Background: an optimization exercise with open tools, aiming at small area. Do not read the settings as production practice. In this exercise RTL edits were held to simulation tests only and were not proved equivalent to the original. Not every run is shown, and edits may drop behaviour that the tests do not exercise. No activity file was given, so power comes from the tool's default toggle rates.

==> run_1/by_instance.png <==
Other cells in gray.
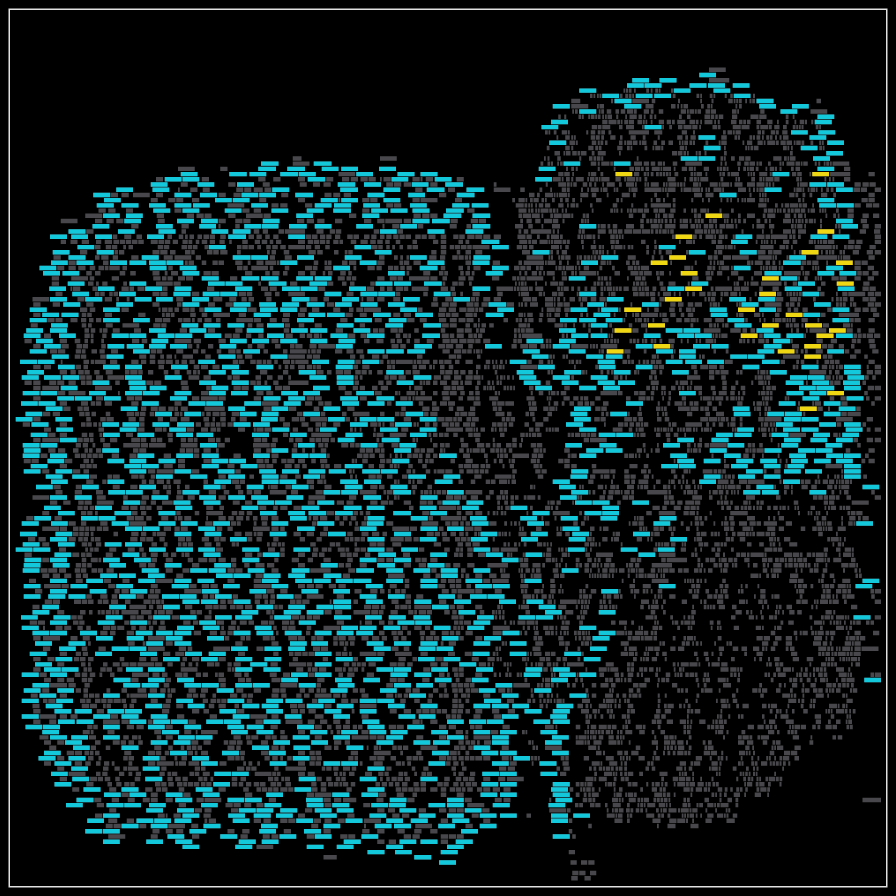
==> run_1/power_grid.png <==
Pins as bars on the die edge.
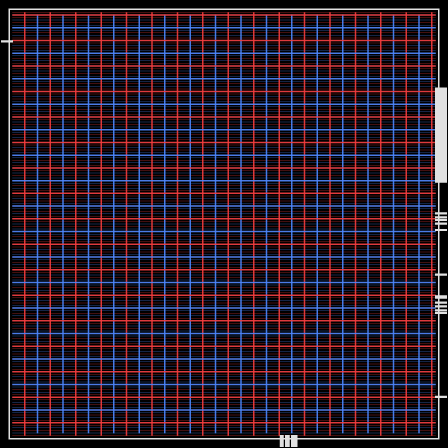
==> run_1/layout.png <==
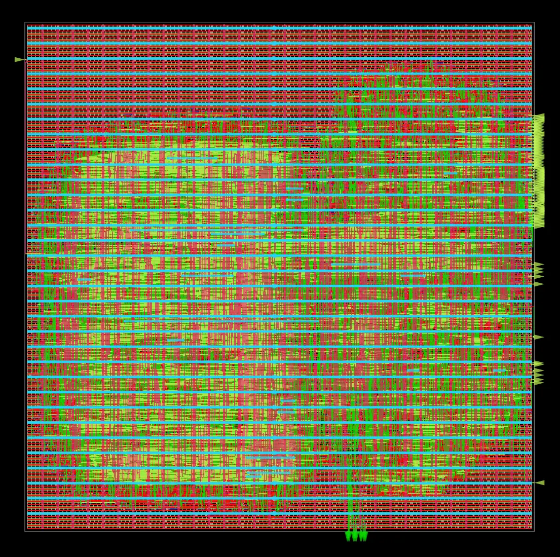
==> run_1/layer_met1.png <==
Supply wires on this layer in gray. Cells faint in the background.
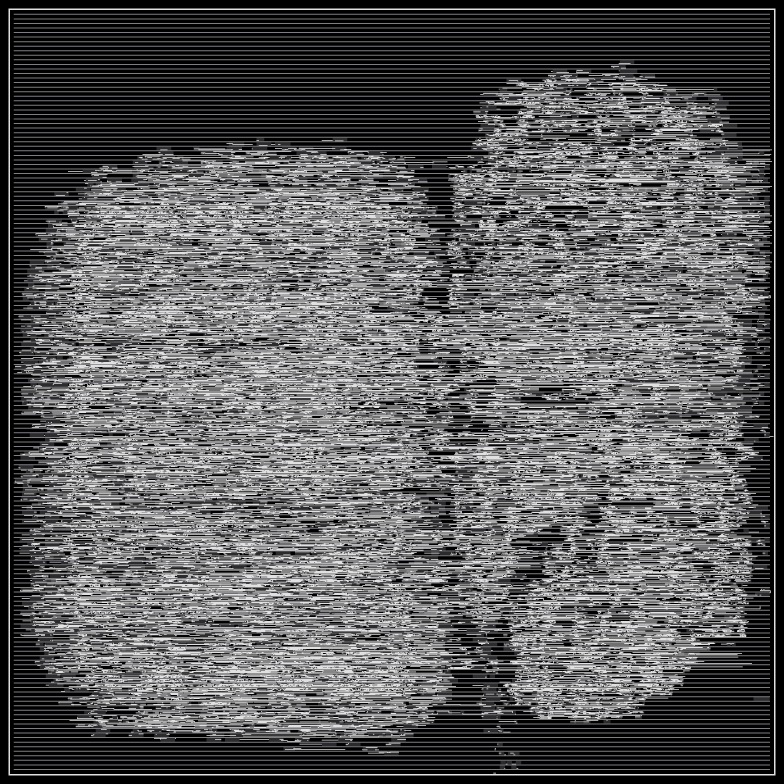
===== flow/design.v =====
module PC(input clock,input rst,
		  input			i_memread,
		  input			i_bus_block,
		  input			i_LW_block,
		  input			i_skip_cs,
		  input			i_jump_cs,
		  input[31:0]	i_jump_addr,
		  input[31:0]	i_skip_addr,
		  input[31:0]	i_memdat,
		  input[31:0]	i_nowjumpstraddr,
		  input			i_jump_risk_block,
	  	  output[31:0] 	o_instraddr,
	  	  output		o_instrnop );
	reg[31:0]	instraddr;
	reg		instr_nop;
	reg		LW_block;	
	reg[1:0]	PC_add;
	assign	o_instrnop=instr_nop;
	assign	o_instraddr[31:0]=instraddr[31:0];
	always@(posedge clock or negedge rst)begin
		if(!rst)	LW_block<=1'h0;
		else  LW_block<=i_LW_block;
	end
	always@(posedge clock or negedge rst)begin
		if(!rst)begin	
				instraddr<=32'h4;
				instr_nop<=1'h0;
			end
	 	else if(((i_memread==1)&&(i_memdat==32'h0))
	 			||(i_LW_block==1)
	 			||(i_bus_block==1)
	 			||(i_jump_risk_block==1))begin
	 		if((i_jump_risk_block==1))
	 			instraddr[31:0]<=i_nowjumpstraddr[31:0];
	 		else
		 		instraddr[31:0]<=instraddr[31:0]; 
		 	if((i_memread==1)&&(i_memdat==32'h0))instr_nop<=1'h1;
		 	else instr_nop<=1'h0;
		end
		else if(i_skip_cs==1)begin
			instraddr[31:0]<=instraddr[31:0]+i_skip_addr[31:0];
			instr_nop<=1'h0;
		end
		else if(i_jump_cs==1)begin
			instraddr[31:0]<=instraddr[31:0]+i_jump_addr[31:0]-4;
			instr_nop<=1'h0;
		end
		else begin
			instraddr[31:0]<=instraddr[31:0]+4;
			instr_nop<=1'h0;
		end
	end
endmodule
module coding(
			input[31:0] 	i_i_instr,
			output reg[6:0]	o_op,
			output reg[2:0]	o_fun3,
			output reg[6:0]	o_fun7,
			output reg[4:0]	o_rd,
			output reg[4:0]	o_rs1,
			output reg[4:0]	o_rs2);
		always@(*)begin
			o_op[6:0]<=i_i_instr[6:0];
			o_fun3[2:0]<=i_i_instr[14:12];
			o_fun7[6:0]<=i_i_instr[31:25];
			o_rd[4:0]<=i_i_instr[11:7];
			o_rs1[4:0]<=i_i_instr[19:15];
			o_rs2[4:0]<=i_i_instr[24:20];
		end
endmodule
module skip(
			input[31:0]	i_i_instr,			  
			input[6:0]	i_op,
			output reg		 o_skip_cs,
			output reg[31:0] o_skip_addr);
	always@(*)begin
		if(i_op[6:0]==7'h6F)begin
			o_skip_cs=1'h1;
			o_skip_addr[31:0]={{11{i_i_instr[31]}},i_i_instr[31],i_i_instr[19:12],i_i_instr[20],i_i_instr[30:21],1'h0};
		end
		else if(i_op[6:0]==7'h17)begin
			o_skip_cs=1'h1;
			o_skip_addr[31:0]={i_i_instr[31:12],12'h0};
		end
		else begin
			o_skip_cs=1'h0;
			o_skip_addr[31:0]=32'h0;
		end
	end
endmodule
module jump_input(
				input[4:0]	i_rs1,
				input[4:0]	i_rs2,
				input[6:0]	i_op,
				input[4:0]	i_EX_rd,
				input[6:0]	i_EX_op,
				input[4:0]	i_MEM_rd,
				input[6:0]	i_MEM_op,
				input[6:0]	i_WB_op,
				input[4:0]	i_WB_rd,
				input[31:0]	i_EX_aludat,
				input[31:0]	i_MEM_aludat,
				input[31:0]	i_reg_writedat,
				input[31:0]	i_ID_reg_readdat1,
				input[31:0]	i_ID_reg_readdat2,
				output reg[31:0]	o_regdat1,
				output reg[31:0]	o_regdat2,
				output reg			o_jump_risk_block);
		reg[1:0]	rs1_select;
		reg[1:0]	rs2_select;
		reg			EX_risk; 
		reg			MEM_risk;
		reg			WB_risk;
		always@(*)begin
			if((i_op[6:0]==7'h63)
				&&(i_EX_op[6:0]!=7'h23)
				&&(i_EX_op[6:0]!=7'h63))
					EX_risk=1;
			else EX_risk=0;
		end
		always@(*)begin
			if((i_op[6:0]==7'h63)
				&&(i_MEM_op[6:0]!=7'h23)
				&&(i_MEM_op[6:0]!=7'h63))
					MEM_risk=1;		
			else MEM_risk=0;
		end
		always@(*)begin	
			if((i_op[6:0]==7'h63)
				&&(i_WB_op[6:0]!=7'h23)
				&&(i_WB_op[6:0]!=7'h63))
					WB_risk=1;		
			else WB_risk=0;		
		end
		always@(*)begin
			case(rs1_select[1:0])
				2'h0:o_regdat1[31:0]=i_ID_reg_readdat1[31:0];
				2'h1:o_regdat1[31:0]=i_EX_aludat[31:0];
				2'h2:o_regdat1[31:0]=i_MEM_aludat[31:0];
				2'h3:o_regdat1[31:0]=i_reg_writedat[31:0];
			endcase
		end		
		always@(*)begin
			if((EX_risk==1)
				&&(i_EX_rd[4:0]==i_rs1[4:0])
				&&(i_EX_rd[4:0]!=0)
				&&(i_EX_op[6:0]!=7'h03))
					rs1_select[1:0]=2'h1; 
			else if((MEM_risk==1)
					&&(i_MEM_rd[4:0]!=0)
					&&(i_EX_rd[4:0]!=i_rs1[4:0])
					&&(i_MEM_op[6:0]!=7'h03)
					&&(i_MEM_rd[4:0]==i_rs1[4:0]))
					rs1_select[1:0]=2'h2;
			else if((WB_risk==1)
					&&(i_WB_rd[4:0]!=0)
					&&(i_EX_rd[4:0]!=i_rs1[4:0])
					&&(i_MEM_rd[4:0]!=i_rs1[4:0])
					&&(i_WB_rd[4:0]==i_rs1[4:0]))
					rs1_select[1:0]=2'h3;
			else	rs1_select[1:0]=2'h0;
		end
		always@(*)begin
			case(rs2_select[1:0])
				2'h0:o_regdat2[31:0]=i_ID_reg_readdat2[31:0];
				2'h1:o_regdat2[31:0]=i_EX_aludat[31:0];
				2'h2:o_regdat2[31:0]=i_MEM_aludat[31:0];
				2'h3:o_regdat2[31:0]=i_reg_writedat[31:0];
			endcase
		end		
		always@(*)begin
			if((EX_risk==1)
				&&(i_EX_rd[4:0]==i_rs2[4:0])
				&&(i_EX_rd[4:0]!=0)
				&&(i_EX_op[6:0]!=7'h03))
					rs2_select[1:0]=2'h1; 
			else if((MEM_risk==1)
					&&(i_MEM_rd[4:0]!=0)
					&&(i_EX_rd[4:0]!=i_rs2[4:0])
					&&(i_MEM_op[6:0]!=7'h03)
					&&(i_MEM_rd[4:0]==i_rs2[4:0]))
					rs2_select[1:0]=2'h2;
			else if((WB_risk==1)
					&&(i_WB_rd[4:0]!=0)
					&&(i_EX_rd[4:0]!=i_rs2[4:0])
					&&(i_MEM_rd[4:0]!=i_rs2[4:0])
					&&(i_WB_rd[4:0]==i_rs2[4:0]))
					rs2_select[1:0]=2'h3;
			else	rs2_select[1:0]=2'h0;
		end		
		always@(*)begin
			if((i_op[6:0]==7'h63)
				&&(i_EX_op[6:0]==7'h03)
				&&((i_EX_rd[4:0]==i_rs1[4:0])
				||(i_EX_rd[4:0]==i_rs2[4:0])))
					o_jump_risk_block=1'h1;
			else if((i_op[6:0]==7'h63)
					&&(i_EX_op[6:0]!=7'h03)
					&&(i_MEM_op[6:0]==7'h03)
					&&((i_MEM_rd[4:0]==i_rs1[4:0])
					||(i_MEM_rd[4:0]==i_rs2[4:0])))
					o_jump_risk_block=1'h1;
			else	o_jump_risk_block=1'h0;
		end
endmodule
module jump(
			input[4:0]	i_rd,
			input[6:0]	i_op,
			input[4:0]	i_rs2,
			input[2:0]	i_fun3,
			input[6:0]	i_fun7,
			input[31:0] i_regdat1,
			input[31:0]	i_regdat2,
			input		i_ID_jump_risk_block,
			output reg[31:0]	o_jump_addr,
			output reg			o_jump_cs);
	reg[31:0]	JALR_jump_addr;
	reg			JALR_jump_cs;
	reg[31:0]	SB_jump_addr;
	reg			SB_jump_cs;
	always@(*)begin
		if(i_ID_jump_risk_block==1)begin
			o_jump_addr[31:0]=32'h0;
			o_jump_cs=1'h0;
		end
		else begin
			case(i_op[6:0])
				7'h67:begin
						o_jump_addr[31:0]=JALR_jump_addr[31:0];
						o_jump_cs=JALR_jump_cs;
					end
				7'h63:begin
						o_jump_addr[31:0]=SB_jump_addr[31:0];
						o_jump_cs=SB_jump_cs;
					end
				default:begin
						o_jump_addr[31:0]=32'h0;
						o_jump_cs=1'h0;
					end
			endcase
		end
	end
	always@(*)begin
		if(i_op[6:0]==7'h67)begin	 
			JALR_jump_addr[31:0]=({{20{i_fun7[6]}},i_fun7[6:0],i_rs2[4:0]}+i_regdat1[31:0])&32'hfffffffe;
			JALR_jump_cs=1'h1;
		end
		else begin
			JALR_jump_addr[31:0]=32'h0;
			JALR_jump_cs=1'h0;
		end
	end
	always@(*)begin
		if(i_op[6:0]==7'h63)
			SB_jump_addr[31:0]={{19{i_fun7[6]}},i_fun7[6],i_rd[0],i_fun7[5:0],i_rd[4:1],1'h0};
		else	SB_jump_addr[31:0]<=32'h0;
	end
	always@(*)begin
		if(i_op[6:0]==7'h63)
			case(i_fun3[2:0])
				3'h0:SB_jump_cs=(i_regdat1[31:0]==i_regdat2[31:0]);
				3'h1:SB_jump_cs=(i_regdat1[31:0]!=i_regdat2[31:0]);
				3'h4:SB_jump_cs=((i_regdat1[31:0]&32'hffffffff)<(i_regdat2[31:0]&32'hffffffff));	 
				3'h6:SB_jump_cs=((i_regdat1[31:0]&32'h7fffffff)<(i_regdat2[31:0]&32'h7fffffff)); 
				3'h5:SB_jump_cs=((i_regdat1[31:0]&32'hffffffff)>=(i_regdat2[31:0]&32'hffffffff));	 
				3'h7:SB_jump_cs=((i_regdat1[31:0]&32'h7fffffff)>=(i_regdat2[31:0]&32'h7fffffff)); 
				default:SB_jump_cs=1'h0;
			endcase			
		else	SB_jump_cs=1'h0;
	end
endmodule
module IF_ID_reg(	input clock,input rst,
					input[6:0]		i_op,
					input[31:0]		i_instraddr,
					input[2:0]		i_fun3,
					input[6:0]		i_fun7,
					input[4:0]		i_rd,
					input[4:0]		i_rs1,
					input[4:0]		i_rs2,
					input			i_instrnop,
					input			i_bus_block,
					input			i_LW_block,
					input			i_jump_cs,
					input			i_jump_risk_block,
					output [6:0] 	o_op,
					output [2:0]	o_fun3,
					output [6:0]	o_fun7,
					output [4:0]	o_rd,
					output [4:0]	o_rs1,
					output[31:0]	o_instraddr,
					output [4:0]	o_rs2);
	reg[31:0] instraddr;
	reg[6:0] op;
	reg[2:0] fun3;
	reg[6:0] fun7;
	reg[4:0] rd;
	reg[4:0] rs1;
	reg[4:0] rs2;
	assign	o_instraddr[31:0]=instraddr[31:0];
	assign	o_op[6:0]=op[6:0];
	assign	o_fun3[2:0]=fun3[2:0];
	assign  o_fun7[6:0]=fun7[6:0];
	assign	o_rd[4:0]=rd[4:0];
	assign  o_rs1[4:0]=rs1[4:0];
	assign	o_rs2[4:0]=rs2[4:0];
	always@(posedge clock or negedge rst)begin
		if(!rst)begin
			op<=7'h0;
			fun3<=3'h0;
			fun7<=7'h0;
			rd<=5'h0;
			rs1<=5'h0;
			rs2<=5'h0;
			instraddr<=32'h0;
		end
		else if((i_instrnop==1)
				||(i_bus_block==1)
				||(i_LW_block==1)
				||(i_jump_cs==1)
				||(i_jump_risk_block==1))begin
			op<=7'h0;
			fun3<=3'h0;
			fun7<=7'h0;
			rd<=5'h0;
			rs1<=5'h0;
			rs2<=5'h0;
		end
		else begin
			instraddr[31:0]<=i_instraddr[31:0];
			op[6:0]<=i_op[6:0];
			fun3[2:0]<=i_fun3[2:0];
			fun7[6:0]<=i_fun7[6:0];
			rd[4:0]<=i_rd[4:0];
			rs1[4:0]<=i_rs1[4:0];
			rs2[4:0]<=i_rs2[4:0];
		end
	end
endmodule
module ID_EX_reg(input clock, input rst,
				 input[31:0]	i_regdat1,
				 input[31:0]	i_regdat2,				
				 input[2:0]		i_fun3,
				 input[6:0]		i_fun7,
				 input[4:0]		i_rs1,
				 input[4:0]		i_rs2,
				 input[4:0]		i_rd,				 
				 input[31:0]	i_memstraddr,
				 input[6:0]		i_op,				 
				 output[6:0]	o_fun7,
				 output[4:0]	o_rs1,
				 output[4:0]	o_rs2,
				 output[31:0]	o_regdat1,
				 output[31:0]	o_regdat2,
				 output[4:0]	o_rd ,
				 output[31:0]	o_memstraddr,
				 output[6:0]	o_op,
				 output[2:0]	o_fun3);
	reg[31:0]	regdat1;
	reg[31:0]	regdat2;
	reg[2:0]	fun3;
	reg[6:0]	fun7;
	reg[4:0]	rs2;
	reg[4:0]	rs1;
	reg[4:0]	rd;
	reg[31:0]	memstraddr;
	reg[6:0]	op;
	assign	o_fun3[2:0]=fun3[2:0];
	assign	o_memstraddr[31:0]=memstraddr[31:0];
	assign	o_op[6:0]=op[6:0];
	assign	o_regdat1[31:0]=regdat1[31:0];
	assign	o_regdat2[31:0]=regdat2[31:0];
	assign	o_rs2[4:0]=rs2[4:0];
	assign	o_rs1[4:0]=rs1[4:0];
	assign	o_fun7[6:0]=fun7[6:0];
	assign	o_rd[4:0]=rd[4:0];
	always@(posedge clock or negedge rst)begin
		if(!rst)begin
			regdat1<=32'h0;
			regdat2<=32'h0;
			fun3<=3'h0;
			fun7<=7'h0;
			rs2<=5'h0;
			rs1<=5'h0;
			rd<=5'h0;
			op<=7'h0;
			memstraddr<=32'h0;
		end
		else begin
			regdat1[31:0]<=i_regdat1[31:0];
			regdat2[31:0]<=i_regdat2[31:0];
			fun3[2:0]<=i_fun3[2:0];
			fun7[6:0]<=i_fun7[6:0];
			rs2[4:0]<=i_rs2[4:0];
			rs1[4:0]<=i_rs1[4:0];
			rd<=i_rd[4:0];
			op[6:0]<=i_op[6:0];
			memstraddr[31:0]<=i_memstraddr[31:0];
		end
	end 
endmodule
module EX_MEM_reg(input clock,input rst,
				  input[31:0] 	i_aludat,
				  input 		i_aluzero,
				  input[4:0] 	i_rd,
				  input[31:0] 	i_regdat2,
				  input[6:0]	i_op,
				  input[2:0]	i_fun3,
				  output[2:0]	o_fun3,
				  output[6:0]	o_op,
				  output[31:0] 	o_aludat,
				  output 		o_aluzero,
				  output[4:0] 	o_rd,
				  output[31:0] 	o_regdat2 );
	reg[31:0]	aludat;
	reg			zero;
	reg[4:0]	rd;
	reg[31:0]	regdat2;
	reg[6:0]	op;
	reg[2:0]	fun3;
	assign	o_fun3[2:0]=fun3[2:0];
	assign	o_op[6:0]=op[6:0];	
	assign	o_aludat[31:0]=aludat[31:0];
	assign	o_aluzero=zero;
	assign	o_rd=rd;
	assign	o_regdat2=regdat2;
	always@(posedge clock or negedge rst)begin
		if(!rst)begin
			aludat<=32'h0;
			zero<=0;
			rd<=5'h0;
			regdat2<=32'h0;
			op<=7'h0;
			fun3<=3'h0;
		end
		else begin
			aludat[31:0]<=i_aludat[31:0];
			zero<=i_aluzero;
			rd[4:0]<=i_rd[4:0];
			regdat2[31:0]<=i_regdat2[31:0];
			op[6:0]<=i_op[6:0];			
			fun3[2:0]<=i_fun3[2:0];
		end
	end
endmodule
module MEM_WB_reg(input clock,input rst,
				  input[31:0] 	i_aludat,
				  input[31:0] 	i_memdat,
				  input[4:0]	i_rd,
				  input[6:0]	i_op,
				  output		o_regwritecs,
				  output[31:0]	o_reg_writedat,
				  output[4:0] 	o_rd,
				  output[6:0]	o_op );
	reg[4:0] rd;
	reg[31:0] reg_writedat;
	reg		regwritecs;
	reg[6:0]	op;
	assign o_op[6:0]=op[6:0];
	assign o_reg_writedat[31:0]=reg_writedat[31:0];
	assign o_regwritecs=regwritecs;
	assign o_rd[4:0]=rd[4:0];
	always@(posedge clock or negedge rst)begin
		if(!rst)begin
			rd<=5'h0;
			reg_writedat<=32'h0;
			regwritecs<=1'h0;
			op<=7'h0;
		end
		else	begin
			op[6:0]<=i_op[6:0];
			rd[4:0]<=i_rd[4:0];
			reg_writedat[31:0]<=(i_op[6:0]==7'h03)?i_memdat[31:0]:i_aludat[31:0];
			if((i_op[6:0]==7'h23)
				||(i_op[6:0]==7'h63)
				||(i_op[6:0]==0))	
				regwritecs<=1'h0;
			else if(i_op[6:0])	regwritecs<=1'h1;
			else regwritecs<=1'h0;
		end
	end
endmodule
module aluinput(	
				input[2:0]	i_fun3,
				input[6:0]	i_op,
				input[31:0]	i_regdat1,
				input[31:0]	i_regdat2,
				input[4:0]	i_rs1,
				input[4:0]	i_rs2,
				input[4:0]	i_rd,
				input[6:0]	i_fun7,
				input[1:0]	i_alu_A_select,
				input[1:0]	i_alu_B_select,
				input[31:0] i_MEM_aludat,
				input[31:0]	i_reg_writedat,
				input[31:0]	i_memstraddr,
				output reg[3:0]	o_operation,
				output reg[31:0]	o_A,
				output reg[31:0]	o_B);
	reg[3:0]	operation_R;	
	reg[3:0]	operation_LS;
	reg[31:0]	o_B1;	
	reg[31:0]	o_A1;
	always@(*)begin
		case(i_alu_A_select)
			2'h0:o_A1[31:0]=i_regdat1[31:0];
			2'h1:o_A1[31:0]=i_MEM_aludat[31:0];
			2'h2:o_A1[31:0]=i_reg_writedat[31:0];
			default:o_A1[31:0]=i_regdat1[31:0];
		endcase
	end
	always@(*)begin
		case(i_alu_B_select)
			2'h0:o_B1[31:0]=i_regdat2[31:0];
			2'h1:o_B1[31:0]=i_MEM_aludat[31:0];
			2'h2:o_B1[31:0]=i_reg_writedat[31:0];
			default:o_B1[31:0]=i_regdat2[31:0];
		endcase
	end
	always@(*)begin
		case(i_op[6:0])
			7'h37:o_A[31:0]=12'h0;
			7'h6F:o_A[31:0]=i_memstraddr[31:0];
			7'h67:o_A[31:0]=i_memstraddr[31:0];
			7'h17:o_A[31:0]=i_memstraddr[31:0];
			default:o_A[31:0]=o_A1[31:0];
		endcase
	end
	always@(*)begin
		case(i_op[6:0])
			7'h33:o_B[31:0]=o_B1[31:0];
			7'h03:o_B[31:0]={{20{i_fun7[6]}},i_fun7[6:0],i_rs2[4:0]};
			7'h23:o_B[31:0]={{20{i_fun7[6]}},i_fun7[6:0],i_rd[4:0]};
			7'h13:begin
							if((i_fun3[2:0]==1)||(i_fun3[2:0]==5))	o_B[31:0]={27'h0,i_rs2[4:0]};	
							else o_B[31:0]={20'h0,i_fun7[6:0],i_rs2[4:0]};
						end
			7'h6F:o_B[31:0]=32'h4;
			7'h67:o_B[31:0]=32'h4;
			7'h37:o_B[31:0]={i_fun7[6:0],i_rs2[4:0],i_rs1[4:0],i_fun3[2:0],12'h0};
			7'h17:o_B[31:0]={i_fun7[6:0],i_rs2[4:0],i_rs1[4:0],i_fun3[2:0],12'h0};
			7'h0:o_B[31:0]=32'h0;
			default:o_B[31:0]=32'h0;
		endcase
	end
	always@(*)begin
		case(i_op[6:0])
			7'h33:o_operation[3:0]=operation_R[3:0];
			7'h13:o_operation[3:0]=operation_R[3:0];
			7'h03:o_operation[3:0]=4'h0;
			7'h23:o_operation[3:0]=4'h0;
			7'h6F:o_operation[3:0]=4'h0;
			7'h67:o_operation[3:0]=4'h0;
			7'h37:o_operation[3:0]=4'h0;
			7'h17:o_operation[3:0]=4'h0;
			default:o_operation[3:0]=4'h0;
		endcase
	end
	always@(*)begin
		if((i_op[6:0]==7'h13)||(i_op[6:0]==7'h33))begin
			if((i_fun3[2:0]==0)&&(i_op[6:0]==7'h33)&&(i_fun7[6:0]==7'h20))
				operation_R[3:0]=4'h8;
			else if((i_fun3[2:0]==5)&&(i_fun7[6:0]==7'h20))
				operation_R[3:0]=4'hD;
			else	operation_R[3:0]={1'h0,i_fun3[2:0]};
		end
		else operation_R[3:0]={1'h0,i_fun3[2:0]};
	end
endmodule
module alu(input[3:0] i_operation,input[31:0] i_A,input[31:0] i_B,
			output reg[31:0] o_aluout,output o_zero);
	assign o_zero=(o_aluout==0);
	always@(i_operation,i_A,i_B)begin
		case(i_operation)
			4'h0:o_aluout=i_A+i_B;
			4'h8:o_aluout=i_A-i_B;
			4'h1:o_aluout=i_A<<i_B[4:0];
			4'h2:o_aluout=(i_A<i_B);
			4'h3:o_aluout=(i_A<i_B);	 
			4'h4:o_aluout=((~i_A)&i_B)|(i_A&(~i_B));
			4'h5:o_aluout=i_A>>i_B[4:0];
			4'hD:o_aluout=i_A>>>i_B[4:0]; 
			4'h6:o_aluout=i_A|i_B;
			4'h7:o_aluout=i_A&i_B;
			default:o_aluout=0;
		endcase
	end
endmodule
module register(input i_clock,input i_rst,input[4:0] i_rs1,input[4:0] i_rs2,
				output reg[31:0] o_read_dat1,output reg[31:0] o_read_dat2,
				input i_write_cs,input[4:0] i_rd,input[31:0] regdat);
		reg[31:0]	regfile[31:0];
		always@(*)begin
			if((i_write_cs==1)&&((i_rd[4:0])==i_rs1[4:0])&&((i_rd[4:0])==i_rs2[4:0]))begin
				o_read_dat1[31:0]=regdat[31:0];
				o_read_dat2[31:0]=regdat[31:0];
			end
			else if(i_write_cs==1&&(i_rd[4:0])==i_rs1[4:0])begin
				o_read_dat1[31:0]=regdat[31:0];
				o_read_dat2=regfile[i_rs2];
			end
			else if(i_write_cs==1&&(i_rd[4:0])==i_rs2[4:0])begin
				o_read_dat2[31:0]=regdat[31:0];
				o_read_dat1=regfile[i_rs1];
			end
			else begin
					o_read_dat1=regfile[i_rs1];
					o_read_dat2=regfile[i_rs2];
			end
		end
		always@(posedge i_clock or negedge i_rst)begin
			if(!i_rst)begin
				regfile[0]<=32'h0;
				regfile[1]<=32'h02;
				regfile[2]<=32'h01;
				regfile[3]<=32'h20;
				regfile[4]<=32'h15;
				regfile[5]<=32'h25;
				regfile[6]<=32'h11;
				regfile[7]<=32'h22;
				regfile[8]<=32'h55;
				regfile[9]<=32'h01;
				regfile[10]<=32'h02;
				regfile[11]<=32'h05;
				regfile[12]<=32'h50;
				regfile[13]<=32'h20;
				regfile[14]<=32'h10;
				regfile[15]<=32'h13;
				regfile[16]<=32'h03;
				regfile[17]<=32'h30;
				regfile[18]<=32'h33;
				regfile[19]<=32'h43;
				regfile[20]<=32'h34;
				regfile[21]<=32'h44;
				regfile[22]<=32'h54;
				regfile[23]<=32'h45;
				regfile[24]<=32'h57;
				regfile[25]<=32'h56;
				regfile[26]<=32'h65;
				regfile[27]<=32'h66;
				regfile[28]<=32'h12;
				regfile[29]<=32'h75;
				regfile[30]<=32'h77;
				regfile[31]<=32'h27;
			end
			else if(i_write_cs)
				regfile[i_rd]<=regdat[31:0];
		end
endmodule
module io(clock,
		  rst,
		  i_iodat,
		  i_memaddress,
		  i_memread_cs,
		  i_memwrite_cs,
		  i_memstraddress,
		  i_instrnop,
		  i_writedat,
		  o_bus_block,
		  o_instr_read,
		  o_instruction,
		  o_memreaddat,
		  o_ioaddr,
		  o_iodat );
	input clock;
	input rst;
	input[31:0]		i_iodat;
	input[31:0]		i_memaddress;
	input			i_memread_cs;
	input			i_memwrite_cs;
	input[31:0]		i_memstraddress;
	input			i_instrnop;
	input[31:0]		i_writedat;
	output reg[31:0]	o_iodat;
	output reg		o_bus_block;
	output 			o_instr_read;
	output reg[31:0]	o_instruction;
	output reg[31:0]	o_memreaddat;
	output reg[31:0]	o_ioaddr;
	reg 	instr_read;  
	reg[31:0]	instruction;
	assign o_instr_read=instr_read;
	always@(posedge clock or negedge rst)begin
		if(!rst)	instruction<=32'h0;
		else if((i_memread_cs!=1)&&(i_memwrite_cs!=1)) instruction[31:0]<=i_iodat[31:0];
	end
	always@(*)begin
		if((i_memread_cs==1)||(i_memwrite_cs==1))begin
			 instr_read=0;
			 o_instruction[31:0]=instruction[31:0];  
			 o_bus_block=1;			  
			 o_ioaddr[31:0]=i_memaddress[31:0];
			 if(i_memread_cs==1)begin
			 	o_memreaddat[31:0]=i_iodat[31:0];
			 	o_iodat[31:0]<=32'h0;
			 end
			 else begin
			    o_iodat[31:0]=i_writedat[31:0];
			    o_memreaddat[31:0]=32'h0;
			 end
		end
		else begin
			 instr_read=1;
			 o_bus_block=0;	
			 o_instruction[31:0]=i_iodat[31:0];
			 o_ioaddr[31:0]=i_memstraddress[31:0];
			 o_memreaddat[31:0]=32'h0;
			 o_iodat[31:0]=32'h0;
		end
	end
endmodule
module cpu(i_instr,clock,rst,i_bus_block,o_memstraddr,o_instrnop,o_memaddr,o_memread_cs,o_memwrite_cs,i_memreaddat,o_memwritedat);
	input	clock,rst;
	input	i_bus_block;
	output[31:0]	o_memstraddr;
	wire[31:0]	o_memstraddr;
	output	o_instrnop;
	wire	o_instrnop;
	wire[6:0] IF_op;
	wire[2:0] IF_fun3;
	wire[6:0] IF_fun7;
	wire[4:0] IF_rd;
	wire[4:0] IF_rs1;
	wire[4:0] IF_rs2;
	wire	  IF_skip_cs;
	wire[31:0] IF_skip_addr;
	input[31:0] i_instr;
	wire[6:0]	ID_op;
	wire[2:0]	ID_fun3;
	wire[6:0]	ID_fun7;
	wire[4:0]	ID_rd;
	wire[4:0]	ID_rs1;
	wire[4:0]	ID_rs2;
	wire[31:0]	ID_memstraddr;
	wire		ID_jump_cs;
	wire[31:0]	ID_jump_addr;
	wire[31:0]	ID_jump_regdat1;
	wire[31:0]	ID_jump_regdat2;
	wire		ID_jump_risk_block;
	reg			ID_LW_block;
	reg[1:0]	alu_A_select;
	reg[1:0]	alu_B_select;
	wire[31:0]	ID_read_dat1;
	wire[31:0]	ID_read_dat2;
	wire[31:0]	EX_memstraddr;
	wire[31:0]	EX_regdat1;
	wire[31:0]	EX_regdat2;
	wire[6:0]	EX_fun7;
	wire[6:0]	EX_op;
	wire[4:0]	EX_rs1;
	wire[4:0]	EX_rs2;
	wire[4:0]	EX_rd;
	wire[3:0]   EX_operation;
	wire[31:0]	EX_A;
	wire[31:0]	EX_B;
	wire[2:0]	EX_fun3;
	wire[31:0]	aludat;
	wire		zero;
	wire[31:0]	MEM_aludat;
	wire[6:0]	MEM_op;
	wire[4:0]	MEM_rd;
	wire[31:0]	MEM_regdat2;
	wire[2:0]	MEM_fun3;
	wire[2:0]	MEM_load_WHB;
	wire[1:0]	MEM_store_WHB;
	output reg[31:0] o_memaddr;
	output reg	    o_memread_cs;
	output reg	    o_memwrite_cs;
	output reg[31:0] o_memwritedat;
	input[31:0]  i_memreaddat;
	reg[31:0]	memreaddat;
	wire[31:0]   reg_writedat;
	wire		WB_regwritecs;
	wire[4:0]	WB_rd;	
	wire[6:0]	WB_op;
	PC instr(
			.clock(clock),
			.rst(rst),
			.i_bus_block(i_bus_block),
			.i_LW_block(ID_LW_block),
			.i_memread(o_memread_cs),
			.i_memdat(memreaddat[31:0]),
			.i_jump_cs(ID_jump_cs),
			.i_jump_addr(ID_jump_addr[31:0]),
			.i_skip_cs(IF_skip_cs),
			.i_skip_addr(IF_skip_addr[31:0]),
			.i_jump_risk_block(ID_jump_risk_block),
			.i_nowjumpstraddr(ID_memstraddr[31:0]),
			.o_instraddr(o_memstraddr[31:0]),
			.o_instrnop(o_instrnop));	
	coding instrcoding(
				.i_i_instr(i_instr[31:0]),
				.o_op(IF_op[6:0]),
				.o_fun3(IF_fun3[2:0]),
				.o_fun7(IF_fun7[6:0]),
				.o_rd(IF_rd[4:0]),
				.o_rs1(IF_rs1[4:0]),
				.o_rs2(IF_rs2[4:0]));	
	skip unconditional(
				  .i_i_instr(i_instr[31:0]),
				  .i_op(IF_op[6:0]),
				  .o_skip_cs(IF_skip_cs),
				  .o_skip_addr(IF_skip_addr[31:0]));
	IF_ID_reg if_id(
				.clock(clock),
				.rst(rst),
				.i_instraddr(o_memstraddr[31:0]),
				.i_op(IF_op[6:0]),
				.i_fun3(IF_fun3[2:0]),
				.i_fun7(IF_fun7[6:0]),
				.i_rd(IF_rd[4:0]),
				.i_rs1(IF_rs1[4:0]),
				.i_rs2(IF_rs2[4:0]),
				.i_instrnop(o_instrnop),
				.i_bus_block(i_bus_block),
				.i_LW_block(ID_LW_block),
				.i_jump_cs(ID_jump_cs),
				.i_jump_risk_block(ID_jump_risk_block),
				.o_op(ID_op[6:0]),
				.o_fun3(ID_fun3[2:0]),
				.o_fun7(ID_fun7[6:0]),
				.o_rd(ID_rd[4:0]),
				.o_rs1(ID_rs1[4:0]),
				.o_instraddr(ID_memstraddr[31:0]),
				.o_rs2(ID_rs2[4:0]));
	jump_input risk_jump(
						.i_rs1(ID_rs1[4:0]),
						.i_rs2(ID_rs2[4:0]),
						.i_op(ID_op[6:0]),
						.i_EX_rd(EX_rd[4:0]),
						.i_EX_op(EX_op[6:0]),
						.i_MEM_rd(MEM_rd[4:0]),
						.i_MEM_op(MEM_op[6:0]),
						.i_WB_rd(WB_rd[4:0]),
						.i_WB_op(WB_op[6:0]),
						.i_EX_aludat(aludat[31:0]),
						.i_MEM_aludat(MEM_aludat[31:0]),
						.i_reg_writedat(reg_writedat[31:0]),
						.i_ID_reg_readdat1(ID_read_dat1[31:0]),
						.i_ID_reg_readdat2(ID_read_dat2[31:0]),
						.o_regdat1(ID_jump_regdat1[31:0]),
						.o_regdat2(ID_jump_regdat2[31:0]),
						.o_jump_risk_block(ID_jump_risk_block));
	jump condition(
				.i_rd(ID_rd[4:0]),
				.i_op(ID_op[6:0]),
				.i_rs2(ID_rs2[4:0]),
				.i_fun3(ID_fun3[2:0]),
				.i_fun7(ID_fun7[6:0]),
				.i_regdat1(ID_jump_regdat1[31:0]),
				.i_regdat2(ID_jump_regdat2[31:0]),
				.i_ID_jump_risk_block(ID_jump_risk_block),
				.o_jump_addr(ID_jump_addr[31:0]),
				.o_jump_cs(ID_jump_cs));
	register regfile(
				.i_clock(clock),
				.i_rst(rst),
				.i_rs1(ID_rs1[4:0]),
				.i_rs2(ID_rs2[4:0]),
				.o_read_dat1(ID_read_dat1[31:0]),
				.o_read_dat2(ID_read_dat2[31:0]),
				.i_write_cs(WB_regwritecs),
				.i_rd(WB_rd[4:0]),
				.regdat(reg_writedat[31:0]));
	always@(*)begin
		if((ID_op[6:0]==7'h03)
			&&(IF_op[6:0]!=7'h63)
			&&((ID_rd[4:0]==IF_rs1[4:0])
			||(ID_rd[4:0]==IF_rs2[4:0])))
			ID_LW_block=1;
		else
			ID_LW_block=0;
	end
	ID_EX_reg id_ex(
				.clock(clock),
				.rst(rst),
				.i_memstraddr(ID_memstraddr[31:0]),
				.i_op(ID_op[6:0]),
				.i_fun3(ID_fun3[2:0]),
				.i_fun7(ID_fun7[6:0]),
				.i_rs1(ID_rs1[4:0]),
				.i_rs2(ID_rs2[4:0]),
				.i_rd(ID_rd[4:0]),
				.i_regdat1(ID_read_dat1[31:0]),
				.i_regdat2(ID_read_dat2[31:0]),				
				.o_regdat1(EX_regdat1[31:0]),
				.o_regdat2(EX_regdat2[31:0]),
				.o_fun7(EX_fun7[6:0]),
				.o_rd(EX_rd[4:0]),
				.o_rs1(EX_rs1[4:0]),
				.o_rs2(EX_rs2[4:0]),
				.o_memstraddr(EX_memstraddr[31:0]),
				.o_op(EX_op[6:0]),
				.o_fun3(EX_fun3[2:0]));
	aluinput aluin(
				  .i_fun3(EX_fun3[2:0]),
				  .i_op(EX_op[6:0]),
				  .i_regdat1(EX_regdat1[31:0]),
				  .i_regdat2(EX_regdat2[31:0]),
				  .i_rs1(EX_rs1[4:0]),
				  .i_rs2(EX_rs2[4:0]),
				  .i_rd(EX_rd[4:0]),
				  .i_fun7(EX_fun7[6:0]),
				  .i_alu_A_select(alu_A_select[1:0]),
				  .i_alu_B_select(alu_B_select[1:0]),
				  .i_MEM_aludat(MEM_aludat[31:0]),
				  .i_reg_writedat(reg_writedat[31:0]),
				  .i_memstraddr(EX_memstraddr[31:0]),
				  .o_operation(EX_operation[3:0]),
				  .o_A(EX_A[31:0]),
				  .o_B(EX_B[31:0]));
	alu alu(
			.i_operation(EX_operation[3:0]),
			.i_A(EX_A[31:0]),
			.i_B(EX_B[31:0]),			
			.o_aluout(aludat[31:0]), 
			.o_zero(zero));
	always@(*)begin
		if((MEM_op[6:0]!=7'h23)
			&&(MEM_op[6:0]!=7'h63)
			&&(MEM_rd[4:0]==EX_rs1[4:0])
			&&(MEM_rd[4:0]!=0)		
			&&(MEM_op[6:0]!=7'h03)) 
				alu_A_select[1:0]=2'h1;  
		else if((WB_op[6:0]!=7'h23)
				&&(WB_op[6:0]!=7'h63)
				&&(WB_rd[4:0]!=0)
				&&(WB_rd[4:0]==EX_rs1[4:0])
				&&((MEM_rd[4:0]!=EX_rs1[4:0])))
				alu_A_select[1:0]=2'h2;
		else alu_A_select=2'h0;	
	end
	always@(*)begin
		if((MEM_op[6:0]!=7'h23)
			&&(MEM_op[6:0]!=7'h63)
			&&(MEM_rd[4:0]==EX_rs2[4:0])
			&&(MEM_rd[4:0]!=0)
			&&(MEM_op[6:0]!=7'h03)) 
				alu_B_select[1:0]=2'h1;  
		else if((WB_op[6:0]!=7'h23)
				&&(WB_op[6:0]!=7'h63)
				&&(WB_rd[4:0]!=0)
				&&(WB_rd[4:0]==EX_rs2[4:0])
				&&((MEM_rd[4:0]!=EX_rs2[4:0])))
				alu_B_select[1:0]=2'h2;
		else alu_B_select=2'h0;						
	end
	EX_MEM_reg ex_mem(
					.clock(clock),
					.rst(rst),
					.i_aludat(aludat[31:0]),
					.i_aluzero(zero),
					.i_fun3(EX_fun3[2:0]),
					.i_op(EX_op[6:0]),
					.i_rd(EX_rd[4:0]),
					.i_regdat2(EX_regdat2[31:0]),
					.o_fun3(MEM_fun3[2:0]),	
					.o_aludat(MEM_aludat[31:0]),
					.o_aluzero(MEM_zero),
					.o_op(MEM_op[6:0]),
					.o_rd(MEM_rd[4:0]),
					.o_regdat2(MEM_regdat2[31:0]));
	always@(*)begin
		if((MEM_op[6:0]==7'h03)||(MEM_op[6:0]==7'h23))	
			o_memaddr=MEM_aludat[31:0];
		else 
			o_memaddr=32'h0;
	end
	always@(*)begin
		if(MEM_op[6:0]==7'h23)begin
			o_memwrite_cs=1'h1;
			case(MEM_fun3[2:0])
				3'h0:o_memwritedat=MEM_regdat2[7:0];
				3'h1:o_memwritedat=MEM_regdat2[15:0];
				3'h2:o_memwritedat=MEM_regdat2[31:0];
				default:o_memwritedat=32'h0;
			endcase
		end
		else begin
			o_memwrite_cs=1'h0;
			o_memwritedat=32'h0;
		end
	end
	always@(*)begin
		if(MEM_op[6:0]==7'h03)begin
			o_memread_cs=1'h1;
			case(MEM_fun3[2:0])
				3'h2:memreaddat[31:0]=i_memreaddat[31:0];
				3'h1:memreaddat[31:0]={{16{i_memreaddat[15]}},i_memreaddat[15:0]};
				3'h0:memreaddat[31:0]={{24{i_memreaddat[7]}},i_memreaddat[7:0]};
				3'h5:memreaddat[31:0]={16'h0,i_memreaddat[15:0]};
				3'h4:memreaddat[31:0]={24'h0,i_memreaddat[7:0]};
				default:memreaddat[31:0]=32'h0;
			endcase
		end
		else begin
			memreaddat[31:0]=32'h0;
			o_memread_cs=1'h0;
		end
	end
	MEM_WB_reg mem_wb(
					.clock(clock),
					.rst(rst),
					.i_op(MEM_op[6:0]),
					.i_aludat(MEM_aludat[31:0]),
					.i_memdat(memreaddat[31:0]),
					.i_rd(MEM_rd[4:0]),
					.o_regwritecs(WB_regwritecs),
					.o_reg_writedat(reg_writedat[31:0]),
					.o_rd(WB_rd[4:0]),
					.o_op(WB_op[6:0]));
endmodule
module top2(i_iodat,o_iodat,o_ioaddr,clock,rst,memread,memwrite_cs );
	input clock,rst;
	input[31:0] i_iodat;
	output[31:0] o_iodat;
	output	memread;
	output	memwrite_cs;
	output[31:0] o_ioaddr;
	wire	memread_cs;
	wire	memwrite_cs;
	wire	instrnop;
	wire	bus_block;
	wire	instr_read;
	wire[31:0] memaddress;
	wire[31:0] memreaddat;
	wire[31:0] memstraddress;
	wire[31:0] writedat;
	wire[31:0] instruction;
	assign	memread=(instr_read|memread_cs);
	io busarbitration(
					.clock(clock),
					.rst(rst),
					.i_iodat(i_iodat[31:0]),
					.i_instrnop(instrnop),
					.i_memread_cs(memread_cs),
					.i_memwrite_cs(memwrite_cs),
					.i_memstraddress(memstraddress[31:0]),
					.i_memaddress(memaddress[31:0]),
					.i_writedat(writedat[31:0]),
					.o_iodat(o_iodat[31:0]),
					.o_instr_read(instr_read),
					.o_bus_block(bus_block),
					.o_memreaddat(memreaddat[31:0]),				
					.o_instruction(instruction[31:0]),
					.o_ioaddr(o_ioaddr[31:0]));
	cpu	a(
		.clock(clock),
		.rst(rst),
		.i_instr(instruction[31:0]),
		.i_bus_block(bus_block),
		.o_memstraddr(memstraddress[31:0]),
		.o_memaddr(memaddress[31:0]),
		.o_memread_cs(memread_cs),
		.o_memwrite_cs(memwrite_cs),
		.i_memreaddat(memreaddat[31:0]),
		.o_memwritedat(writedat[31:0]),
		.o_instrnop(instrnop));
endmodule

===== flow/run.sh =====
#!/bin/bash
# synth_recipe.tcl (not shown) runs the flow's synth.tcl, then flattens the netlist and writes it again
# the make line also repeats each setting of config.mk as NAME=value (left out here)
make -C /OpenROAD-flow-scripts/flow DESIGN_CONFIG=/design/flow/config.mk WORK_HOME=/design/flow/orfs CLKGATE_MAP_FILE= SYNTH_SCRIPT=/design/flow/synth_recipe.tcl finish

===== flow/config.mk =====
export PLATFORM = sky130hd
export DESIGN_NAME = top2
export DESIGN_NICKNAME = top2
export VERILOG_FILES = /design/flow/design.v
export SDC_FILE = /design/flow/constraint.sdc
export NUM_CORES = 4
export LEC_CHECK = 0
export CAP_MARGIN = 20
export CORE_MARGIN = 2
export CORE_UTILIZATION = 40
export SLEW_MARGIN = 20

===== flow/constraint.sdc =====
create_clock -name core_clock -period 15.0 [get_ports {clock}]
set_input_delay 3.0000 -clock core_clock [delete_from_list [all_inputs] [get_ports {clock}]]
set_output_delay 3.0000 -clock core_clock [all_outputs]
set_load 0.01 [all_outputs]

==> results.txt, run 1 <==
- Status: complete, no violations
- Capture point of the worst reg-to-reg path: a.instr.instraddr[31]
- Final nets: 8,301
- 1st-iter DRT viols: about 14,000
- Netlist Area Pre-Place: just over 80,000 um^2
- YS warnings: 16
- # port buffers: 99
- CP Class: register to register
- Post-CTS Hold Buffers: 0
- CTS root buffer: clkbuf_16
- Worst setup path start: a.mem_wb.rd[2]
- Placer's final routability congestion estimate: roughly 1.1
- Reg2reg path depth: 55
- Worst hold start: a.ex_mem.op[3]
- Largest net degree at the start of global routing: 168
- Internal power: 0.009757 W
- Post-cts sizing count: 0
- Core area: 204,200 um^2
- Worst setup EP type: register
- Worst reg-to-reg setup slack: 1.45 ns
- Hold Crit Class: register to register
- Detailed Routing Iterations Pass 1: 10
- CTS tree: yes
- Flop pwr share: between 30% and 40%
- Logic pwr share: a little over a third
- Switch Pwr: 0.006941 W
- Slack of the critical path: 1.452 ns
- First-pass GRT wire length: 574,000 um
- Mean post-synth cell area: 10.04 um^2
- Distinct cells, synth: 96
- Ys async rst share: 100.0%
- Max IR drop VDD: 0.0001375 V
- Initial antenna violation count: 41
- Gr usage total: 38.57%
- Max-Slew Margin vs Limit: 5.725%
- Grt ovf: 0
- Vias in the first global route: approximately 73,000
- CP max FO: 32
- Clock sink total: around 1,400
- Layout cells sized above 1: a little under a quarter
- Number of core rows: 166
- RSZ-0062 raised after global routing: no
- Ys flop type: dfrtp_1
- Critical R2R Launch: a.mem_wb.rd[2]
- Required time of the worst setup path: 15.71 ns
- Crit path DAT: 14.26 ns
- Avg WL per Cell: 38.45 um
- DRC viols: 0
- Final Slew Violations: 0
- Post-DP HPWL: 260,300 um
- Mapped Nets: between 8,000 and 9,000
- Die ar.: 208,700 um^2
- PnR Total Power: 0.01670 W
- DRT antenna net count: 0
- Area post-placement: 86,630 um^2
- Worst hold endpoint: a.mem_wb.op[3]
- Max incr delay on CP: 0.81 ns
- Max-cap viol count: 0
- Dpl ws: 1.933 ns
- Most frequent CP cell: o21ai_0
- Mapped Cells: 8,170
- Setup TNS Final: 0 ns
- Die X: 456.9 um
- P_leak: 40.22 nW
- Minimum clock period: 13.55 ns
- Pwr/cell area: between 150 and 200 nW/um^2
- Slew @ Worst Pin: ~1.4 ns
- Vias per cell: 7.183
- IO Pins: 100
- Initial Util: 40.18%
- Final worst-path cycle share: 90.32%
- CP max-delay cell: dfrtp_1
- Setup Fix Bufs, Post-CTS: 0
- Post-synthesis sequential area ratio: 42.96%
- Clk network pwr share: between 20% and 30%
- Area growth from synthesis to layout: 12.46%
- Setup violators final: 0
- #FFs+latches synth: 1,404
- Fmax: 73.81 MHz
- CTS Buf Count: about 160
- Post-synth EDFFs: 0
- Worst-path clk slew: roughly 0.06 ns
- Final hold violations: 0
- # H-tree levels: 4
- Startpoint types: register
- Max Buffers Root-to-Sink: 3
- Switch share: 41.57%
- Clock skew: between 0.06 and 0.07 ns
- Via count: a little under 80,000
- Worst skew pair latency: 0.86 ns
- Worst Hold Depth: 0
About by_instance.png:
[busarbitration] yellow | placed flops: 32
[a] cyan | placed flops: 1,372 | where: spread over the die

About power_grid.png:
[VSS] red
[VDD] blue
signal pins: 100
met5 straps: 33
met1 rails: 167
met4 straps: 33

About layout.png:
post-route cell area: 92,250 um^2
die height: 456.9 um
final core utilization: 45.18%
Post-Route WL: 417,000 um

About layer_met1.png:
wire length on this layer: 148 mm
share of all routed wire: 35%
main direction: horizontal
longest straight run: 97.5 um
nets with wire on the layer: 7,791

run 1: sequential cells by signal, indices dropped and copies added, names as in the netlist, 32 cells and up:
register                    flops
a.regfile.regfile            1024
a.ex_mem.aludat                32
a.ex_mem.regdat2               32
a.id_ex.memstraddr             32
a.id_ex.regdat1                32
a.id_ex.regdat2                32
a.if_id.instraddr              32
a.instr.instraddr              32
a.mem_wb.reg_writedat          32
busarbitration.instruction     32
run 1: cell usage after synthesis, types with 55 or more instances:
cell type | number | share of area (%)
dfrtp_1 | 1319 | 40
o21a_1 | 57 | 0.52
a22o_1 | 329 | 3.5
o21ai_0 | 482 | 2.9
nor3_1 | 75 | 0.46
clkbuf_1 | 589 | 2.7
buf_1 | 80 | 0.37
nand3_1 | 142 | 0.87
a21oi_1 | 317 | 1.9
dfstp_2 | 85 | 2.7
a221oi_1 | 371 | 4.0
xnor2_1 | 115 | 1.2
a211oi_1 | 62 | 0.57
o211ai_1 | 59 | 0.54
nand2_1 | 644 | 2.9
nor2_1 | 506 | 2.3
ha_1 | 251 | 3.8
inv_1 | 252 | 1.2
mux2i_1 | 117 | 1.4
mux2_2 | 1025 | 14
o32ai_1 | 62 | 0.66
and2_1 | 57 | 0.43
a22oi_1 | 357 | 3.3
xor2_1 | 55 | 0.59
nand4_1 | 152 | 1.2
run 1: logic make-up after synthesis:
group	synth area share, %
simple gates	10.10
buf+inv	4.493
compound gates	21.15
xor+xnor	1.815
mux	15.53
flops	42.96
fa+ha+maj	3.950
run 1: power groups by stage:
| stage | sequential (W) | combinational (W) | clock, W |
|---|---|---|---|
| 2_1_floorplan | 0.00586 | 0.00373 | 0 |
| 3_5_place_dp | 0.00656 | 0.00564 | 0 |
| 3_3_place_gp | 0.00653 | 0.00555 | 0 |
| 4_1_cts | 0.00650 | 0.00566 | 0.00416 |
| 6_report | 0.00659 | 0.00595 | 0.00416 |
| 5_1_grt | 0.00667 | 0.00625 | 0.00431 |
run 1: layer usage:
| metal | wire [um] | vias to the layer above | part of all wire, % | global-route usage (%) |
|---|---|---|---|---|
| met5 | 733 | - | 0.18 | 1.148 |
| met4 | 39850 | 40 | 9.6 | 28.19 |
| met3 | 66620 | 2281 | 16 | 17.97 |
| met2 | 162300 | 7100 | 39 | 52.61 |
| met1 | 147500 | 38270 | 35 | 47.17 |
| li1 | - | 30210 | - | - |
run 1: worst max-delay path: cells and delay by family (launching register included):
kind,cells,cell delay (ns)
mux,2,0.68
flops,1,0.81
xor+xnor,2,0.35
buf+inv,3,0.24
fa+ha+maj,5,1.61
simple gates,9,1.55
compound gates,34,8.17
run 1: layout by cell type (no fill, tap or decap), types with 53 or more instances in the layout:
cell and count:
dfstp_2 85, a221oi_1 371, inv_1 251, xnor2_1 115
xor2_1 55, nor2_1 423, dfrtp_1 1315, o32ai_1 53
nand2_1 632, a22o_1 329, a22oi_1 357, nand3_1 142
o21ai_0 473, buf_4 279, a211oi_1 61, clkdlybuf4s50_1 98
and2_1 55, mux2_2 1025, nor3_1 72, nand4_1 152
a21oi_1 317, nor2_4 75, mux2i_1 117, o21a_1 57
o211ai_1 59, clkbuf_16 160, ha_1 251
run 1: stage by stage:
step                      instances  hold WS (ns)
after floorplan                8170        0.3487
after global placement        10540        0.3583
after detailed placement      10540        0.3612
after CTS                     10820        0.3647
after global routing          10830        0.3871
final                         10850        0.3684
run 1: worst max-delay path by stage:
stage                                 end  depth (start not counted)  slack (ns)
global placement    a.instr.instraddr[31]                         56        2.14
floorplan           a.instr.instraddr[31]                         56        4.46
detailed placement  a.instr.instraddr[31]                         55        1.93
global route        a.instr.instraddr[31]                         56        0.73
CTS                 a.instr.instraddr[31]                         55        1.87
finish              a.instr.instraddr[31]                         55        1.45
run 1: final cells by class:
class,instances,area (um^2)
fill,19100,111900
multi-input combinational,5808,43940
sequential,1404,35250
clock buffer,225,4568
tap,2688,3363
timing repair buffer,384,3202
inverter,255,957.2
clock inverter,60,922.1
antenna,22,55.05
--- run 2 (changed files replaced; the others as in run 1) ---
==> flow/design.v <==
module top2(i_iodat,o_iodat,o_ioaddr,clock,rst,memread,memwrite_cs);
	input clock,rst;
	input[31:0] i_iodat;
	output[31:0] o_iodat;
	output[31:0] o_ioaddr;
	output memread;
	output memwrite_cs;
	localparam OP_R=7'h33, OP_I=7'h13, OP_L=7'h03, OP_JALR=7'h67, OP_S=7'h23,
	           OP_B=7'h63, OP_LUI=7'h37, OP_AUIPC=7'h17, OP_JAL=7'h6F;
	reg[31:0] pc;		 
	reg       nop;		 
	reg[31:0] d_pc;
	reg[31:0] d_ins;
	reg[31:0] e_a;		 
	reg[31:0] e_b;		 
	reg[4:0]  e_rd;
	reg[2:0]  e_f3;
	reg[6:0]  e_f7;
	reg       e_alu, e_sub;
	reg       e_L, e_S, e_B, e_W;
	reg[1:0]  e_asel, e_bsel;
	reg[31:0] m_alu;
	reg[31:0] m_sd;		 
	reg[4:0]  m_rd;
	reg[2:0]  m_f3;
	reg       m_L, m_S, m_B, m_W;
	reg[31:0] w_data;
	reg[4:0]  w_rd;
	reg       w_wr, w_fwd;
	reg[31:0] rf[0:31];
	reg[31:0] vld;
	wire bus = m_L|m_S;
	assign memwrite_cs = m_S;
	assign memread = ~m_S;
	assign o_iodat = m_sd;
	assign o_ioaddr = bus ? m_alu : pc;
	reg[31:0] ld;
	always @(*) begin
		case(m_f3)
			3'h2: ld = i_iodat;
			3'h1: ld = {{16{i_iodat[15]}},i_iodat[15:0]};
			3'h0: ld = {{24{i_iodat[7]}},i_iodat[7:0]};
			3'h5: ld = {16'h0,i_iodat[15:0]};
			3'h4: ld = {24'h0,i_iodat[7:0]};
			default: ld = 32'h0;
		endcase
	end
	wire ldzero = (ld==32'h0);
	wire[31:0] ins = i_iodat;
	wire[6:0] f_op = ins[6:0];
	wire f_jal = (f_op==OP_JAL);
	wire f_auipc = (f_op==OP_AUIPC);
	wire skip = f_jal|f_auipc;
	wire[31:0] skip_addr = f_jal ? {{12{ins[31]}},ins[19:12],ins[20],ins[30:21],1'b0}
	                             : {ins[31:12],12'h0};
	wire[6:0] d_op = d_ins[6:0];
	wire[4:0] d_rd = d_ins[11:7];
	wire[2:0] d_f3 = d_ins[14:12];
	wire[4:0] d_rs1 = d_ins[19:15];
	wire[4:0] d_rs2 = d_ins[24:20];
	wire[6:0] d_f7 = d_ins[31:25];
	wire d_isR = (d_op==OP_R);
	wire d_isI = (d_op==OP_I);
	wire d_isL = (d_op==OP_L);
	wire d_isS = (d_op==OP_S);
	wire d_isB = (d_op==OP_B);
	wire d_isJALR = (d_op==OP_JALR);
	wire d_isJAL = (d_op==OP_JAL);
	wire d_isLUI = (d_op==OP_LUI);
	wire d_isAUIPC = (d_op==OP_AUIPC);
	localparam[223:0] RK = {7'h27,7'h77,7'h75,7'h12,7'h66,7'h65,7'h56,7'h57,
	                        7'h45,7'h54,7'h44,7'h34,7'h43,7'h33,7'h30,7'h03,
	                        7'h13,7'h10,7'h20,7'h50,7'h05,7'h02,7'h01,7'h55,
	                        7'h22,7'h11,7'h25,7'h15,7'h20,7'h01,7'h02,7'h00};
	wire wt1 = w_wr & (w_rd==d_rs1);
	wire wt2 = w_wr & (w_rd==d_rs2);
	reg[31:0] sv1, sk1, sv2, sk2;
	integer ri;
	always @(*) begin
		for(ri=0; ri<32; ri=ri+1) begin
			sv1[ri] = (d_rs1==ri) & ~wt1 & vld[ri];
			sk1[ri] = (d_rs1==ri) & ~wt1 & ~vld[ri];
			sv2[ri] = (d_rs2==ri) & ~wt2 & vld[ri];
			sk2[ri] = (d_rs2==ri) & ~wt2 & ~vld[ri];
		end
	end
	reg[6:0] kd1, kd2;
	integer kb, ki;
	always @(*) begin
		for(kb=0; kb<7; kb=kb+1) begin
			kd1[kb] = 1'b0; kd2[kb] = 1'b0;
			for(ki=0; ki<32; ki=ki+1) if(RK[ki*7+kb]) begin
				kd1[kb] = kd1[kb] | sk1[ki];
				kd2[kb] = kd2[kb] | sk2[ki];
			end
		end
	end
	wire[32:0] s1x = {wt1, sv1};
	wire[32:0] s2x = {wt2, sv2};
	wire[31:0] rd1, rd2;
	genvar gb, gk;
	generate for(gb=0; gb<32; gb=gb+1) begin: rdb
		wire[32:0] dx = {w_data[gb], rf[31][gb], rf[30][gb], rf[29][gb], rf[28][gb], rf[27][gb], rf[26][gb],
		                 rf[25][gb], rf[24][gb], rf[23][gb], rf[22][gb], rf[21][gb], rf[20][gb], rf[19][gb],
		                 rf[18][gb], rf[17][gb], rf[16][gb], rf[15][gb], rf[14][gb], rf[13][gb], rf[12][gb],
		                 rf[11][gb], rf[10][gb], rf[9][gb], rf[8][gb], rf[7][gb], rf[6][gb], rf[5][gb],
		                 rf[4][gb], rf[3][gb], rf[2][gb], rf[1][gb], rf[0][gb]};
		wire[10:0] y1, y2;
		for(gk=0; gk<11; gk=gk+1) begin: grp
			rf_aoi u1(.a1(s1x[3*gk]), .a2(dx[3*gk]), .b1(s1x[3*gk+1]), .b2(dx[3*gk+1]),
			          .c1(s1x[3*gk+2]), .c2(dx[3*gk+2]), .y(y1[gk]));
			rf_aoi u2(.a1(s2x[3*gk]), .a2(dx[3*gk]), .b1(s2x[3*gk+1]), .b2(dx[3*gk+1]),
			          .c1(s2x[3*gk+2]), .c2(dx[3*gk+2]), .y(y2[gk]));
		end
		if(gb<7) begin: k
			assign rd1[gb] = ~&y1 | kd1[gb];
			assign rd2[gb] = ~&y2 | kd2[gb];
		end else begin: nk
			assign rd1[gb] = ~&y1;
			assign rd2[gb] = ~&y2;
		end
	end endgenerate
	wire ex_risk = d_isB & ~(e_S|e_B);
	wire mem_risk = d_isB & ~(m_S|m_B);
	wire wb_risk = d_isB & w_fwd;
	wire[31:0] aludat;
	reg[31:0] v1, v2;
	always @(*) begin
		if(ex_risk && e_rd==d_rs1 && e_rd!=0 && !e_L) v1 = aludat;
		else if(mem_risk && m_rd!=0 && e_rd!=d_rs1 && !m_L && m_rd==d_rs1) v1 = m_alu;
		else if(wb_risk && w_rd!=0 && e_rd!=d_rs1 && m_rd!=d_rs1 && w_rd==d_rs1) v1 = w_data;
		else v1 = rd1;
	end
	always @(*) begin
		if(ex_risk && e_rd==d_rs2 && e_rd!=0 && !e_L) v2 = aludat;
		else if(mem_risk && m_rd!=0 && e_rd!=d_rs2 && !m_L && m_rd==d_rs2) v2 = m_alu;
		else if(wb_risk && w_rd!=0 && e_rd!=d_rs2 && m_rd!=d_rs2 && w_rd==d_rs2) v2 = w_data;
		else v2 = rd2;
	end
	wire jrb = d_isB & ((e_L & (e_rd==d_rs1 || e_rd==d_rs2)) |
	                    (~e_L & m_L & (m_rd==d_rs1 || m_rd==d_rs2)));
	wire beq = (v1==v2);
	wire blt31 = (v1[30:0] < v2[30:0]);
	wire blt = (v1[31]^v2[31]) ? v2[31] : blt31;
	reg bcond;
	always @(*) begin
		case(d_f3)
			3'h0: bcond = beq;
			3'h1: bcond = ~beq;
			3'h4: bcond = blt;
			3'h5: bcond = ~blt;
			3'h6: bcond = blt31;
			3'h7: bcond = ~blt31;
			default: bcond = 1'b0;
		endcase
	end
	wire jump = ~jrb & (d_isJALR | (d_isB & bcond));
	wire[13:0] jimm = (d_isJALR ? {{2{d_ins[31]}},d_ins[31:20]}
	                            : {d_ins[31],d_ins[31],d_ins[7],d_ins[30:25],d_ins[11:8],1'b0}) - 14'd4;
	wire lwb = d_isL & (f_op!=OP_B) & (d_rd==ins[19:15] || d_rd==ins[24:20]);
	wire stall = bus | lwb | jrb;
	wire jr = d_isJALR & ~skip;
	wire c0 = jr & rd1[0] & jimm[0];
	wire[31:0] px = skip ? skip_addr : {{18{jimm[13]}},jimm[13:1],c0};
	wire[31:0] py = jr ? {rd1[31:1],c0} : 32'h0;
	wire[31:0] cs_s = pc ^ px ^ py;
	wire[31:0] cs_c = (pc & px) | (pc & py) | (px & py);
	wire[31:0] pc_x = cs_s + {cs_c[30:0],1'b0};
	wire[31:0] pc_4 = pc + 32'h4;
	wire[31:0] pc_nx = (skip|jump) ? pc_x : pc_4;
	always @(posedge clock or negedge rst) begin
		if(!rst) begin
			pc <= 32'h4;
			nop <= 1'b0;
		end else begin
			nop <= m_L & ldzero;
			if(stall) begin
				if(jrb) pc <= d_pc;
			end else
				pc <= pc_nx;
		end
	end
	wire flush = nop | bus | lwb | jump | jrb;
	always @(posedge clock or negedge rst) begin
		if(!rst)
			d_ins <= 32'h0;
		else if(flush)
			d_ins <= 32'h0;
		else
			d_ins <= ins;
	end
	always @(posedge clock) begin
		d_pc <= pc;
	end
	wire d_pcrel = d_isJAL|d_isJALR|d_isAUIPC;
	wire d_noA = d_pcrel|d_isLUI;
	wire e_fw3 = ~(e_S|e_B|e_L);
	wire m_fw2 = ~(m_S|m_B);
	wire[1:0] n_asel = d_noA ? 2'h0 :
	                   (e_fw3 && e_rd==d_rs1 && e_rd!=0) ? 2'h1 :
	                   (m_fw2 && m_rd!=0 && m_rd==d_rs1 && e_rd!=d_rs1) ? 2'h2 : 2'h0;
	wire[1:0] n_bsel = ~d_isR ? 2'h0 :
	                   (e_fw3 && e_rd==d_rs2 && e_rd!=0) ? 2'h1 :
	                   (m_fw2 && m_rd!=0 && m_rd==d_rs2 && e_rd!=d_rs2) ? 2'h2 : 2'h0;
	reg[31:0] n_b;
	always @(*) begin
		case(d_op)
			OP_R, OP_S: n_b = rd2;
			OP_L: n_b = {{20{d_ins[31]}},d_ins[31:20]};
			OP_I: n_b = (d_f3==3'h1 || d_f3==3'h5) ? {27'h0,d_rs2} : {20'h0,d_ins[31:20]};
			OP_JAL, OP_JALR: n_b = 32'h4;
			OP_LUI, OP_AUIPC: n_b = {d_ins[31:12],12'h0};
			default: n_b = 32'h0;
		endcase
	end
	always @(posedge clock or negedge rst) begin
		if(!rst) begin
			e_rd <= 5'h0;
			e_L <= 1'b0; e_S <= 1'b0; e_B <= 1'b0; e_W <= 1'b0;
		end else begin
			e_rd <= d_rd;
			e_L <= d_isL; e_S <= d_isS; e_B <= d_isB; e_W <= (d_op!=7'h0) & ~d_isS & ~d_isB;
		end
	end
	always @(posedge clock) begin
		e_a <= d_isLUI ? 32'h0 : d_pcrel ? d_pc : rd1;
		e_b <= n_b;
		e_f3 <= d_f3; e_f7 <= d_f7;
		e_alu <= d_isR|d_isI;
		e_sub <= d_isR & (d_f3==3'h0) & (d_f7==7'h20);
		e_asel <= n_asel; e_bsel <= n_bsel;
	end
	wire[31:0] A = e_asel==2'h1 ? m_alu : e_asel==2'h2 ? w_data : e_a;
	wire[31:0] B = e_bsel==2'h1 ? m_alu : e_bsel==2'h2 ? w_data :
	               e_S ? {{20{e_f7[6]}},e_f7,e_rd} : e_b;
	wire[2:0] op3 = e_alu ? e_f3 : 3'h0;
	wire inv = (op3==3'h0) ? e_sub : (op3==3'h2 || op3==3'h3);
	wire[31:0] Bx = B ^ {32{inv}};
	wire[31:0] ag = A & Bx;
	wire[31:0] ap = A ^ Bx;
	reg[31:0] aG, aP;
	integer al, aj;
	always @(*) begin
		aG = ag; aP = ap;
		aG[0] = ag[0] | (ap[0] & inv);
		for(al=1; al<=5; al=al+1)
			for(aj=(1<<al)-1; aj<32; aj=aj+(1<<al)) begin
				aG[aj] = aG[aj] | (aP[aj] & aG[aj-(1<<(al-1))]);
				aP[aj] = aP[aj] & aP[aj-(1<<(al-1))];
			end
		for(al=4; al>0; al=al-1)
			for(aj=(1<<al)+(1<<(al-1))-1; aj<32; aj=aj+(1<<al)) begin
				aG[aj] = aG[aj] | (aP[aj] & aG[aj-(1<<(al-1))]);
				aP[aj] = aP[aj] & aP[aj-(1<<(al-1))];
			end
	end
	wire[31:0] sum = ap ^ {aG[30:0],inv};
	wire cout = aG[31];
	function [31:0] rev(input[31:0] x);
		integer k;
		for(k=0; k<32; k=k+1) rev[k] = x[31-k];
	endfunction
	wire left = ~op3[2];
	wire[31:0] shr = (left ? rev(A) : A) >> B[4:0];
	wire[31:0] shl = rev(shr);
	reg[31:0] alu_r;
	always @(*) begin
		case(op3)
			3'h0: alu_r = sum;
			3'h1: alu_r = shl;
			3'h2, 3'h3: alu_r = {31'h0,~cout};
			3'h4: alu_r = ap;
			3'h5: alu_r = shr;
			3'h6: alu_r = ap | ag;
			default: alu_r = ag;
		endcase
	end
	assign aludat = alu_r;
	reg[31:0] sd;
	always @(*) begin
		case(e_f3)
			3'h0: sd = {24'h0,e_b[7:0]};
			3'h1: sd = {16'h0,e_b[15:0]};
			3'h2: sd = e_b;
			default: sd = 32'h0;
		endcase
	end
	always @(posedge clock or negedge rst) begin
		if(!rst) begin
			m_sd <= 32'h0; m_rd <= 5'h0;
			m_L <= 1'b0; m_S <= 1'b0; m_B <= 1'b0; m_W <= 1'b0;
		end else begin
			m_sd <= e_S ? sd : 32'h0;
			m_rd <= e_rd;
			m_L <= e_L; m_S <= e_S; m_B <= e_B; m_W <= e_W;
		end
	end
	always @(posedge clock) begin
		m_alu <= aludat;
		m_f3 <= e_f3;
	end
	always @(posedge clock or negedge rst) begin
		if(!rst) begin
			w_rd <= 5'h0; w_wr <= 1'b0; w_fwd <= 1'b0;
		end else begin
			w_rd <= m_rd;
			w_wr <= m_W;
			w_fwd <= ~(m_S|m_B);
		end
	end
	always @(posedge clock) begin
		w_data <= m_L ? ld : m_alu;
	end
	always @(posedge clock or negedge rst) begin
		if(!rst) vld <= 32'h0;
		else if(w_wr) vld[w_rd] <= 1'b1;
	end
	always @(posedge clock) begin
		if(w_wr) rf[w_rd] <= w_data;
	end
endmodule
module rf_aoi(input a1, input a2, input b1, input b2, input c1, input c2, output y);
	assign y = ~((a1&a2)|(b1&b2)|(c1&c2));
endmodule
==> flow/config.mk <==
export PLATFORM = sky130hd
export DESIGN_NAME = top2
export DESIGN_NICKNAME = top2
export VERILOG_FILES = /design/flow/design.v
export SDC_FILE = /design/flow/constraint.sdc
export NUM_CORES = 4
export LEC_CHECK = 0
export CAP_MARGIN = 20
export CORE_MARGIN = 2
export CORE_UTILIZATION = 40
export CTS_CLUSTER_DIAMETER = 80
export CTS_CLUSTER_SIZE = 25
export SLEW_MARGIN = 20
export SYNTH_HIERARCHICAL = 1
==> run_2/placement_by_type.png <==
Fill, decap, tap and diode cells in gray.
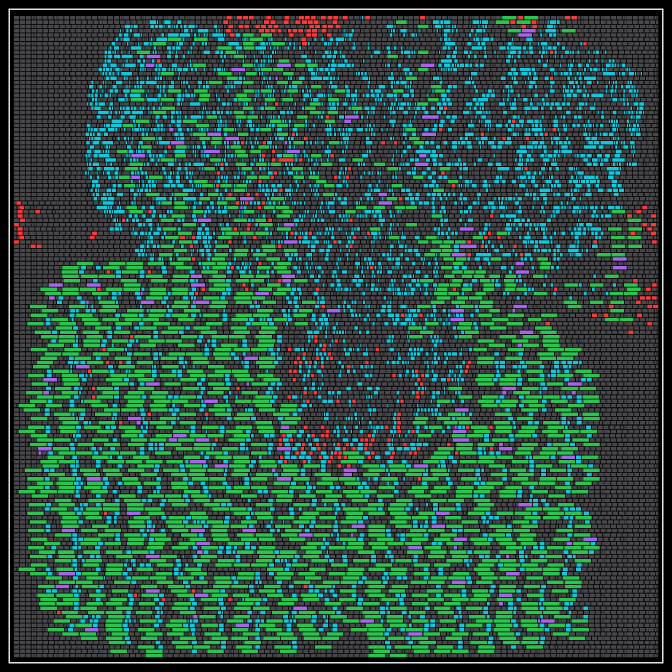
[clock drivers and dummy loads] purple | cells: 130 | share of their area: 3.7%
[flops] green | cells: 1,357 | share of their area: 54%
[other buffers and delay cells] red | cells: 320 | share of their area: 3.7%
[combinational and other logic] cyan | cells: 3,895 | share of their area: 39%

==> run_2/power_grid.png <==
Pins as bars on the die edge.
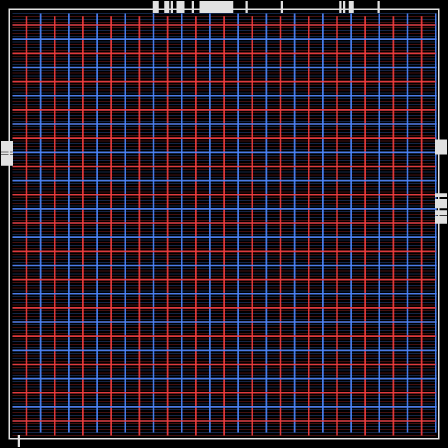
[VSS] red
[VDD] blue
rows: 149
met5 straps: 29

==> run 2 against run 1 <==
  * Sequential power shrank about 20%
  * Sequential cell count shrank 47
  * Via count shrank 27%
  * Total power shrank 32%
  * Critical endpoint is now pc[30]
  * Highest routed layer unchanged
==> results.txt, run 2 <==
- Area growth from synthesis to layout: 11.54% (was 12.46%)
- # H-tree levels: 3 (was 4)
- Post-synthesis sequential area ratio: 57.47% (was 42.96%)
- Synth Area in Simple Gates: 11.67% (was 10.10%)
- Final core utilization: 44.92% (was 45.18%)
- Complex-gate fraction of the synthesized area: 20.03% (was 21.15%)
- Max Buffers Root-to-Sink: 3 (unchanged)
- Fmax: 90.70 MHz (was 73.81 MHz)
- CTS Buf Count: 78 (was 158)
- Setup Fix Bufs, Post-CTS: 0 (unchanged)
- Initial Util: 40.27% (was 40.18%)
- Distinct cells, synth: 95 (was 96)
- Mean post-synth cell area: 12.12 um^2 (was 10.04 um^2)
- Avg WL per Cell: 40.05 um (was 38.45 um)
- CP Class: register to register (unchanged)
- Post-cts sizing count: 0 (unchanged)
- DRC viols: 0 (unchanged)
- Most frequent cells in the layout: edfxtp_1, a222oi_1, nor2_1 (was dfrtp_1, mux2_2, nand2_1)
- Post-Synth Adder-Cell Area: 3.932% (was 3.950%)
- CTS tree: yes (unchanged)
- Max-Slew Margin vs Limit: 14.07% (was 5.725%)
- Post-synth EDFFs: 1,024 (was 0)
- RSZ-0062 raised after global routing: no (unchanged)
- IO Pins: 100 (unchanged)
- Max IR drop VDD: 0.0001122 V (was 0.0001375 V)
- Vias per cell: 7.219 (was 7.183)
- Post-Route WL: 316,400 um (was 417,000 um)
- # port buffers: 99 (unchanged)
- Top cells by count, synth: edfxtp_1, a222oi_1, nor2_1 (was dfrtp_1, mux2_2, nand2_1)
- Max incr delay on CP: 0.86 ns (was 0.81 ns)
- CP max-delay cell: and3_1 (was dfrtp_1)
- 1st-iter DRT viols: 13,620 (was 13,700)
- Clock sink total: 1,357 (was 1,404)
- CP max FO: 22 (was 32)
- #FFs+latches synth: 1,357 (was 1,404)
- Mapped Cells: 5,484 (was 8,170)
- Core area: 165,000 um^2 (was 204,200 um^2)
- Gr usage total: 36.15% (was 38.57%)
- Largest cells by area after synthesis: edfxtp_1, a222oi_1, dfrtp_1, dfxtp_1, ha_1 (was dfrtp_1, mux2_2, a221oi_1, ha_1, a22o_1)
- Seq. cell area: 38,200 um^2 (was 35,250 um^2)
- Final nets: 5,866 (was 8,301)
- Via count: 57,040 (was 77,900)
- Post-DP HPWL: 212,200 um (was 260,300 um)
- Post-synth top area share: 46.28% (was 40.24%)
- Largest net degree at the start of global routing: 70 (was 168)
- Area of the multi-input gates: 27,160 um^2 (was 43,940 um^2)
- Minimum clock period: 11.03 ns (was 13.55 ns)
- Placer's final routability congestion estimate: 1.032 (was 1.055)
- Filler instances: 15,050 (was 19,100)
- Final worst-path cycle share: 73.50% (was 90.32%)
- DRT antenna net count: 0 (unchanged)
- Initial antenna violation count: 27 (was 41)
- Post-CTS Hold Buffers: 0 (unchanged)
- Grt ovf: 0 (unchanged)
- Setup TNS Final: 0 ns (unchanged)
- Die ar.: 169,400 um^2 (was 208,700 um^2)
- Worst-path clk slew: 0.10 ns (was 0.06 ns)
- Clock skew: 0.1216 ns (was 0.06340 ns)
- Max-cap viol count: 0 (unchanged)
- Hold Crit Class: register to register (unchanged)
- Die X: 411.6 um (was 456.9 um)
- Netlist Area Pre-Place: 66,450 um^2 (was 82,030 um^2)
- Vias in the first global route: 52,010 (was 73,280)
- Worst setup EP type: register (unchanged)
- Detailed Routing Iterations Pass 1: 31 (was 10)
- Status: complete, no violations (unchanged)
- Crit path DAT: 11.66 ns (was 14.26 ns)
- Startpoint types: register (unchanged)
- Most used standard cell by instance count after synthesis: edfxtp_1 (was dfrtp_1)
- Number of core rows: 149 (was 166)
- Multiplexer share of the synthesized area: 2.561% (was 15.53%)
- Biggest register: rf (was a.regfile.regfile)
- Required time of the worst setup path: 15.64 ns (was 15.71 ns)
- Mapped Nets: 5,698 (was 8,460)
- Final hold violations: 0 (unchanged)
- Post-Synth XOR/XNOR Area: 1.900% (was 1.815%)
- Final Slew Violations: 0 (unchanged)
- Leading cell type in the layout, fill and taps excluded: edfxtp_1 (was dfrtp_1)
- Slew @ Worst Pin: 1.278 ns (was 1.410 ns)
- Ys flop type: edfxtp_1 (was dfrtp_1)
- First-pass GRT wire length: 428,400 um (was 574,000 um)
- P_leak: 26.31 nW (was 40.22 nW)
- Main combinational cell family by area after synthesis: compound AO/OA/AOI/OAI gates (unchanged)
- Layout cells sized above 1: 9.049% (was 22.74%)
- CTS root buffer: clkbuf_16 (unchanged)
- Largest register FFs: 1,024 (unchanged)
- Top cell type by total area after synthesis: edfxtp_1 (was dfrtp_1)
- Setup violators final: 0 (unchanged)
- Pwr/cell area: 152.4 nW/um^2 (was 181.0 nW/um^2)
- Worst skew pair latency: 0.79 ns (was 0.86 ns)
- Ys async rst share: 11.35% (was 100.0%)
- YS warnings: 7 (was 16)
- Die height: 411.6 um (was 456.9 um)
==> run_2/layer_met1.png <==
Supply wires on this layer in gray. Cells faint in the background.
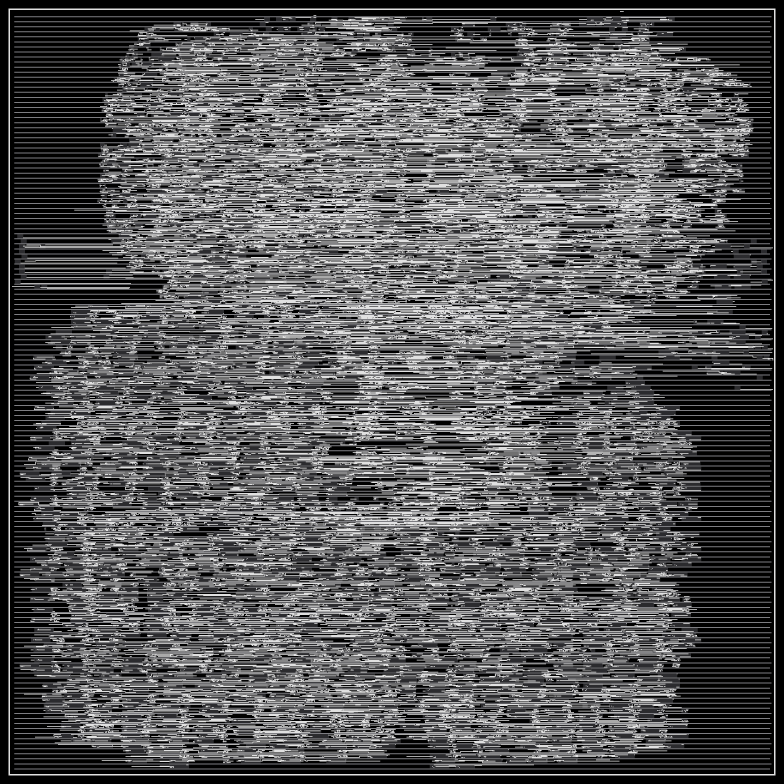
wire length on this layer: 120 mm
main direction: horizontal
nets with wire on the layer: 5,570

[run 2: changes by cell type after synthesis, moves of 363 or more]
cell / before / now
a222oi_1: 1 / 704
mux2_2: 1025 / 34
a221oi_1: 371 / 8
dfrtp_1: 1319 / 153
edfxtp_1: 0 / 1024
clkbuf_1: 589 / 185
[run 2: metrics by stage]
stage | std cells | total power (W) | hold slack, ns | setup WS [ns] | instance area (um^2)
4_1_cts | 7890 | 0.01108 | 0.3586 | 4.129 | 74050
3_3_place_gp | 7758 | 0.008654 | 0.3389 | 4.054 | 71380
2_1_floorplan | 5484 | 0.006726 | 0.3312 | 5.829 | 66450
3_5_place_dp | 7760 | 0.008671 | 0.3364 | 4.075 | 71420
5_1_grt | 7893 | 0.01153 | 0.3737 | 3.422 | 74090
6_report | 7901 | 0.01129 | 0.3583 | 3.975 | 74110
[run 2: cells by family after synthesis]
group           after synthesis
xor+xnor                    142
mux                         157
fa+ha+maj                   180
buf+inv                     414
compound gates             1684
flops                      1357
simple gates               1550
[run 2: final timing paths]
kind	depth (start not counted)	from	to	slack, ns
hold / removal	0	m_W	w_wr	0.36
max in group asynchronous	2	rst	m_rd[0]	11.49
hold reg to reg	0	m_W	w_wr	0.36
setup / recovery	37	e_bsel[1]	pc[30]	3.97
setup reg to reg	37	e_bsel[1]	pc[30]	3.97
min in group asynchronous	1	rst	pc[18]	2.20
[run 2: worst max-delay path: cells and delay by family (launching register included)]
family,cells,cell delay [ns]
and+or+nand+nor,12,3.54
adders and majority gates,3,1.15
buffers and inverters,1,0.54
AOI/OAI and AO/OA,20,4.70
xor gates and xnor gates,1,0.20
DFF,1,0.83
[run 2: per-module statistics from Yosys (local to each module, per instance)]
module	flops+latches	times used	area [um^2]
top2	1357	1	59400
rf_aoi	0	704	10.01
[run 2: power breakdown]
group          total [W]  switching, W  internal [W]
clock            0.00248       0.00138       0.00110
sequential       0.00530      0.000614       0.00468
combinational    0.00352       0.00250       0.00102
[run 2: layout make-up]
cell class	count	share of cell area (%)
sequential	1357	51.54
inverter	182	0.9218
clock buffer	91	2.841
clock inverter	39	0.7141
multi-input combinational	3713	36.65
tap	2189	3.696
antenna	10	0.03376
timing repair buffer	320	3.609
[run 2: per-layer routing]
metal  track usage (%)  share of wire, %  vias to the layer above
li1                  -                 -                    23030
met1             49.91                38                    28480
met2             49.67                40                     4748
met3             11.96                15                      746
met4             19.89               6.4                       32
met5                 0             0.066                        -
==> inputs of run 3 (changes only) <==
--- a/flow/design.v
+++ b/flow/design.v
@@ -18,7 +18,6 @@
 	reg[6:0]  e_f7;
 	reg       e_alu, e_sub;
 	reg       e_L, e_S, e_B, e_W;
-	reg[1:0]  e_asel, e_bsel;
 	reg[31:0] m_alu;
 	reg[31:0] m_sd;		 
 	reg[4:0]  m_rd;
@@ -72,16 +71,33 @@
 	                        7'h45,7'h54,7'h44,7'h34,7'h43,7'h33,7'h30,7'h03,
 	                        7'h13,7'h10,7'h20,7'h50,7'h05,7'h02,7'h01,7'h55,
 	                        7'h22,7'h11,7'h25,7'h15,7'h20,7'h01,7'h02,7'h00};
+	wire d_noA = d_isJAL|d_isJALR|d_isAUIPC|d_isLUI;
+	wire en1 = d_isB | ~d_noA;
+	wire en2 = d_isB | d_isR;
+	wire e_fw3 = ~(e_S|e_B|e_L);
+	wire m_fw2 = ~(m_S|m_B);
+	wire c1a = en1 & e_fw3 & (e_rd==d_rs1) & (e_rd!=5'h0);
+	wire c2a = en1 & ~c1a & m_fw2 & (m_rd!=5'h0) & (m_rd==d_rs1) & (e_rd!=d_rs1);
+	wire c3a = d_isB & ~c1a & ~c2a & w_fwd & (w_rd!=5'h0) & (e_rd!=d_rs1) & (m_rd!=d_rs1) & (w_rd==d_rs1);
+	wire c1b = en2 & e_fw3 & (e_rd==d_rs2) & (e_rd!=5'h0);
+	wire c2b = en2 & ~c1b & m_fw2 & (m_rd!=5'h0) & (m_rd==d_rs2) & (e_rd!=d_rs2);
+	wire c3b = d_isB & ~c1b & ~c2b & w_fwd & (w_rd!=5'h0) & (e_rd!=d_rs2) & (m_rd!=d_rs2) & (w_rd==d_rs2);
+	wire fex1 = c1a, fmem1 = c2a & ~m_L, fld1 = c2a & m_L & ~d_isB;
+	wire fex2 = c1b, fmem2 = c2b & ~m_L, fld2 = c2b & m_L & ~d_isB;
+	wire any1 = c1a | c2a | c3a;
+	wire any2 = c1b | c2b | c3b;
 	wire wt1 = w_wr & (w_rd==d_rs1);
 	wire wt2 = w_wr & (w_rd==d_rs2);
+	wire sw1 = (wt1 & ~any1) | c3a;
+	wire sw2 = (wt2 & ~any2) | c3b;
 	reg[31:0] sv1, sk1, sv2, sk2;
 	integer ri;
 	always @(*) begin
 		for(ri=0; ri<32; ri=ri+1) begin
-			sv1[ri] = (d_rs1==ri) & ~wt1 & vld[ri];
-			sk1[ri] = (d_rs1==ri) & ~wt1 & ~vld[ri];
-			sv2[ri] = (d_rs2==ri) & ~wt2 & vld[ri];
-			sk2[ri] = (d_rs2==ri) & ~wt2 & ~vld[ri];
+			sv1[ri] = (d_rs1==ri) & ~wt1 & ~any1 & vld[ri];
+			sk1[ri] = (d_rs1==ri) & ~wt1 & ~any1 & ~vld[ri];
+			sv2[ri] = (d_rs2==ri) & ~wt2 & ~any2 & vld[ri];
+			sk2[ri] = (d_rs2==ri) & ~wt2 & ~any2 & ~vld[ri];
 		end
 	end
 	reg[6:0] kd1, kd2;
@@ -95,18 +111,20 @@
 			end
 		end
 	end
-	wire[32:0] s1x = {wt1, sv1};
-	wire[32:0] s2x = {wt2, sv2};
+	wire[31:0] aludat;
+	wire[35:0] s1x = {fld1, fmem1, fex1, sw1, sv1};
+	wire[35:0] s2x = {fld2, fmem2, fex2, sw2, sv2};
 	wire[31:0] rd1, rd2;
 	genvar gb, gk;
 	generate for(gb=0; gb<32; gb=gb+1) begin: rdb
-		wire[32:0] dx = {w_data[gb], rf[31][gb], rf[30][gb], rf[29][gb], rf[28][gb], rf[27][gb], rf[26][gb],
+		wire[35:0] dx = {ld[gb], m_alu[gb], aludat[gb], w_data[gb],
+		                 rf[31][gb], rf[30][gb], rf[29][gb], rf[28][gb], rf[27][gb], rf[26][gb],
 		                 rf[25][gb], rf[24][gb], rf[23][gb], rf[22][gb], rf[21][gb], rf[20][gb], rf[19][gb],
 		                 rf[18][gb], rf[17][gb], rf[16][gb], rf[15][gb], rf[14][gb], rf[13][gb], rf[12][gb],
 		                 rf[11][gb], rf[10][gb], rf[9][gb], rf[8][gb], rf[7][gb], rf[6][gb], rf[5][gb],
 		                 rf[4][gb], rf[3][gb], rf[2][gb], rf[1][gb], rf[0][gb]};
-		wire[10:0] y1, y2;
-		for(gk=0; gk<11; gk=gk+1) begin: grp
+		wire[11:0] y1, y2;
+		for(gk=0; gk<12; gk=gk+1) begin: grp
 			rf_aoi u1(.a1(s1x[3*gk]), .a2(dx[3*gk]), .b1(s1x[3*gk+1]), .b2(dx[3*gk+1]),
 			          .c1(s1x[3*gk+2]), .c2(dx[3*gk+2]), .y(y1[gk]));
 			rf_aoi u2(.a1(s2x[3*gk]), .a2(dx[3*gk]), .b1(s2x[3*gk+1]), .b2(dx[3*gk+1]),
@@ -120,23 +138,8 @@
 			assign rd2[gb] = ~&y2;
 		end
 	end endgenerate
-	wire ex_risk = d_isB & ~(e_S|e_B);
-	wire mem_risk = d_isB & ~(m_S|m_B);
-	wire wb_risk = d_isB & w_fwd;
-	wire[31:0] aludat;
-	reg[31:0] v1, v2;
-	always @(*) begin
-		if(ex_risk && e_rd==d_rs1 && e_rd!=0 && !e_L) v1 = aludat;
-		else if(mem_risk && m_rd!=0 && e_rd!=d_rs1 && !m_L && m_rd==d_rs1) v1 = m_alu;
-		else if(wb_risk && w_rd!=0 && e_rd!=d_rs1 && m_rd!=d_rs1 && w_rd==d_rs1) v1 = w_data;
-		else v1 = rd1;
-	end
-	always @(*) begin
-		if(ex_risk && e_rd==d_rs2 && e_rd!=0 && !e_L) v2 = aludat;
-		else if(mem_risk && m_rd!=0 && e_rd!=d_rs2 && !m_L && m_rd==d_rs2) v2 = m_alu;
-		else if(wb_risk && w_rd!=0 && e_rd!=d_rs2 && m_rd!=d_rs2 && w_rd==d_rs2) v2 = w_data;
-		else v2 = rd2;
-	end
+	wire[31:0] v1 = rd1;
+	wire[31:0] v2 = rd2;
 	wire jrb = d_isB & ((e_L & (e_rd==d_rs1 || e_rd==d_rs2)) |
 	                    (~e_L & m_L & (m_rd==d_rs1 || m_rd==d_rs2)));
 	wire beq = (v1==v2);
@@ -166,7 +169,15 @@
 	wire[31:0] cs_s = pc ^ px ^ py;
 	wire[31:0] cs_c = (pc & px) | (pc & py) | (px & py);
 	wire[31:0] pc_x = cs_s + {cs_c[30:0],1'b0};
-	wire[31:0] pc_4 = pc + 32'h4;
+	wire[31:0] pc_4;
+	wire[32:0] ic;
+	assign ic[2] = 1'b1;
+	assign pc_4[1:0] = pc[1:0];
+	genvar ii;
+	generate for(ii=2; ii<32; ii=ii+1) begin: inc
+		assign pc_4[ii] = pc[ii] ^ ic[ii];
+		assign ic[ii+1] = pc[ii] & ic[ii];
+	end endgenerate
 	wire[31:0] pc_nx = (skip|jump) ? pc_x : pc_4;
 	always @(posedge clock or negedge rst) begin
 		if(!rst) begin
@@ -183,25 +194,19 @@
 	wire flush = nop | bus | lwb | jump | jrb;
 	always @(posedge clock or negedge rst) begin
 		if(!rst)
-			d_ins <= 32'h0;
+			{d_ins[11:0]} <= 12'h0;
 		else if(flush)
-			d_ins <= 32'h0;
+			{d_ins[11:0]} <= 12'h0;
 		else
-			d_ins <= ins;
+			{d_ins[11:0]} <= ins[11:0];
+	end
+	always @(posedge clock) begin
+		d_ins[31:12] <= ins[31:12];
 	end
 	always @(posedge clock) begin
 		d_pc <= pc;
 	end
 	wire d_pcrel = d_isJAL|d_isJALR|d_isAUIPC;
-	wire d_noA = d_pcrel|d_isLUI;
-	wire e_fw3 = ~(e_S|e_B|e_L);
-	wire m_fw2 = ~(m_S|m_B);
-	wire[1:0] n_asel = d_noA ? 2'h0 :
-	                   (e_fw3 && e_rd==d_rs1 && e_rd!=0) ? 2'h1 :
-	                   (m_fw2 && m_rd!=0 && m_rd==d_rs1 && e_rd!=d_rs1) ? 2'h2 : 2'h0;
-	wire[1:0] n_bsel = ~d_isR ? 2'h0 :
-	                   (e_fw3 && e_rd==d_rs2 && e_rd!=0) ? 2'h1 :
-	                   (m_fw2 && m_rd!=0 && m_rd==d_rs2 && e_rd!=d_rs2) ? 2'h2 : 2'h0;
 	reg[31:0] n_b;
 	always @(*) begin
 		case(d_op)
@@ -228,11 +233,9 @@
 		e_f3 <= d_f3; e_f7 <= d_f7;
 		e_alu <= d_isR|d_isI;
 		e_sub <= d_isR & (d_f3==3'h0) & (d_f7==7'h20);
-		e_asel <= n_asel; e_bsel <= n_bsel;
 	end
-	wire[31:0] A = e_asel==2'h1 ? m_alu : e_asel==2'h2 ? w_data : e_a;
-	wire[31:0] B = e_bsel==2'h1 ? m_alu : e_bsel==2'h2 ? w_data :
-	               e_S ? {{20{e_f7[6]}},e_f7,e_rd} : e_b;
+	wire[31:0] A = e_a;
+	wire[31:0] B = e_S ? {{20{e_f7[6]}},e_f7,e_rd} : e_b;
 	wire[2:0] op3 = e_alu ? e_f3 : 3'h0;
 	wire inv = (op3==3'h0) ? e_sub : (op3==3'h2 || op3==3'h3);
 	wire[31:0] Bx = B ^ {32{inv}};
==> run_3/sizes.png <==
Scale bar: 100 um.
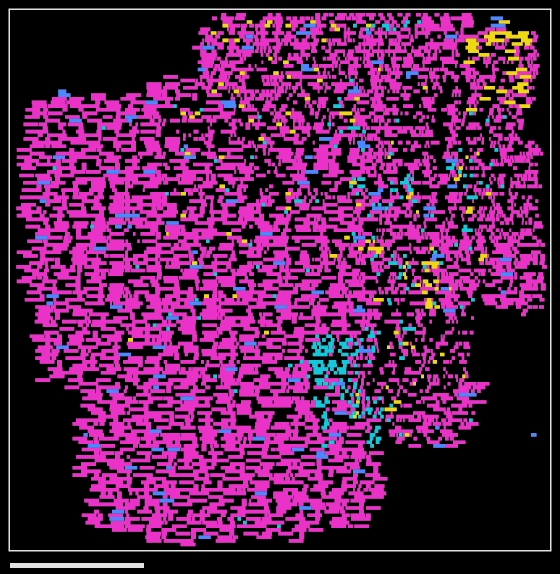
[_3 and _4 cells] cyan | cells: 254
[_2 cells] yellow | cells: 150
[_0 and _1 cells] magenta | cells: 4,513
[_6 and larger] blue | cells: 115

==> run_3/power_grid.png <==
Pins as bars on the die edge.
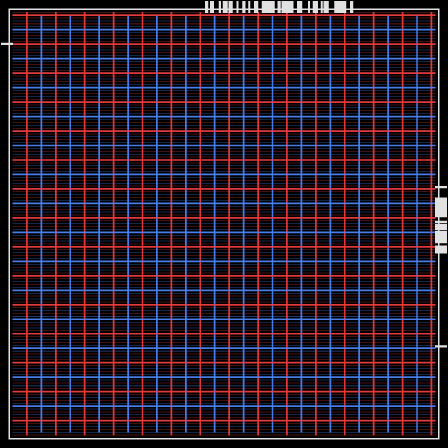
[VSS] red
[VDD] blue
signal pins: 100
rows: 146
met5 straps: 29
met1 rails: 147

==> run 3 against run 2 <==
  * Total power shrank 9.8%
  * Clock skew decreased by 0.060 ns
  * Still clean
  * Critical path type unchanged
  * Clock-buffer cell count rose by 3
  * Largest power group unchanged
  * Worst setup slack lost 0.19 ns
  * Combinational power is 26% lower
==> results.txt, run 3 <==
- Netlist Area Pre-Place: 63,360 um^2 (was 66,450 um^2)
- Post-synth top area share: 48.53% (was 46.28%)
- CP max-delay cell: a221oi_1 (was and3_1)
- 1st-iter DRT viols: 13,230 (was 13,620)
- Post-Route WL: 286,800 um (was 316,400 um)
- Initial Util: 40.14% (was 40.27%)
- Avg WL per Cell: 40.35 um (was 40.05 um)
- Slew @ Worst Pin: 1.295 ns (was 1.278 ns)
- Detailed Routing Iterations Pass 1: 14 (was 31)
- Via count: 52,540 (was 57,040)
- Vias in the first global route: 49,130 (was 52,010)
- Seq. cell area: 38,010 um^2 (was 38,200 um^2)
- Clock skew: 0.06187 ns (was 0.1216 ns)
- DRC viols: 0 (unchanged)
- Top cells by count, synth: edfxtp_1, a222oi_1, nor2_1 (unchanged)
- Gr usage total: 34.17% (was 36.15%)
- Final Slew Violations: 0 (unchanged)
- Area post-placement: 68,320 um^2 (was 71,420 um^2)
- Largest cells by area after synthesis: edfxtp_1, a222oi_1, dfxtp_1, dfrtp_1, ha_1 (was edfxtp_1, a222oi_1, dfrtp_1, dfxtp_1, ha_1)
- IO Pins: 100 (unchanged)
- Layout cells sized above 1: 10.31% (was 9.049%)
- CTS Buf Count: 77 (was 78)
- CTS root buffer: clkbuf_16 (unchanged)
- Final worst-path cycle share: 74.79% (was 73.50%)
- Top cell type by total area after synthesis: edfxtp_1 (unchanged)
- Largest net degree at the start of global routing: 74 (was 70)
- Mapped Cells: 4,735 (was 5,484)
- Critical path's top delay family: compound AO/OA/AOI/OAI gates (unchanged)
- PnR Total Power: 0.01019 W (was 0.01129 W)
- Fmax: 89.14 MHz (was 90.70 MHz)
- Startpoint types: register (unchanged)
- Most frequent CP cell: o21ai_0
- Leading cell type in the layout, fill and taps excluded: edfxtp_1 (unchanged)
- Largest register FFs: 1,024 (unchanged)
- Post-DP HPWL: 183,400 um (was 212,200 um)
- Number of core rows: 146 (was 149)
- Clock sink total: 1,353 (was 1,357)
- CTS tree: yes (unchanged)
- Crit path DAT: 11.82 ns (was 11.66 ns)
- First-pass GRT wire length: 391,300 um (was 428,400 um)
- Setup Fix Bufs, Post-CTS: 0 (unchanged)
- Worst-path clk slew: 0.09 ns (was 0.10 ns)
- Max-Slew Margin vs Limit: 13.68% (was 14.07%)
- Final nets: 5,218 (was 5,866)
- Max IR drop VDD: 0.00008815 V (was 0.0001122 V)
- Status: complete, no violations (unchanged)
- Ys flop type: edfxtp_1 (unchanged)
- Core area: 157,800 um^2 (was 165,000 um^2)
- YS warnings: 7 (unchanged)
- Area growth from synthesis to layout: 11.98% (was 11.54%)
- DRT antenna net count: 0 (unchanged)
- Post-cts sizing count: 0 (unchanged)
- Grt ovf: 0 (unchanged)
- Setup TNS Final: 0 ns (unchanged)
- Most used standard cell by instance count after synthesis: edfxtp_1 (unchanged)
- Worst setup EP type: register (unchanged)
- Filler instances: 14,310 (was 15,050)
- WP buf/inv: 5 (was 1)
- CP max FO: 35 (was 22)
- Hold Crit Class: register to register (unchanged)
- Most frequent cells in the layout: edfxtp_1, a222oi_1, nor2_1 (unchanged)
- RSZ-0062 raised after global routing: no (unchanged)
- Mapped Nets: 4,977 (was 5,698)
- Vias per cell: 7.391 (was 7.219)
- Mean post-synth cell area: 13.38 um^2 (was 12.12 um^2)
==> run_3/layout.png <==
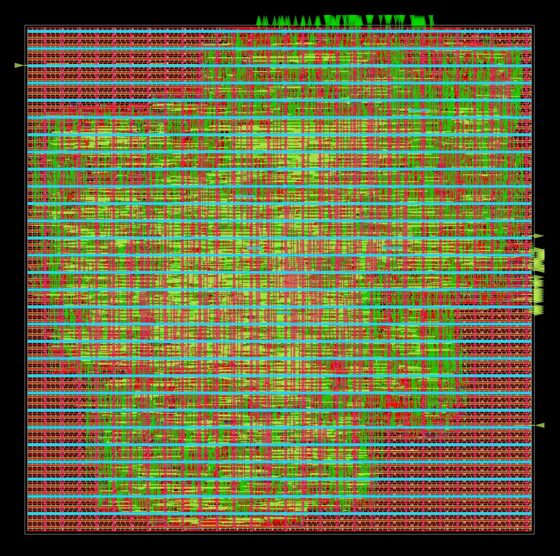
final core utilization: 44.95%
post-route cell area: 70,950 um^2
Die X: 402.0 um
Die ar.: 161,600 um^2

-- run 3: per-module statistics from Yosys, one instance, submodules excluded --
module / cells inside / times used / flops+latches
top2: 3967 / 1 / 1353
rf_aoi: 1 / 768 / 0
-- run 3: metal layers --
layer,up-vias,global-route usage [%],routed length [um]
met2,4674,50.49,122000
met5,-,0.02974,59
met1,26230,43.72,100400
li1,20800,-,-
met4,10,20.43,20950
met3,827,11.09,43370
-- run 3: worst paths after layout --
check	slack, ns	to	depth (start not counted)	start
max in group asynchronous	11.16	pc[16]	2	rst
worst max-delay path	3.78	pc[29]	35	e_S
worst min-delay path	0.36	m_W	0	e_W
worst max register to register	3.78	pc[29]	35	e_S
worst min register to register	0.36	m_W	0	e_W
min in group asynchronous	2.28	vld[3]	1	rst
-- run 3: logic make-up after synthesis --
logic type / after synthesis / share of synthesized area [%]
AND/OR/NAND/NOR: 1122 / 8.991
AO/OA/AOI/OAI: 1437 / 19.06
multiplexers: 187 / 3.665
flip-flops: 1353 / 59.99
adder cells (fa/ha/maj): 208 / 4.676
XOR/XNOR: 127 / 1.756
buffers and inverters: 301 / 1.868
-- run 3: area by class of cell --
cell class                 instances  share of cell area [%]
sequential                      1353                   53.58
multi-input combinational       3081                   34.70
tap                             2072                   3.654
timing repair buffer             304                   3.564
clock buffer                      94                   2.878
inverter                         159                  0.8412
clock inverter                    41                  0.7707
antenna                            4                 0.01411
-- run 3: power breakdown --
part,leakage (nW),total (W),switching (W),internal (W)
combinational,10.8,0.00261,0.00176,0.000852
sequential,12.6,0.00510,0.000491,0.00461
clock,1.25,0.00247,0.00139,0.00108
-- run 3: stage by stage --
| stage | std cells | utilization [%] | hold WS, ns | worst slack (ns) |
|---|---|---|---|---|
| after detailed placement | 6967 | 43.29 | 0.3395 | 4.238 |
| after global routing | 7104 | 44.95 | 0.3737 | 3.370 |
| after CTS | 7102 | 44.93 | 0.3603 | 4.155 |
| final | 7108 | 44.95 | 0.3618 | 3.781 |
| after floorplan | 4735 | - | 0.3290 | 7.010 |
| after global placement | 6962 | 43.26 | 0.3347 | 4.250 |
==> inputs of run 4 (changes only) <==
--- a/flow/design.v
+++ b/flow/design.v
@@ -9,7 +9,6 @@
 	           OP_B=7'h63, OP_LUI=7'h37, OP_AUIPC=7'h17, OP_JAL=7'h6F;
 	reg[31:0] pc;		 
 	reg       nop;		 
-	reg[31:0] d_pc;
 	reg[31:0] d_ins;
 	reg[31:0] e_a;		 
 	reg[31:0] e_b;		 
@@ -158,13 +157,14 @@
 		endcase
 	end
 	wire jump = ~jrb & (d_isJALR | (d_isB & bcond));
-	wire[13:0] jimm = (d_isJALR ? {{2{d_ins[31]}},d_ins[31:20]}
-	                            : {d_ins[31],d_ins[31],d_ins[7],d_ins[30:25],d_ins[11:8],1'b0}) - 14'd4;
+	wire[21:0] jimm = (d_isJALR ? {{10{d_ins[31]}},d_ins[31:20]} :
+	                   d_isJAL ? {d_ins[31],d_ins[31],d_ins[19:12],d_ins[20],d_ins[30:21],1'b0} :
+	                   {{10{d_ins[31]}},d_ins[7],d_ins[30:25],d_ins[11:8],1'b0}) - 22'd4;
 	wire lwb = d_isL & (f_op!=OP_B) & (d_rd==ins[19:15] || d_rd==ins[24:20]);
 	wire stall = bus | lwb | jrb;
 	wire jr = d_isJALR & ~skip;
 	wire c0 = jr & rd1[0] & jimm[0];
-	wire[31:0] px = skip ? skip_addr : {{18{jimm[13]}},jimm[13:1],c0};
+	wire[31:0] px = jrb ? 32'hfffffffc : skip ? skip_addr : {{10{jimm[21]}},jimm[21:1],c0};
 	wire[31:0] py = jr ? {rd1[31:1],c0} : 32'h0;
 	wire[31:0] cs_s = pc ^ px ^ py;
 	wire[31:0] cs_c = (pc & px) | (pc & py) | (px & py);
@@ -186,7 +186,7 @@
 		end else begin
 			nop <= m_L & ldzero;
 			if(stall) begin
-				if(jrb) pc <= d_pc;
+				if(jrb) pc <= pc_x;
 			end else
 				pc <= pc_nx;
 		end
@@ -203,9 +203,6 @@
 	always @(posedge clock) begin
 		d_ins[31:12] <= ins[31:12];
 	end
-	always @(posedge clock) begin
-		d_pc <= pc;
-	end
 	wire d_pcrel = d_isJAL|d_isJALR|d_isAUIPC;
 	reg[31:0] n_b;
 	always @(*) begin
@@ -213,8 +210,8 @@
 			OP_R, OP_S: n_b = rd2;
 			OP_L: n_b = {{20{d_ins[31]}},d_ins[31:20]};
 			OP_I: n_b = (d_f3==3'h1 || d_f3==3'h5) ? {27'h0,d_rs2} : {20'h0,d_ins[31:20]};
-			OP_JAL, OP_JALR: n_b = 32'h4;
-			OP_LUI, OP_AUIPC: n_b = {d_ins[31:12],12'h0};
+			OP_JAL: n_b = {{10{jimm[21]}},jimm};
+			OP_LUI: n_b = {d_ins[31:12],12'h0};
 			default: n_b = 32'h0;
 		endcase
 	end
@@ -228,11 +225,11 @@
 		end
 	end
 	always @(posedge clock) begin
-		e_a <= d_isLUI ? 32'h0 : d_pcrel ? d_pc : rd1;
+		e_a <= d_isLUI ? 32'h0 : d_pcrel ? pc : rd1;
 		e_b <= n_b;
 		e_f3 <= d_f3; e_f7 <= d_f7;
 		e_alu <= d_isR|d_isI;
-		e_sub <= d_isR & (d_f3==3'h0) & (d_f7==7'h20);
+		e_sub <= (d_isR & (d_f3==3'h0) & (d_f7==7'h20)) | d_isJAL;
 	end
 	wire[31:0] A = e_a;
 	wire[31:0] B = e_S ? {{20{e_f7[6]}},e_f7,e_rd} : e_b;
@@ -264,7 +261,22 @@
 		for(k=0; k<32; k=k+1) rev[k] = x[31-k];
 	endfunction
 	wire left = ~op3[2];
-	wire[31:0] shr = (left ? rev(A) : A) >> B[4:0];
+	wire[31:0] ra = rev(A);
+	wire[31:0] s0n, s1, s2n, s3, s4n, shr;
+	genvar si;
+	generate for(si=0; si<32; si=si+1) begin: shf
+		sh_mx2i m0(.a0(A[si]), .a1(ra[si]), .s(left), .yn(s0n[si]));
+		if(si+1<32) begin: t1 sh_mx2i m(.a0(s0n[si]), .a1(s0n[si+1]), .s(B[0]), .yn(s1[si])); end
+		else begin: f1 assign s1[si] = ~(s0n[si] | B[0]); end
+		if(si+2<32) begin: t2 sh_mx2i m(.a0(s1[si]), .a1(s1[si+2]), .s(B[1]), .yn(s2n[si])); end
+		else begin: f2 assign s2n[si] = ~(s1[si] & ~B[1]); end
+		if(si+4<32) begin: t3 sh_mx2i m(.a0(s2n[si]), .a1(s2n[si+4]), .s(B[2]), .yn(s3[si])); end
+		else begin: f3 assign s3[si] = ~(s2n[si] | B[2]); end
+		if(si+8<32) begin: t4 sh_mx2i m(.a0(s3[si]), .a1(s3[si+8]), .s(B[3]), .yn(s4n[si])); end
+		else begin: f4 assign s4n[si] = ~(s3[si] & ~B[3]); end
+		if(si+16<32) begin: t5 sh_mx2i m(.a0(s4n[si]), .a1(s4n[si+16]), .s(B[4]), .yn(shr[si])); end
+		else begin: f5 assign shr[si] = ~(s4n[si] | B[4]); end
+	end endgenerate
 	wire[31:0] shl = rev(shr);
 	reg[31:0] alu_r;
 	always @(*) begin
@@ -318,9 +330,23 @@
 		if(!rst) vld <= 32'h0;
 		else if(w_wr) vld[w_rd] <= 1'b1;
 	end
-	always @(posedge clock) begin
-		if(w_wr) rf[w_rd] <= w_data;
-	end
+	wire[31:0] we, wen;
+	genvar wi, wb;
+	generate for(wi=0; wi<32; wi=wi+1) begin: wr
+		assign we[wi] = w_wr & (w_rd==wi);
+		assign wen[wi] = ~we[wi];
+		wire[31:0] nx;
+		for(wb=0; wb<32; wb=wb+1) begin: b
+			rf_hold h(.we(we[wi]), .d(w_data[wb]), .wen(wen[wi]), .q(rf[wi][wb]), .y(nx[wb]));
+		end
+		always @(posedge clock) rf[wi] <= nx;
+	end endgenerate
+endmodule
+module sh_mx2i(input a0, input a1, input s, output yn);
+	assign yn = ~(s ? a1 : a0);
+endmodule
+module rf_hold(input we, input d, input wen, input q, output y);
+	assign y = (we & d) | (wen & q);
 endmodule
 module rf_aoi(input a1, input a2, input b1, input b2, input c1, input c2, output y);
 	assign y = ~((a1&a2)|(b1&b2)|(c1&c2));
==> run_4/placement_by_type.png <==
Fill, decap, tap and diode cells in gray.
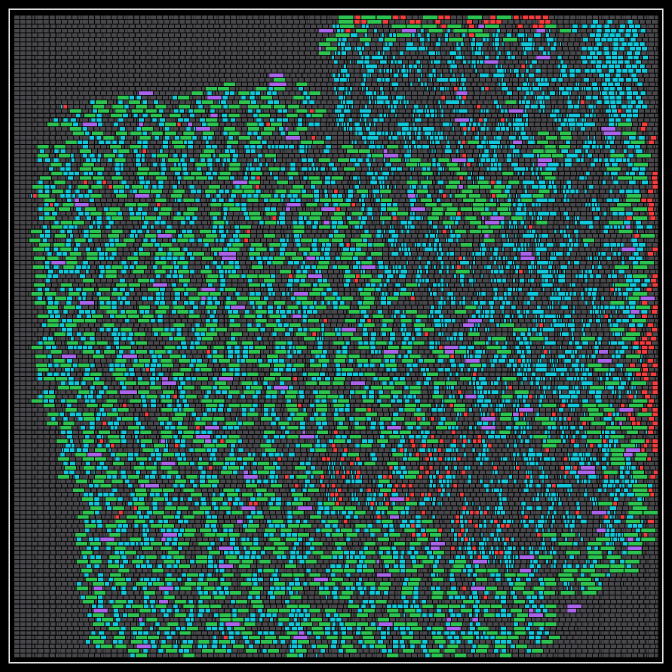
[clock drivers and dummy loads] purple | cells: 145 | share of their area: 4.4%
[other buffers and delay cells] red | cells: 329 | share of their area: 4.0%
[combinational and other logic] cyan | cells: 4,348 | share of their area: 51%
[flops] green | cells: 1,321 | share of their area: 40%

==> run_4/power_grid.png <==
Pins as bars on the die edge.
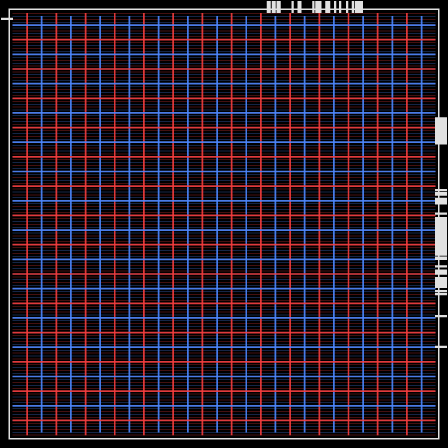
[VSS] red
[VDD] blue
met4 straps: 28
met1 rails: 145
rows: 144
signal pins: 100
met5 straps: 28

==> run 4 against run 3 <==
  * Register-to-register slack got worse by 0.64 ns
  * Still clean
  * Critical path depth stayed put
  * Critical endpoint is now pc[26]
  * Final area down 1.5%
  * Via count up 20%
==> results.txt, run 4 <==
- RSZ-0062 raised after global routing: no (unchanged)
- Worst setup path start: e_f3[0] (was e_S)
- Post-synthesis sequential area ratio: 43.78% (was 59.99%)
- Post-Route WL: 330,800 um (was 286,800 um)
- Ys flop type: dfxtp_1 (was edfxtp_1)
- Area of the multi-input gates: 33,590 um^2 (was 24,620 um^2)
- Die ar.: 158,000 um^2 (was 161,600 um^2)
- Max incr delay on CP: 0.99 ns (was 0.78 ns)
- Pwr/cell area: 151.3 nW/um^2 (was 143.6 nW/um^2)
- Core area: 153,900 um^2 (was 157,800 um^2)
- Critical R2R Launch: e_f3[0] (was e_S)
- Largest cells by area after synthesis: dfxtp_1, a22o_1, a222oi_1, dfrtp_1, ha_1 (was edfxtp_1, a222oi_1, dfxtp_1, dfrtp_1, ha_1)
- Met2 wire length: 127,700 um (was 122,000 um)
- Max Buffers Root-to-Sink: 3 (unchanged)
- Complex-gate fraction of the synthesized area: 33.87% (was 19.06%)
- Worst hold start: m_W (was e_W)
- P_leak: 27.36 nW (was 24.68 nW)
- Final nets: 6,328 (was 5,218)
- Largest register FFs: 1,024 (unchanged)
- Post-CTS Hold Buffers: 0 (unchanged)
- Setup TNS Final: 0 ns (unchanged)
- #FFs+latches synth: 1,321 (was 1,353)
- Post-DP HPWL: 218,600 um (was 183,400 um)
- CP max FO: 34 (was 35)
- Post-cts sizing count: 0 (unchanged)
- CP max-delay cell: nor3_1 (was a221oi_1)
- Setup Fix Bufs, Post-CTS: 0 (unchanged)
- Gr usage total: 39.81% (was 34.17%)
- Setup violators final: 0 (unchanged)
- Via count: 62,910 (was 52,540)
- Vias in the first global route: 55,950 (was 49,130)
- Critical path's top delay family: compound AO/OA/AOI/OAI gates (unchanged)
- Most frequent CP cell: a21oi_1 (was o21ai_0)
- Detailed Routing Iterations Pass 1: 13 (was 14)
- Netlist Area Pre-Place: 61,940 um^2 (was 63,360 um^2)
- Clock skew: 0.05813 ns (was 0.06187 ns)
- Post-synth top area share: 38.36% (was 48.53%)
- Top cells by count, synth: dfxtp_1, a22o_1, a222oi_1 (was edfxtp_1, a222oi_1, nor2_1)
- DRT antenna net count: 0 (unchanged)
- Worst skew pair latency: 0.78 ns (was 0.75 ns)
- Status: complete, no violations (unchanged)
- Mapped Cells: 5,813 (was 4,735)
- Max-Slew Margin vs Limit: 14.79% (was 13.68%)
- Most frequent cells in the layout: dfxtp_1, a22o_1, a222oi_1 (was edfxtp_1, a222oi_1, nor2_1)
- # H-tree levels: 3 (unchanged)
- Crit path DAT: 12.52 ns (was 11.82 ns)
- Avg WL per Cell: 40.36 um (was 40.35 um)
- IO Pins: 100 (unchanged)
- Post-Synth Adder-Cell Area: 4.783% (was 4.676%)
- Ys async rst share: 10.14% (was 9.904%)
- Startpoint types: register (unchanged)
- CTS Buf Count: 86 (was 77)
- Biggest register: rf (unchanged)
- Post-Synth XOR/XNOR Area: 1.790% (was 1.756%)
- Worst-path clk slew: 0.09 ns (about the same)
- Die height: 397.5 um (was 402.0 um)
- Synth Area in Simple Gates: 9.295% (was 8.991%)
- M1 WL: 128,600 um (was 100,400 um)
- Most used standard cell by instance count after synthesis: dfxtp_1 (was edfxtp_1)
- Top layer in use: met5 (unchanged)
- Post-synth EDFFs: 0 (was 1,024)
- Mapped Nets: 6,055 (was 4,977)
- Main combinational cell family by area after synthesis: compound AO/OA/AOI/OAI gates (unchanged)
- Worst reg-to-reg setup slack: 3.14 ns (was 3.78 ns)
- YS warnings: 9 (was 7)
- Required time of the worst setup path: 15.67 ns (was 15.60 ns)
- Seq. cell area: 27,120 um^2 (was 38,010 um^2)
- # port buffers: 99 (unchanged)
- Vias per cell: 7.676 (was 7.391)
- Grt ovf: 0 (unchanged)
- DRC viols: 0 (unchanged)
==> run_4/layer_met1.png <==
Supply wires on this layer in gray. Cells faint in the background.
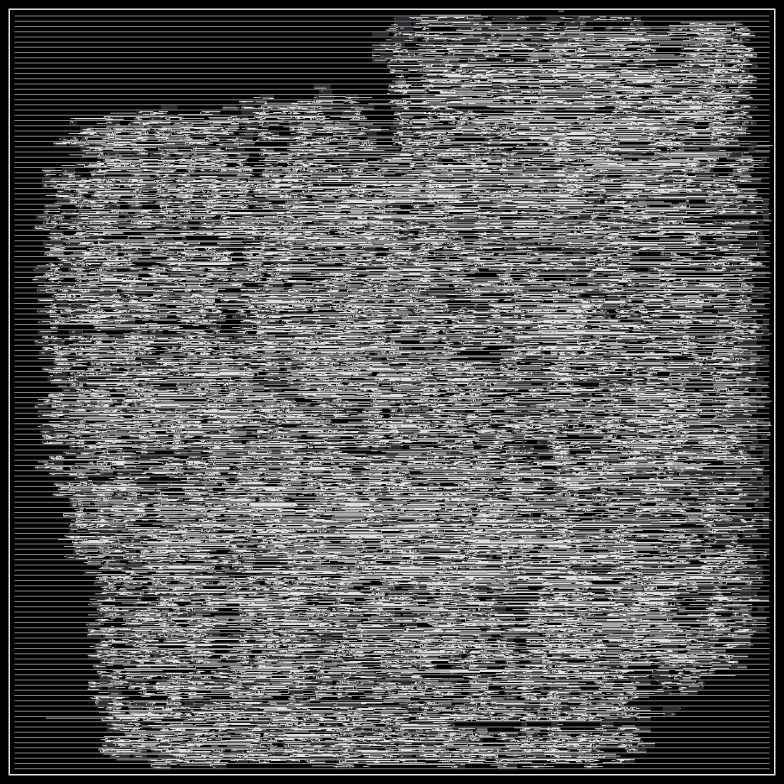
nets with wire on the layer: 6,058
longest straight run: 127 um
main direction: horizontal
share of all routed wire: 39%
wire length on this layer: 129 mm

[run 4: cell count changes after synthesis, sizes merged, moves of 17 or more]
cell    change
a21boi     -28
inv        +82
a22o     +1017
a22oi      -24
a221o      +19
edfxtp   -1024
a21oi      -20
dfxtp     +992
nor3       -17
nand2      +22
mux2i      +95
mux4       -30
nor2       -79
[run 4: cell families (layout without fill, tap and decap cells)]
| family | count (synthesis) | in the layout |
|---|---|---|
| AO/OA/AOI/OAI | 2427 | 2427 |
| XOR/XNOR | 125 | 125 |
| adder cells (fa/ha/maj) | 208 | 208 |
| buffers and inverters | 386 | 716 |
| flip-flops | 1321 | 1321 |
| multiplexers | 248 | 248 |
| other | 0 | 9 |
| AND/OR/NAND/NOR | 1098 | 1098 |
[run 4: power breakdown]
part	switching (W)	leakage (nW)	total (W)	internal, W
sequential	0.000769	11.3	0.00499	0.00422
clock	0.00151	1.43	0.00271	0.00121
combinational	0.00174	14.6	0.00287	0.00113
[run 4: worst register-to-register path, delay by kind of cell (launching register included)]
family	cells	cell delay (ns)
compound gates	21	5.40
simple gates	5	2.30
buf+inv	5	2.20
fa+ha+maj	3	1.37
flops	1	0.32
xor+xnor	1	0.20
[run 4: layout make-up]
type	count	area share [%]
clock inverters	53	1.071
flip-flops and latches	1321	38.81
clock buffers	92	3.171
repair buffers	329	3.887
inverters	242	1.300
well taps	2044	3.660
multi-input cells	4106	48.07
diodes	9	0.03223
[run 4: final timing paths]
path,to,depth (start not counted)
worst max-delay path,pc[26],35
worst min-delay path,w_wr,0
worst max register to register,pc[26],35
worst min register to register,w_wr,0
max in group asynchronous,m_sd[25],2
min in group asynchronous,vld[23],1
[run 4: per-stage QoR]
step	area (um^2)	setup WS [ns]	util (%)	hold slack [ns]	cells
after CTS	69800	3.741	45.36	0.3615	8182
after global placement	66820	3.733	43.43	0.3339	8035
after global routing	69860	2.745	45.40	0.3625	8189
after detailed placement	66840	3.803	43.44	0.3434	8037
final	69880	3.144	45.42	0.3569	8196
after floorplan	61940	6.085	-	0.3258	5813
[run 4: per-module statistics from Yosys, one instance, submodules excluded]
module | copies in the design | cells inside | flip-flops and latches | cell area [um^2]
rf_aoi | 768 | 1 | 0 | 10.01
rf_hold | 1024 | 1 | 0 | 8.758
sh_mx2i | 161 | 1 | 0 | 10.01
top2 | 1 | 3860 | 1321 | 43680
[run 4: routing by layer]
layer	up-vias	GRT usage [%]
li1	25190	-
met1	31070	54.58
met2	5708	53.97
met3	920	14.98
met4	20	20.12
met5	-	0
==> inputs of run 5 (changes only) <==
--- a/flow/design.v
+++ b/flow/design.v
@@ -162,13 +162,32 @@
 	                   {{10{d_ins[31]}},d_ins[7],d_ins[30:25],d_ins[11:8],1'b0}) - 22'd4;
 	wire lwb = d_isL & (f_op!=OP_B) & (d_rd==ins[19:15] || d_rd==ins[24:20]);
 	wire stall = bus | lwb | jrb;
-	wire jr = d_isJALR & ~skip;
+	wire hold = bus | lwb;
+	wire jr = d_isJALR & ~skip & ~hold;
 	wire c0 = jr & rd1[0] & jimm[0];
-	wire[31:0] px = jrb ? 32'hfffffffc : skip ? skip_addr : {{10{jimm[21]}},jimm[21:1],c0};
+	wire[31:0] px = jrb ? 32'hfffffffc : hold ? 32'h0 :
+	                skip ? skip_addr : {{10{jimm[21]}},jimm[21:1],c0};
 	wire[31:0] py = jr ? {rd1[31:1],c0} : 32'h0;
 	wire[31:0] cs_s = pc ^ px ^ py;
 	wire[31:0] cs_c = (pc & px) | (pc & py) | (px & py);
-	wire[31:0] pc_x = cs_s + {cs_c[30:0],1'b0};
+	wire[31:0] xa = cs_s, xb = {cs_c[30:0],1'b0};
+	wire[31:0] xg = xa & xb, xp = xa ^ xb;
+	reg[31:0] xG, xP;
+	integer xl, xj;
+	always @(*) begin
+		xG = xg; xP = xp;
+		for(xl=1; xl<=5; xl=xl+1)
+			for(xj=(1<<xl)-1; xj<32; xj=xj+(1<<xl)) begin
+				xG[xj] = xG[xj] | (xP[xj] & xG[xj-(1<<(xl-1))]);
+				xP[xj] = xP[xj] & xP[xj-(1<<(xl-1))];
+			end
+		for(xl=4; xl>0; xl=xl-1)
+			for(xj=(1<<xl)+(1<<(xl-1))-1; xj<32; xj=xj+(1<<xl)) begin
+				xG[xj] = xG[xj] | (xP[xj] & xG[xj-(1<<(xl-1))]);
+				xP[xj] = xP[xj] & xP[xj-(1<<(xl-1))];
+			end
+	end
+	wire[31:0] pc_x = xp ^ {xG[30:0],1'b0};
 	wire[31:0] pc_4;
 	wire[32:0] ic;
 	assign ic[2] = 1'b1;
@@ -178,17 +197,14 @@
 		assign pc_4[ii] = pc[ii] ^ ic[ii];
 		assign ic[ii+1] = pc[ii] & ic[ii];
 	end endgenerate
-	wire[31:0] pc_nx = (skip|jump) ? pc_x : pc_4;
+	wire[31:0] pc_nx = (stall|skip|jump) ? pc_x : pc_4;
 	always @(posedge clock or negedge rst) begin
 		if(!rst) begin
 			pc <= 32'h4;
 			nop <= 1'b0;
 		end else begin
 			nop <= m_L & ldzero;
-			if(stall) begin
-				if(jrb) pc <= pc_x;
-			end else
-				pc <= pc_nx;
+			pc <= pc_nx;
 		end
 	end
 	wire flush = nop | bus | lwb | jump | jrb;
==> flow/config.mk (replaced) <==
export PLATFORM = sky130hd
export DESIGN_NAME = top2
export DESIGN_NICKNAME = top2
export VERILOG_FILES = /design/flow/design.v
export SDC_FILE = /design/flow/constraint.sdc
export NUM_CORES = 4
export LEC_CHECK = 0
export CAP_MARGIN = 5
export CORE_MARGIN = 2
export CORE_UTILIZATION = 55
export CTS_CLUSTER_DIAMETER = 80
export CTS_CLUSTER_SIZE = 25
export SLEW_MARGIN = 5
export SYNTH_HIERARCHICAL = 1
==> run_5/layer_met1.png <==
Supply wires on this layer in gray. Cells faint in the background.
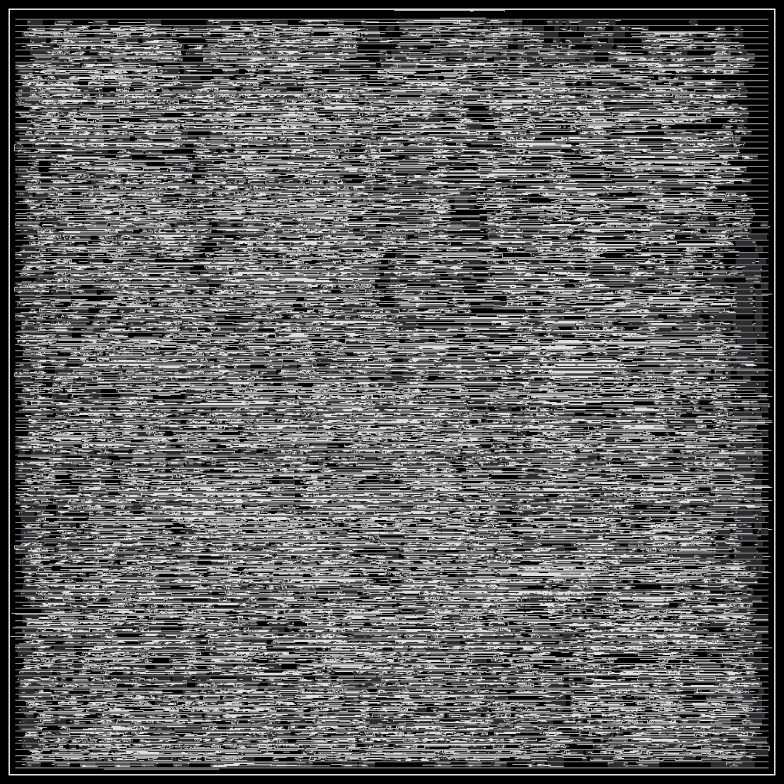
wire length on this layer: 108 mm
share of all routed wire: 35%
longest straight run: 112 um

==> run_5/layout.png <==
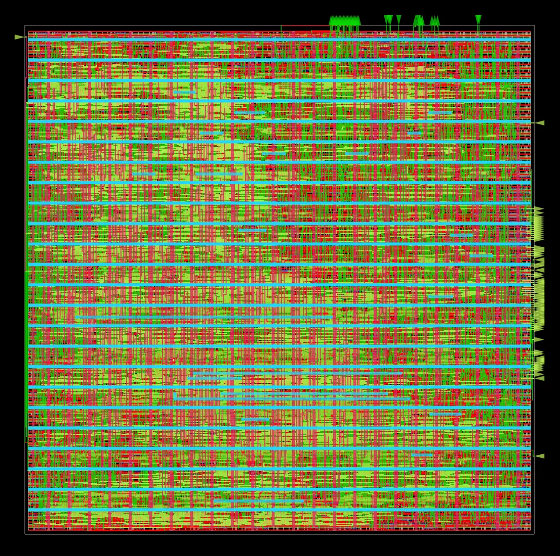
Die X: 338.7 um
number of core rows: 122
IO Pins: 100
Post-Route WL: 305,500 um

==> run 5 against run 4 <==
  * The layout now fails its checks (max-capacitance violations, max-slew violations)
  * Synthesized cell count is 1.7% lower
  * Critical path depth is 1 higher
  * Register-to-register slack better by 0.50 ns
  * Sequential power hardly changed
  * First-iteration DRC count is 1.7% higher
  * Global-route usage is 11 points higher
  * Worst hold slack better by 0.0026 ns
  * Clock skew is 0.014 ns lower
  * Clock-buffer cell count is 18 lower
  * Combinational power is 6% lower
  * Largest power group unchanged
==> results.txt, run 5 <==
- Clock sink total: 1,321 (unchanged)
- Max IR drop VDD: 0.0001183 V (was 0.0001043 V)
- Largest net degree at the start of global routing: 87 (was 72)
- Post-DP HPWL: 200,900 um (was 218,600 um)
- Grt ovf: 0 (unchanged)
- Hold Crit Class: register to register (unchanged)
- Crit path DAT: 11.91 ns (was 12.52 ns)
- Worst Hold Slack: 0.3595 ns (was 0.3569 ns)
- Seq. cell area: 27,120 um^2 (about the same)
- Post-synth EDFFs: 0 (unchanged)
- YS warnings: 9 (unchanged)
- Final nets: 6,235 (was 6,328)
- Mapped Nets: 5,972 (was 6,055)
- Post-cts sizing count: 0 (unchanged)
- Slew @ Worst Pin: 1.522 ns (was 1.268 ns)
- Initial antenna violation count: 20 (was 37)
- Mapped Cells: 5,714 (was 5,813)
- Layout cells sized above 1: 8.503% (was 8.611%)
- Top cell type by total area after synthesis: dfxtp_1 (unchanged)
- Largest register FFs: 1,024 (unchanged)
- Final worst-path cycle share: 75.70% (was 79.04%)
- Biggest register: rf (unchanged)
- Gr usage total: 50.39% (was 39.81%)
- Core area: 110,800 um^2 (was 153,900 um^2)
- Vias in the first global route: 57,050 (was 55,950)
- Failed Checks: max-capacitance violations, max-slew violations
- #FFs+latches synth: 1,321 (unchanged)
- Avg WL per Cell: 40.77 um (was 40.36 um)
- Via count: 62,730 (was 62,910)
- Max-Slew Margin vs Limit: -2.274% (was 14.79%)
- Fin cells: 7,493 (was 8,196)
- Vias per cell: 8.372 (was 7.676)
- CP max FO: 31 (was 34)
- DRC viols: 0 (unchanged)
- WP buf/inv: 3 (was 5)
- Top cells by count, synth: dfxtp_1, a22o_1, a222oi_1 (unchanged)
- Die ar.: 114,700 um^2 (was 158,000 um^2)
- Fmax: 88.07 MHz (was 84.34 MHz)
- CTS tree: yes (unchanged)
- Area growth from synthesis to layout: 10.24% (was 12.81%)
- CP max-delay cell: dfrtp_1 (was nor3_1)
- Critical path's top delay family: compound AO/OA/AOI/OAI gates (unchanged)
- Ys flop type: dfxtp_1 (unchanged)
- Clock skew: 0.04422 ns (was 0.05813 ns)
- Status: complete, but fails checks (was complete, no violations)
- CP Class: register to register (unchanged)
- Leading cell type in the layout, fill and taps excluded: dfxtp_1 (unchanged)
- Minimum clock period: 11.35 ns (was 11.86 ns)
- Pwr/cell area: 144.7 nW/um^2 (was 151.3 nW/um^2)
- # port buffers: 99 (unchanged)
- Post-CTS Hold Buffers: 0 (unchanged)
- Post-synthesis sequential area ratio: 44.02% (was 43.78%)
- Mean post-synth cell area: 10.78 um^2 (was 10.66 um^2)
- P_leak: 26.85 nW (was 27.36 nW)
- Final Slew Violations: 2 (was 0)
- Worst skew pair latency: 0.72 ns (was 0.78 ns)
- Worst-path clk slew: 0.10 ns (was 0.09 ns)
- Cells after DPL: 7,396 (was 8,037)
- Placer's final routability congestion estimate: 1.055 (was 1.050)
- RSZ-0062 raised after global routing: no (unchanged)
- Area of the multi-input gates: 33,480 um^2 (was 33,590 um^2)
- # H-tree levels: 3 (unchanged)
- Setup TNS Final: 0 ns (unchanged)
- Detailed Routing Iterations Pass 1: 17 (was 13)
- Setup violators final: 0 (unchanged)
- Largest cells by area after synthesis: dfxtp_1, a22o_1, a222oi_1, dfrtp_1, ha_1 (unchanged)
- First-pass GRT wire length: 426,900 um (was 453,300 um)
- Distinct cells, synth: 84 (was 93)
- Most frequent cells in the layout: dfxtp_1, a22o_1, a222oi_1 (unchanged)
- Startpoint types: register (unchanged)
- Ys async rst share: 10.14% (unchanged)
- DRT antenna net count: 0 (unchanged)
- CTS root buffer: clkbuf_16 (unchanged)
- Filler instances: 9,549 (was 14,580)
- CTS Buf Count: 67 (was 86)
- Max Buffers Root-to-Sink: 3 (unchanged)
- Max incr delay on CP: 0.86 ns (was 0.99 ns)
- 1st-iter DRT viols: 17,640 (was 17,350)
- Worst setup EP type: register (unchanged)
- Max-cap viol count: 2 (was 0)
- Most used standard cell by instance count after synthesis: dfxtp_1 (unchanged)
- Post-synth top area share: 38.57% (was 38.36%)
- Initial Util: 55.59% (was 40.26%)
- Final hold violations: 0 (unchanged)
- Setup Fix Bufs, Post-CTS: 0 (unchanged)
- Required time of the worst setup path: 15.56 ns (was 15.67 ns)
- Netlist Area Pre-Place: 61,600 um^2 (was 61,940 um^2)
==> run_5/sizes.png <==
Scale bar: 100 um.
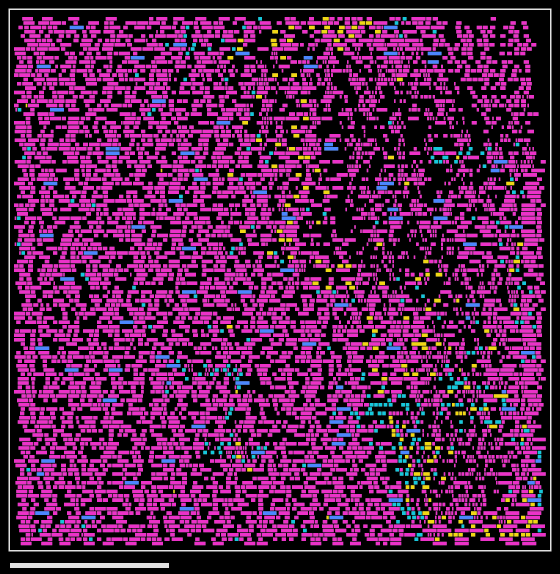
[_0 and _1 cells] magenta | cells: 5,488
[_2 cells] yellow | cells: 175
[_6 and larger] blue | cells: 85
[_3 and _4 cells] cyan | cells: 250

## run 5: changes by cell type in the layout (fill, tap and decap cells not counted), sizes merged, moves of 15 or more
cell    change
a21oi      -30
or3        -19
buf        +15
a221o      -17
mux2       +39
inv        -83
nand2      +20
clkbuf     -23
and3       -23
## run 5: per-module statistics from Yosys (local to each module, per instance)
module	area, um^2	cells	times used
top2	43340	3761	1
rf_aoi	10.01	1	768
sh_mx2i	10.01	1	161
rf_hold	8.758	1	1024
## run 5: path summary, 6_finish.rpt
kind | from | to | slack [ns] | depth (start not counted)
worst max-delay path | e_S | pc[31] | 3.65 | 36
worst min-delay path | e_W | m_W | 0.36 | 0
worst max register to register | e_S | pc[31] | 3.65 | 36
worst min register to register | e_W | m_W | 0.36 | 0
max in group asynchronous | rst | m_sd[25] | 11.32 | 2
min in group asynchronous | rst | w_rd[1] | 2.35 | 1
## run 5: cells by family after synthesis
family | count (synthesis) | share of synthesized area, %
xor gates and xnor gates | 120 | 1.706
AOI/OAI and AO/OA | 2367 | 33.29
and+or+nand+nor | 1084 | 9.020
muxes | 276 | 4.671
DFF | 1321 | 44.02
buffers and inverters | 322 | 1.992
adders and majority gates | 224 | 5.305
## run 5: metal layers
metal | up-vias | GRT usage (%) | share of wire, %
li1 | 24720 | - | -
met1 | 30410 | 64.02 | 35
met2 | 6199 | 68.07 | 39
met3 | 1356 | 23.35 | 18
met4 | 44 | 32.09 | 8.1
met5 | - | 2.708 | 0.30
## run 5: layout make-up
type	instances	area share (%)
Clock buffer	74	2.614
Sequential cell	1321	39.93
Inverter	177	0.9783
Multi-Input combinational cell	4071	49.29
Tap cell	1488	2.741
Antenna cell	7	0.02579
Clock inverter	16	0.3021
Timing Repair Buffer	339	4.114
## run 5: per-stage QoR
step / power (W) / area (um^2) / utilization [%] / setup slack (ns)
4_1_cts: 0.009620 / 67900 / 61.27 / 4.024
3_5_place_dp: 0.007551 / 65920 / 59.48 / 4.030
5_1_grt: 0.01010 / 67900 / 61.27 / 3.214
2_1_floorplan: 0.006384 / 61600 / - / 5.650
6_report: 0.009830 / 67920 / 61.28 / 3.646
3_3_place_gp: 0.007496 / 65920 / 59.48 / 4.300
## run 5: power by group
group | internal, W | switching [W] | total (W)
registers | 0.00425 | 0.000733 | 0.00498
logic | 0.00109 | 0.00162 | 0.00271
clock network | 0.000879 | 0.00126 | 0.00214

## what the ideal ports hide
In the flow no input, the clock included, has a driving cell. The finished layouts below were timed again as built, in two steps.
Step 1 (the two cells are an assumption about what drives the block):
set clk [get_ports {clock}]
set_driving_cell -lib_cell sky130_fd_sc_hd__clkbuf_16 $clk
set_driving_cell -lib_cell sky130_fd_sc_hd__buf_2 [delete_from_list [all_inputs] $clk]
Step 2, shift: input delay + t, output delay - t, t = (earliest + latest rising clock arrival at the registers) / 2. This alone moves slack from input paths to output paths.
Three values: no drivers, after step 1, after step 2; two values: the first two.
run	t (ns)	setup slack, ns	hold WS [ns]	worst setup path at the end	cell pins on the clock port's net
run 1	0.917	1.452 / 1.452 / 1.452	0.368 / 0.368 / 0.368	register to register	1
run 2	0.811	3.975 / 3.975 / 3.975	0.358 / 0.358 / 0.358	register to register	1
run 3	0.803	3.781 / 3.781 / 3.781	0.362 / 0.362 / 0.362	register to register	1
run 4	0.831	3.144 / 3.144 / 3.144	0.357 / 0.357 / 0.357	register to register	1
run 5	0.780	3.646 / 3.646 / 3.646	0.360 / 0.360 / 0.360	register to register	1
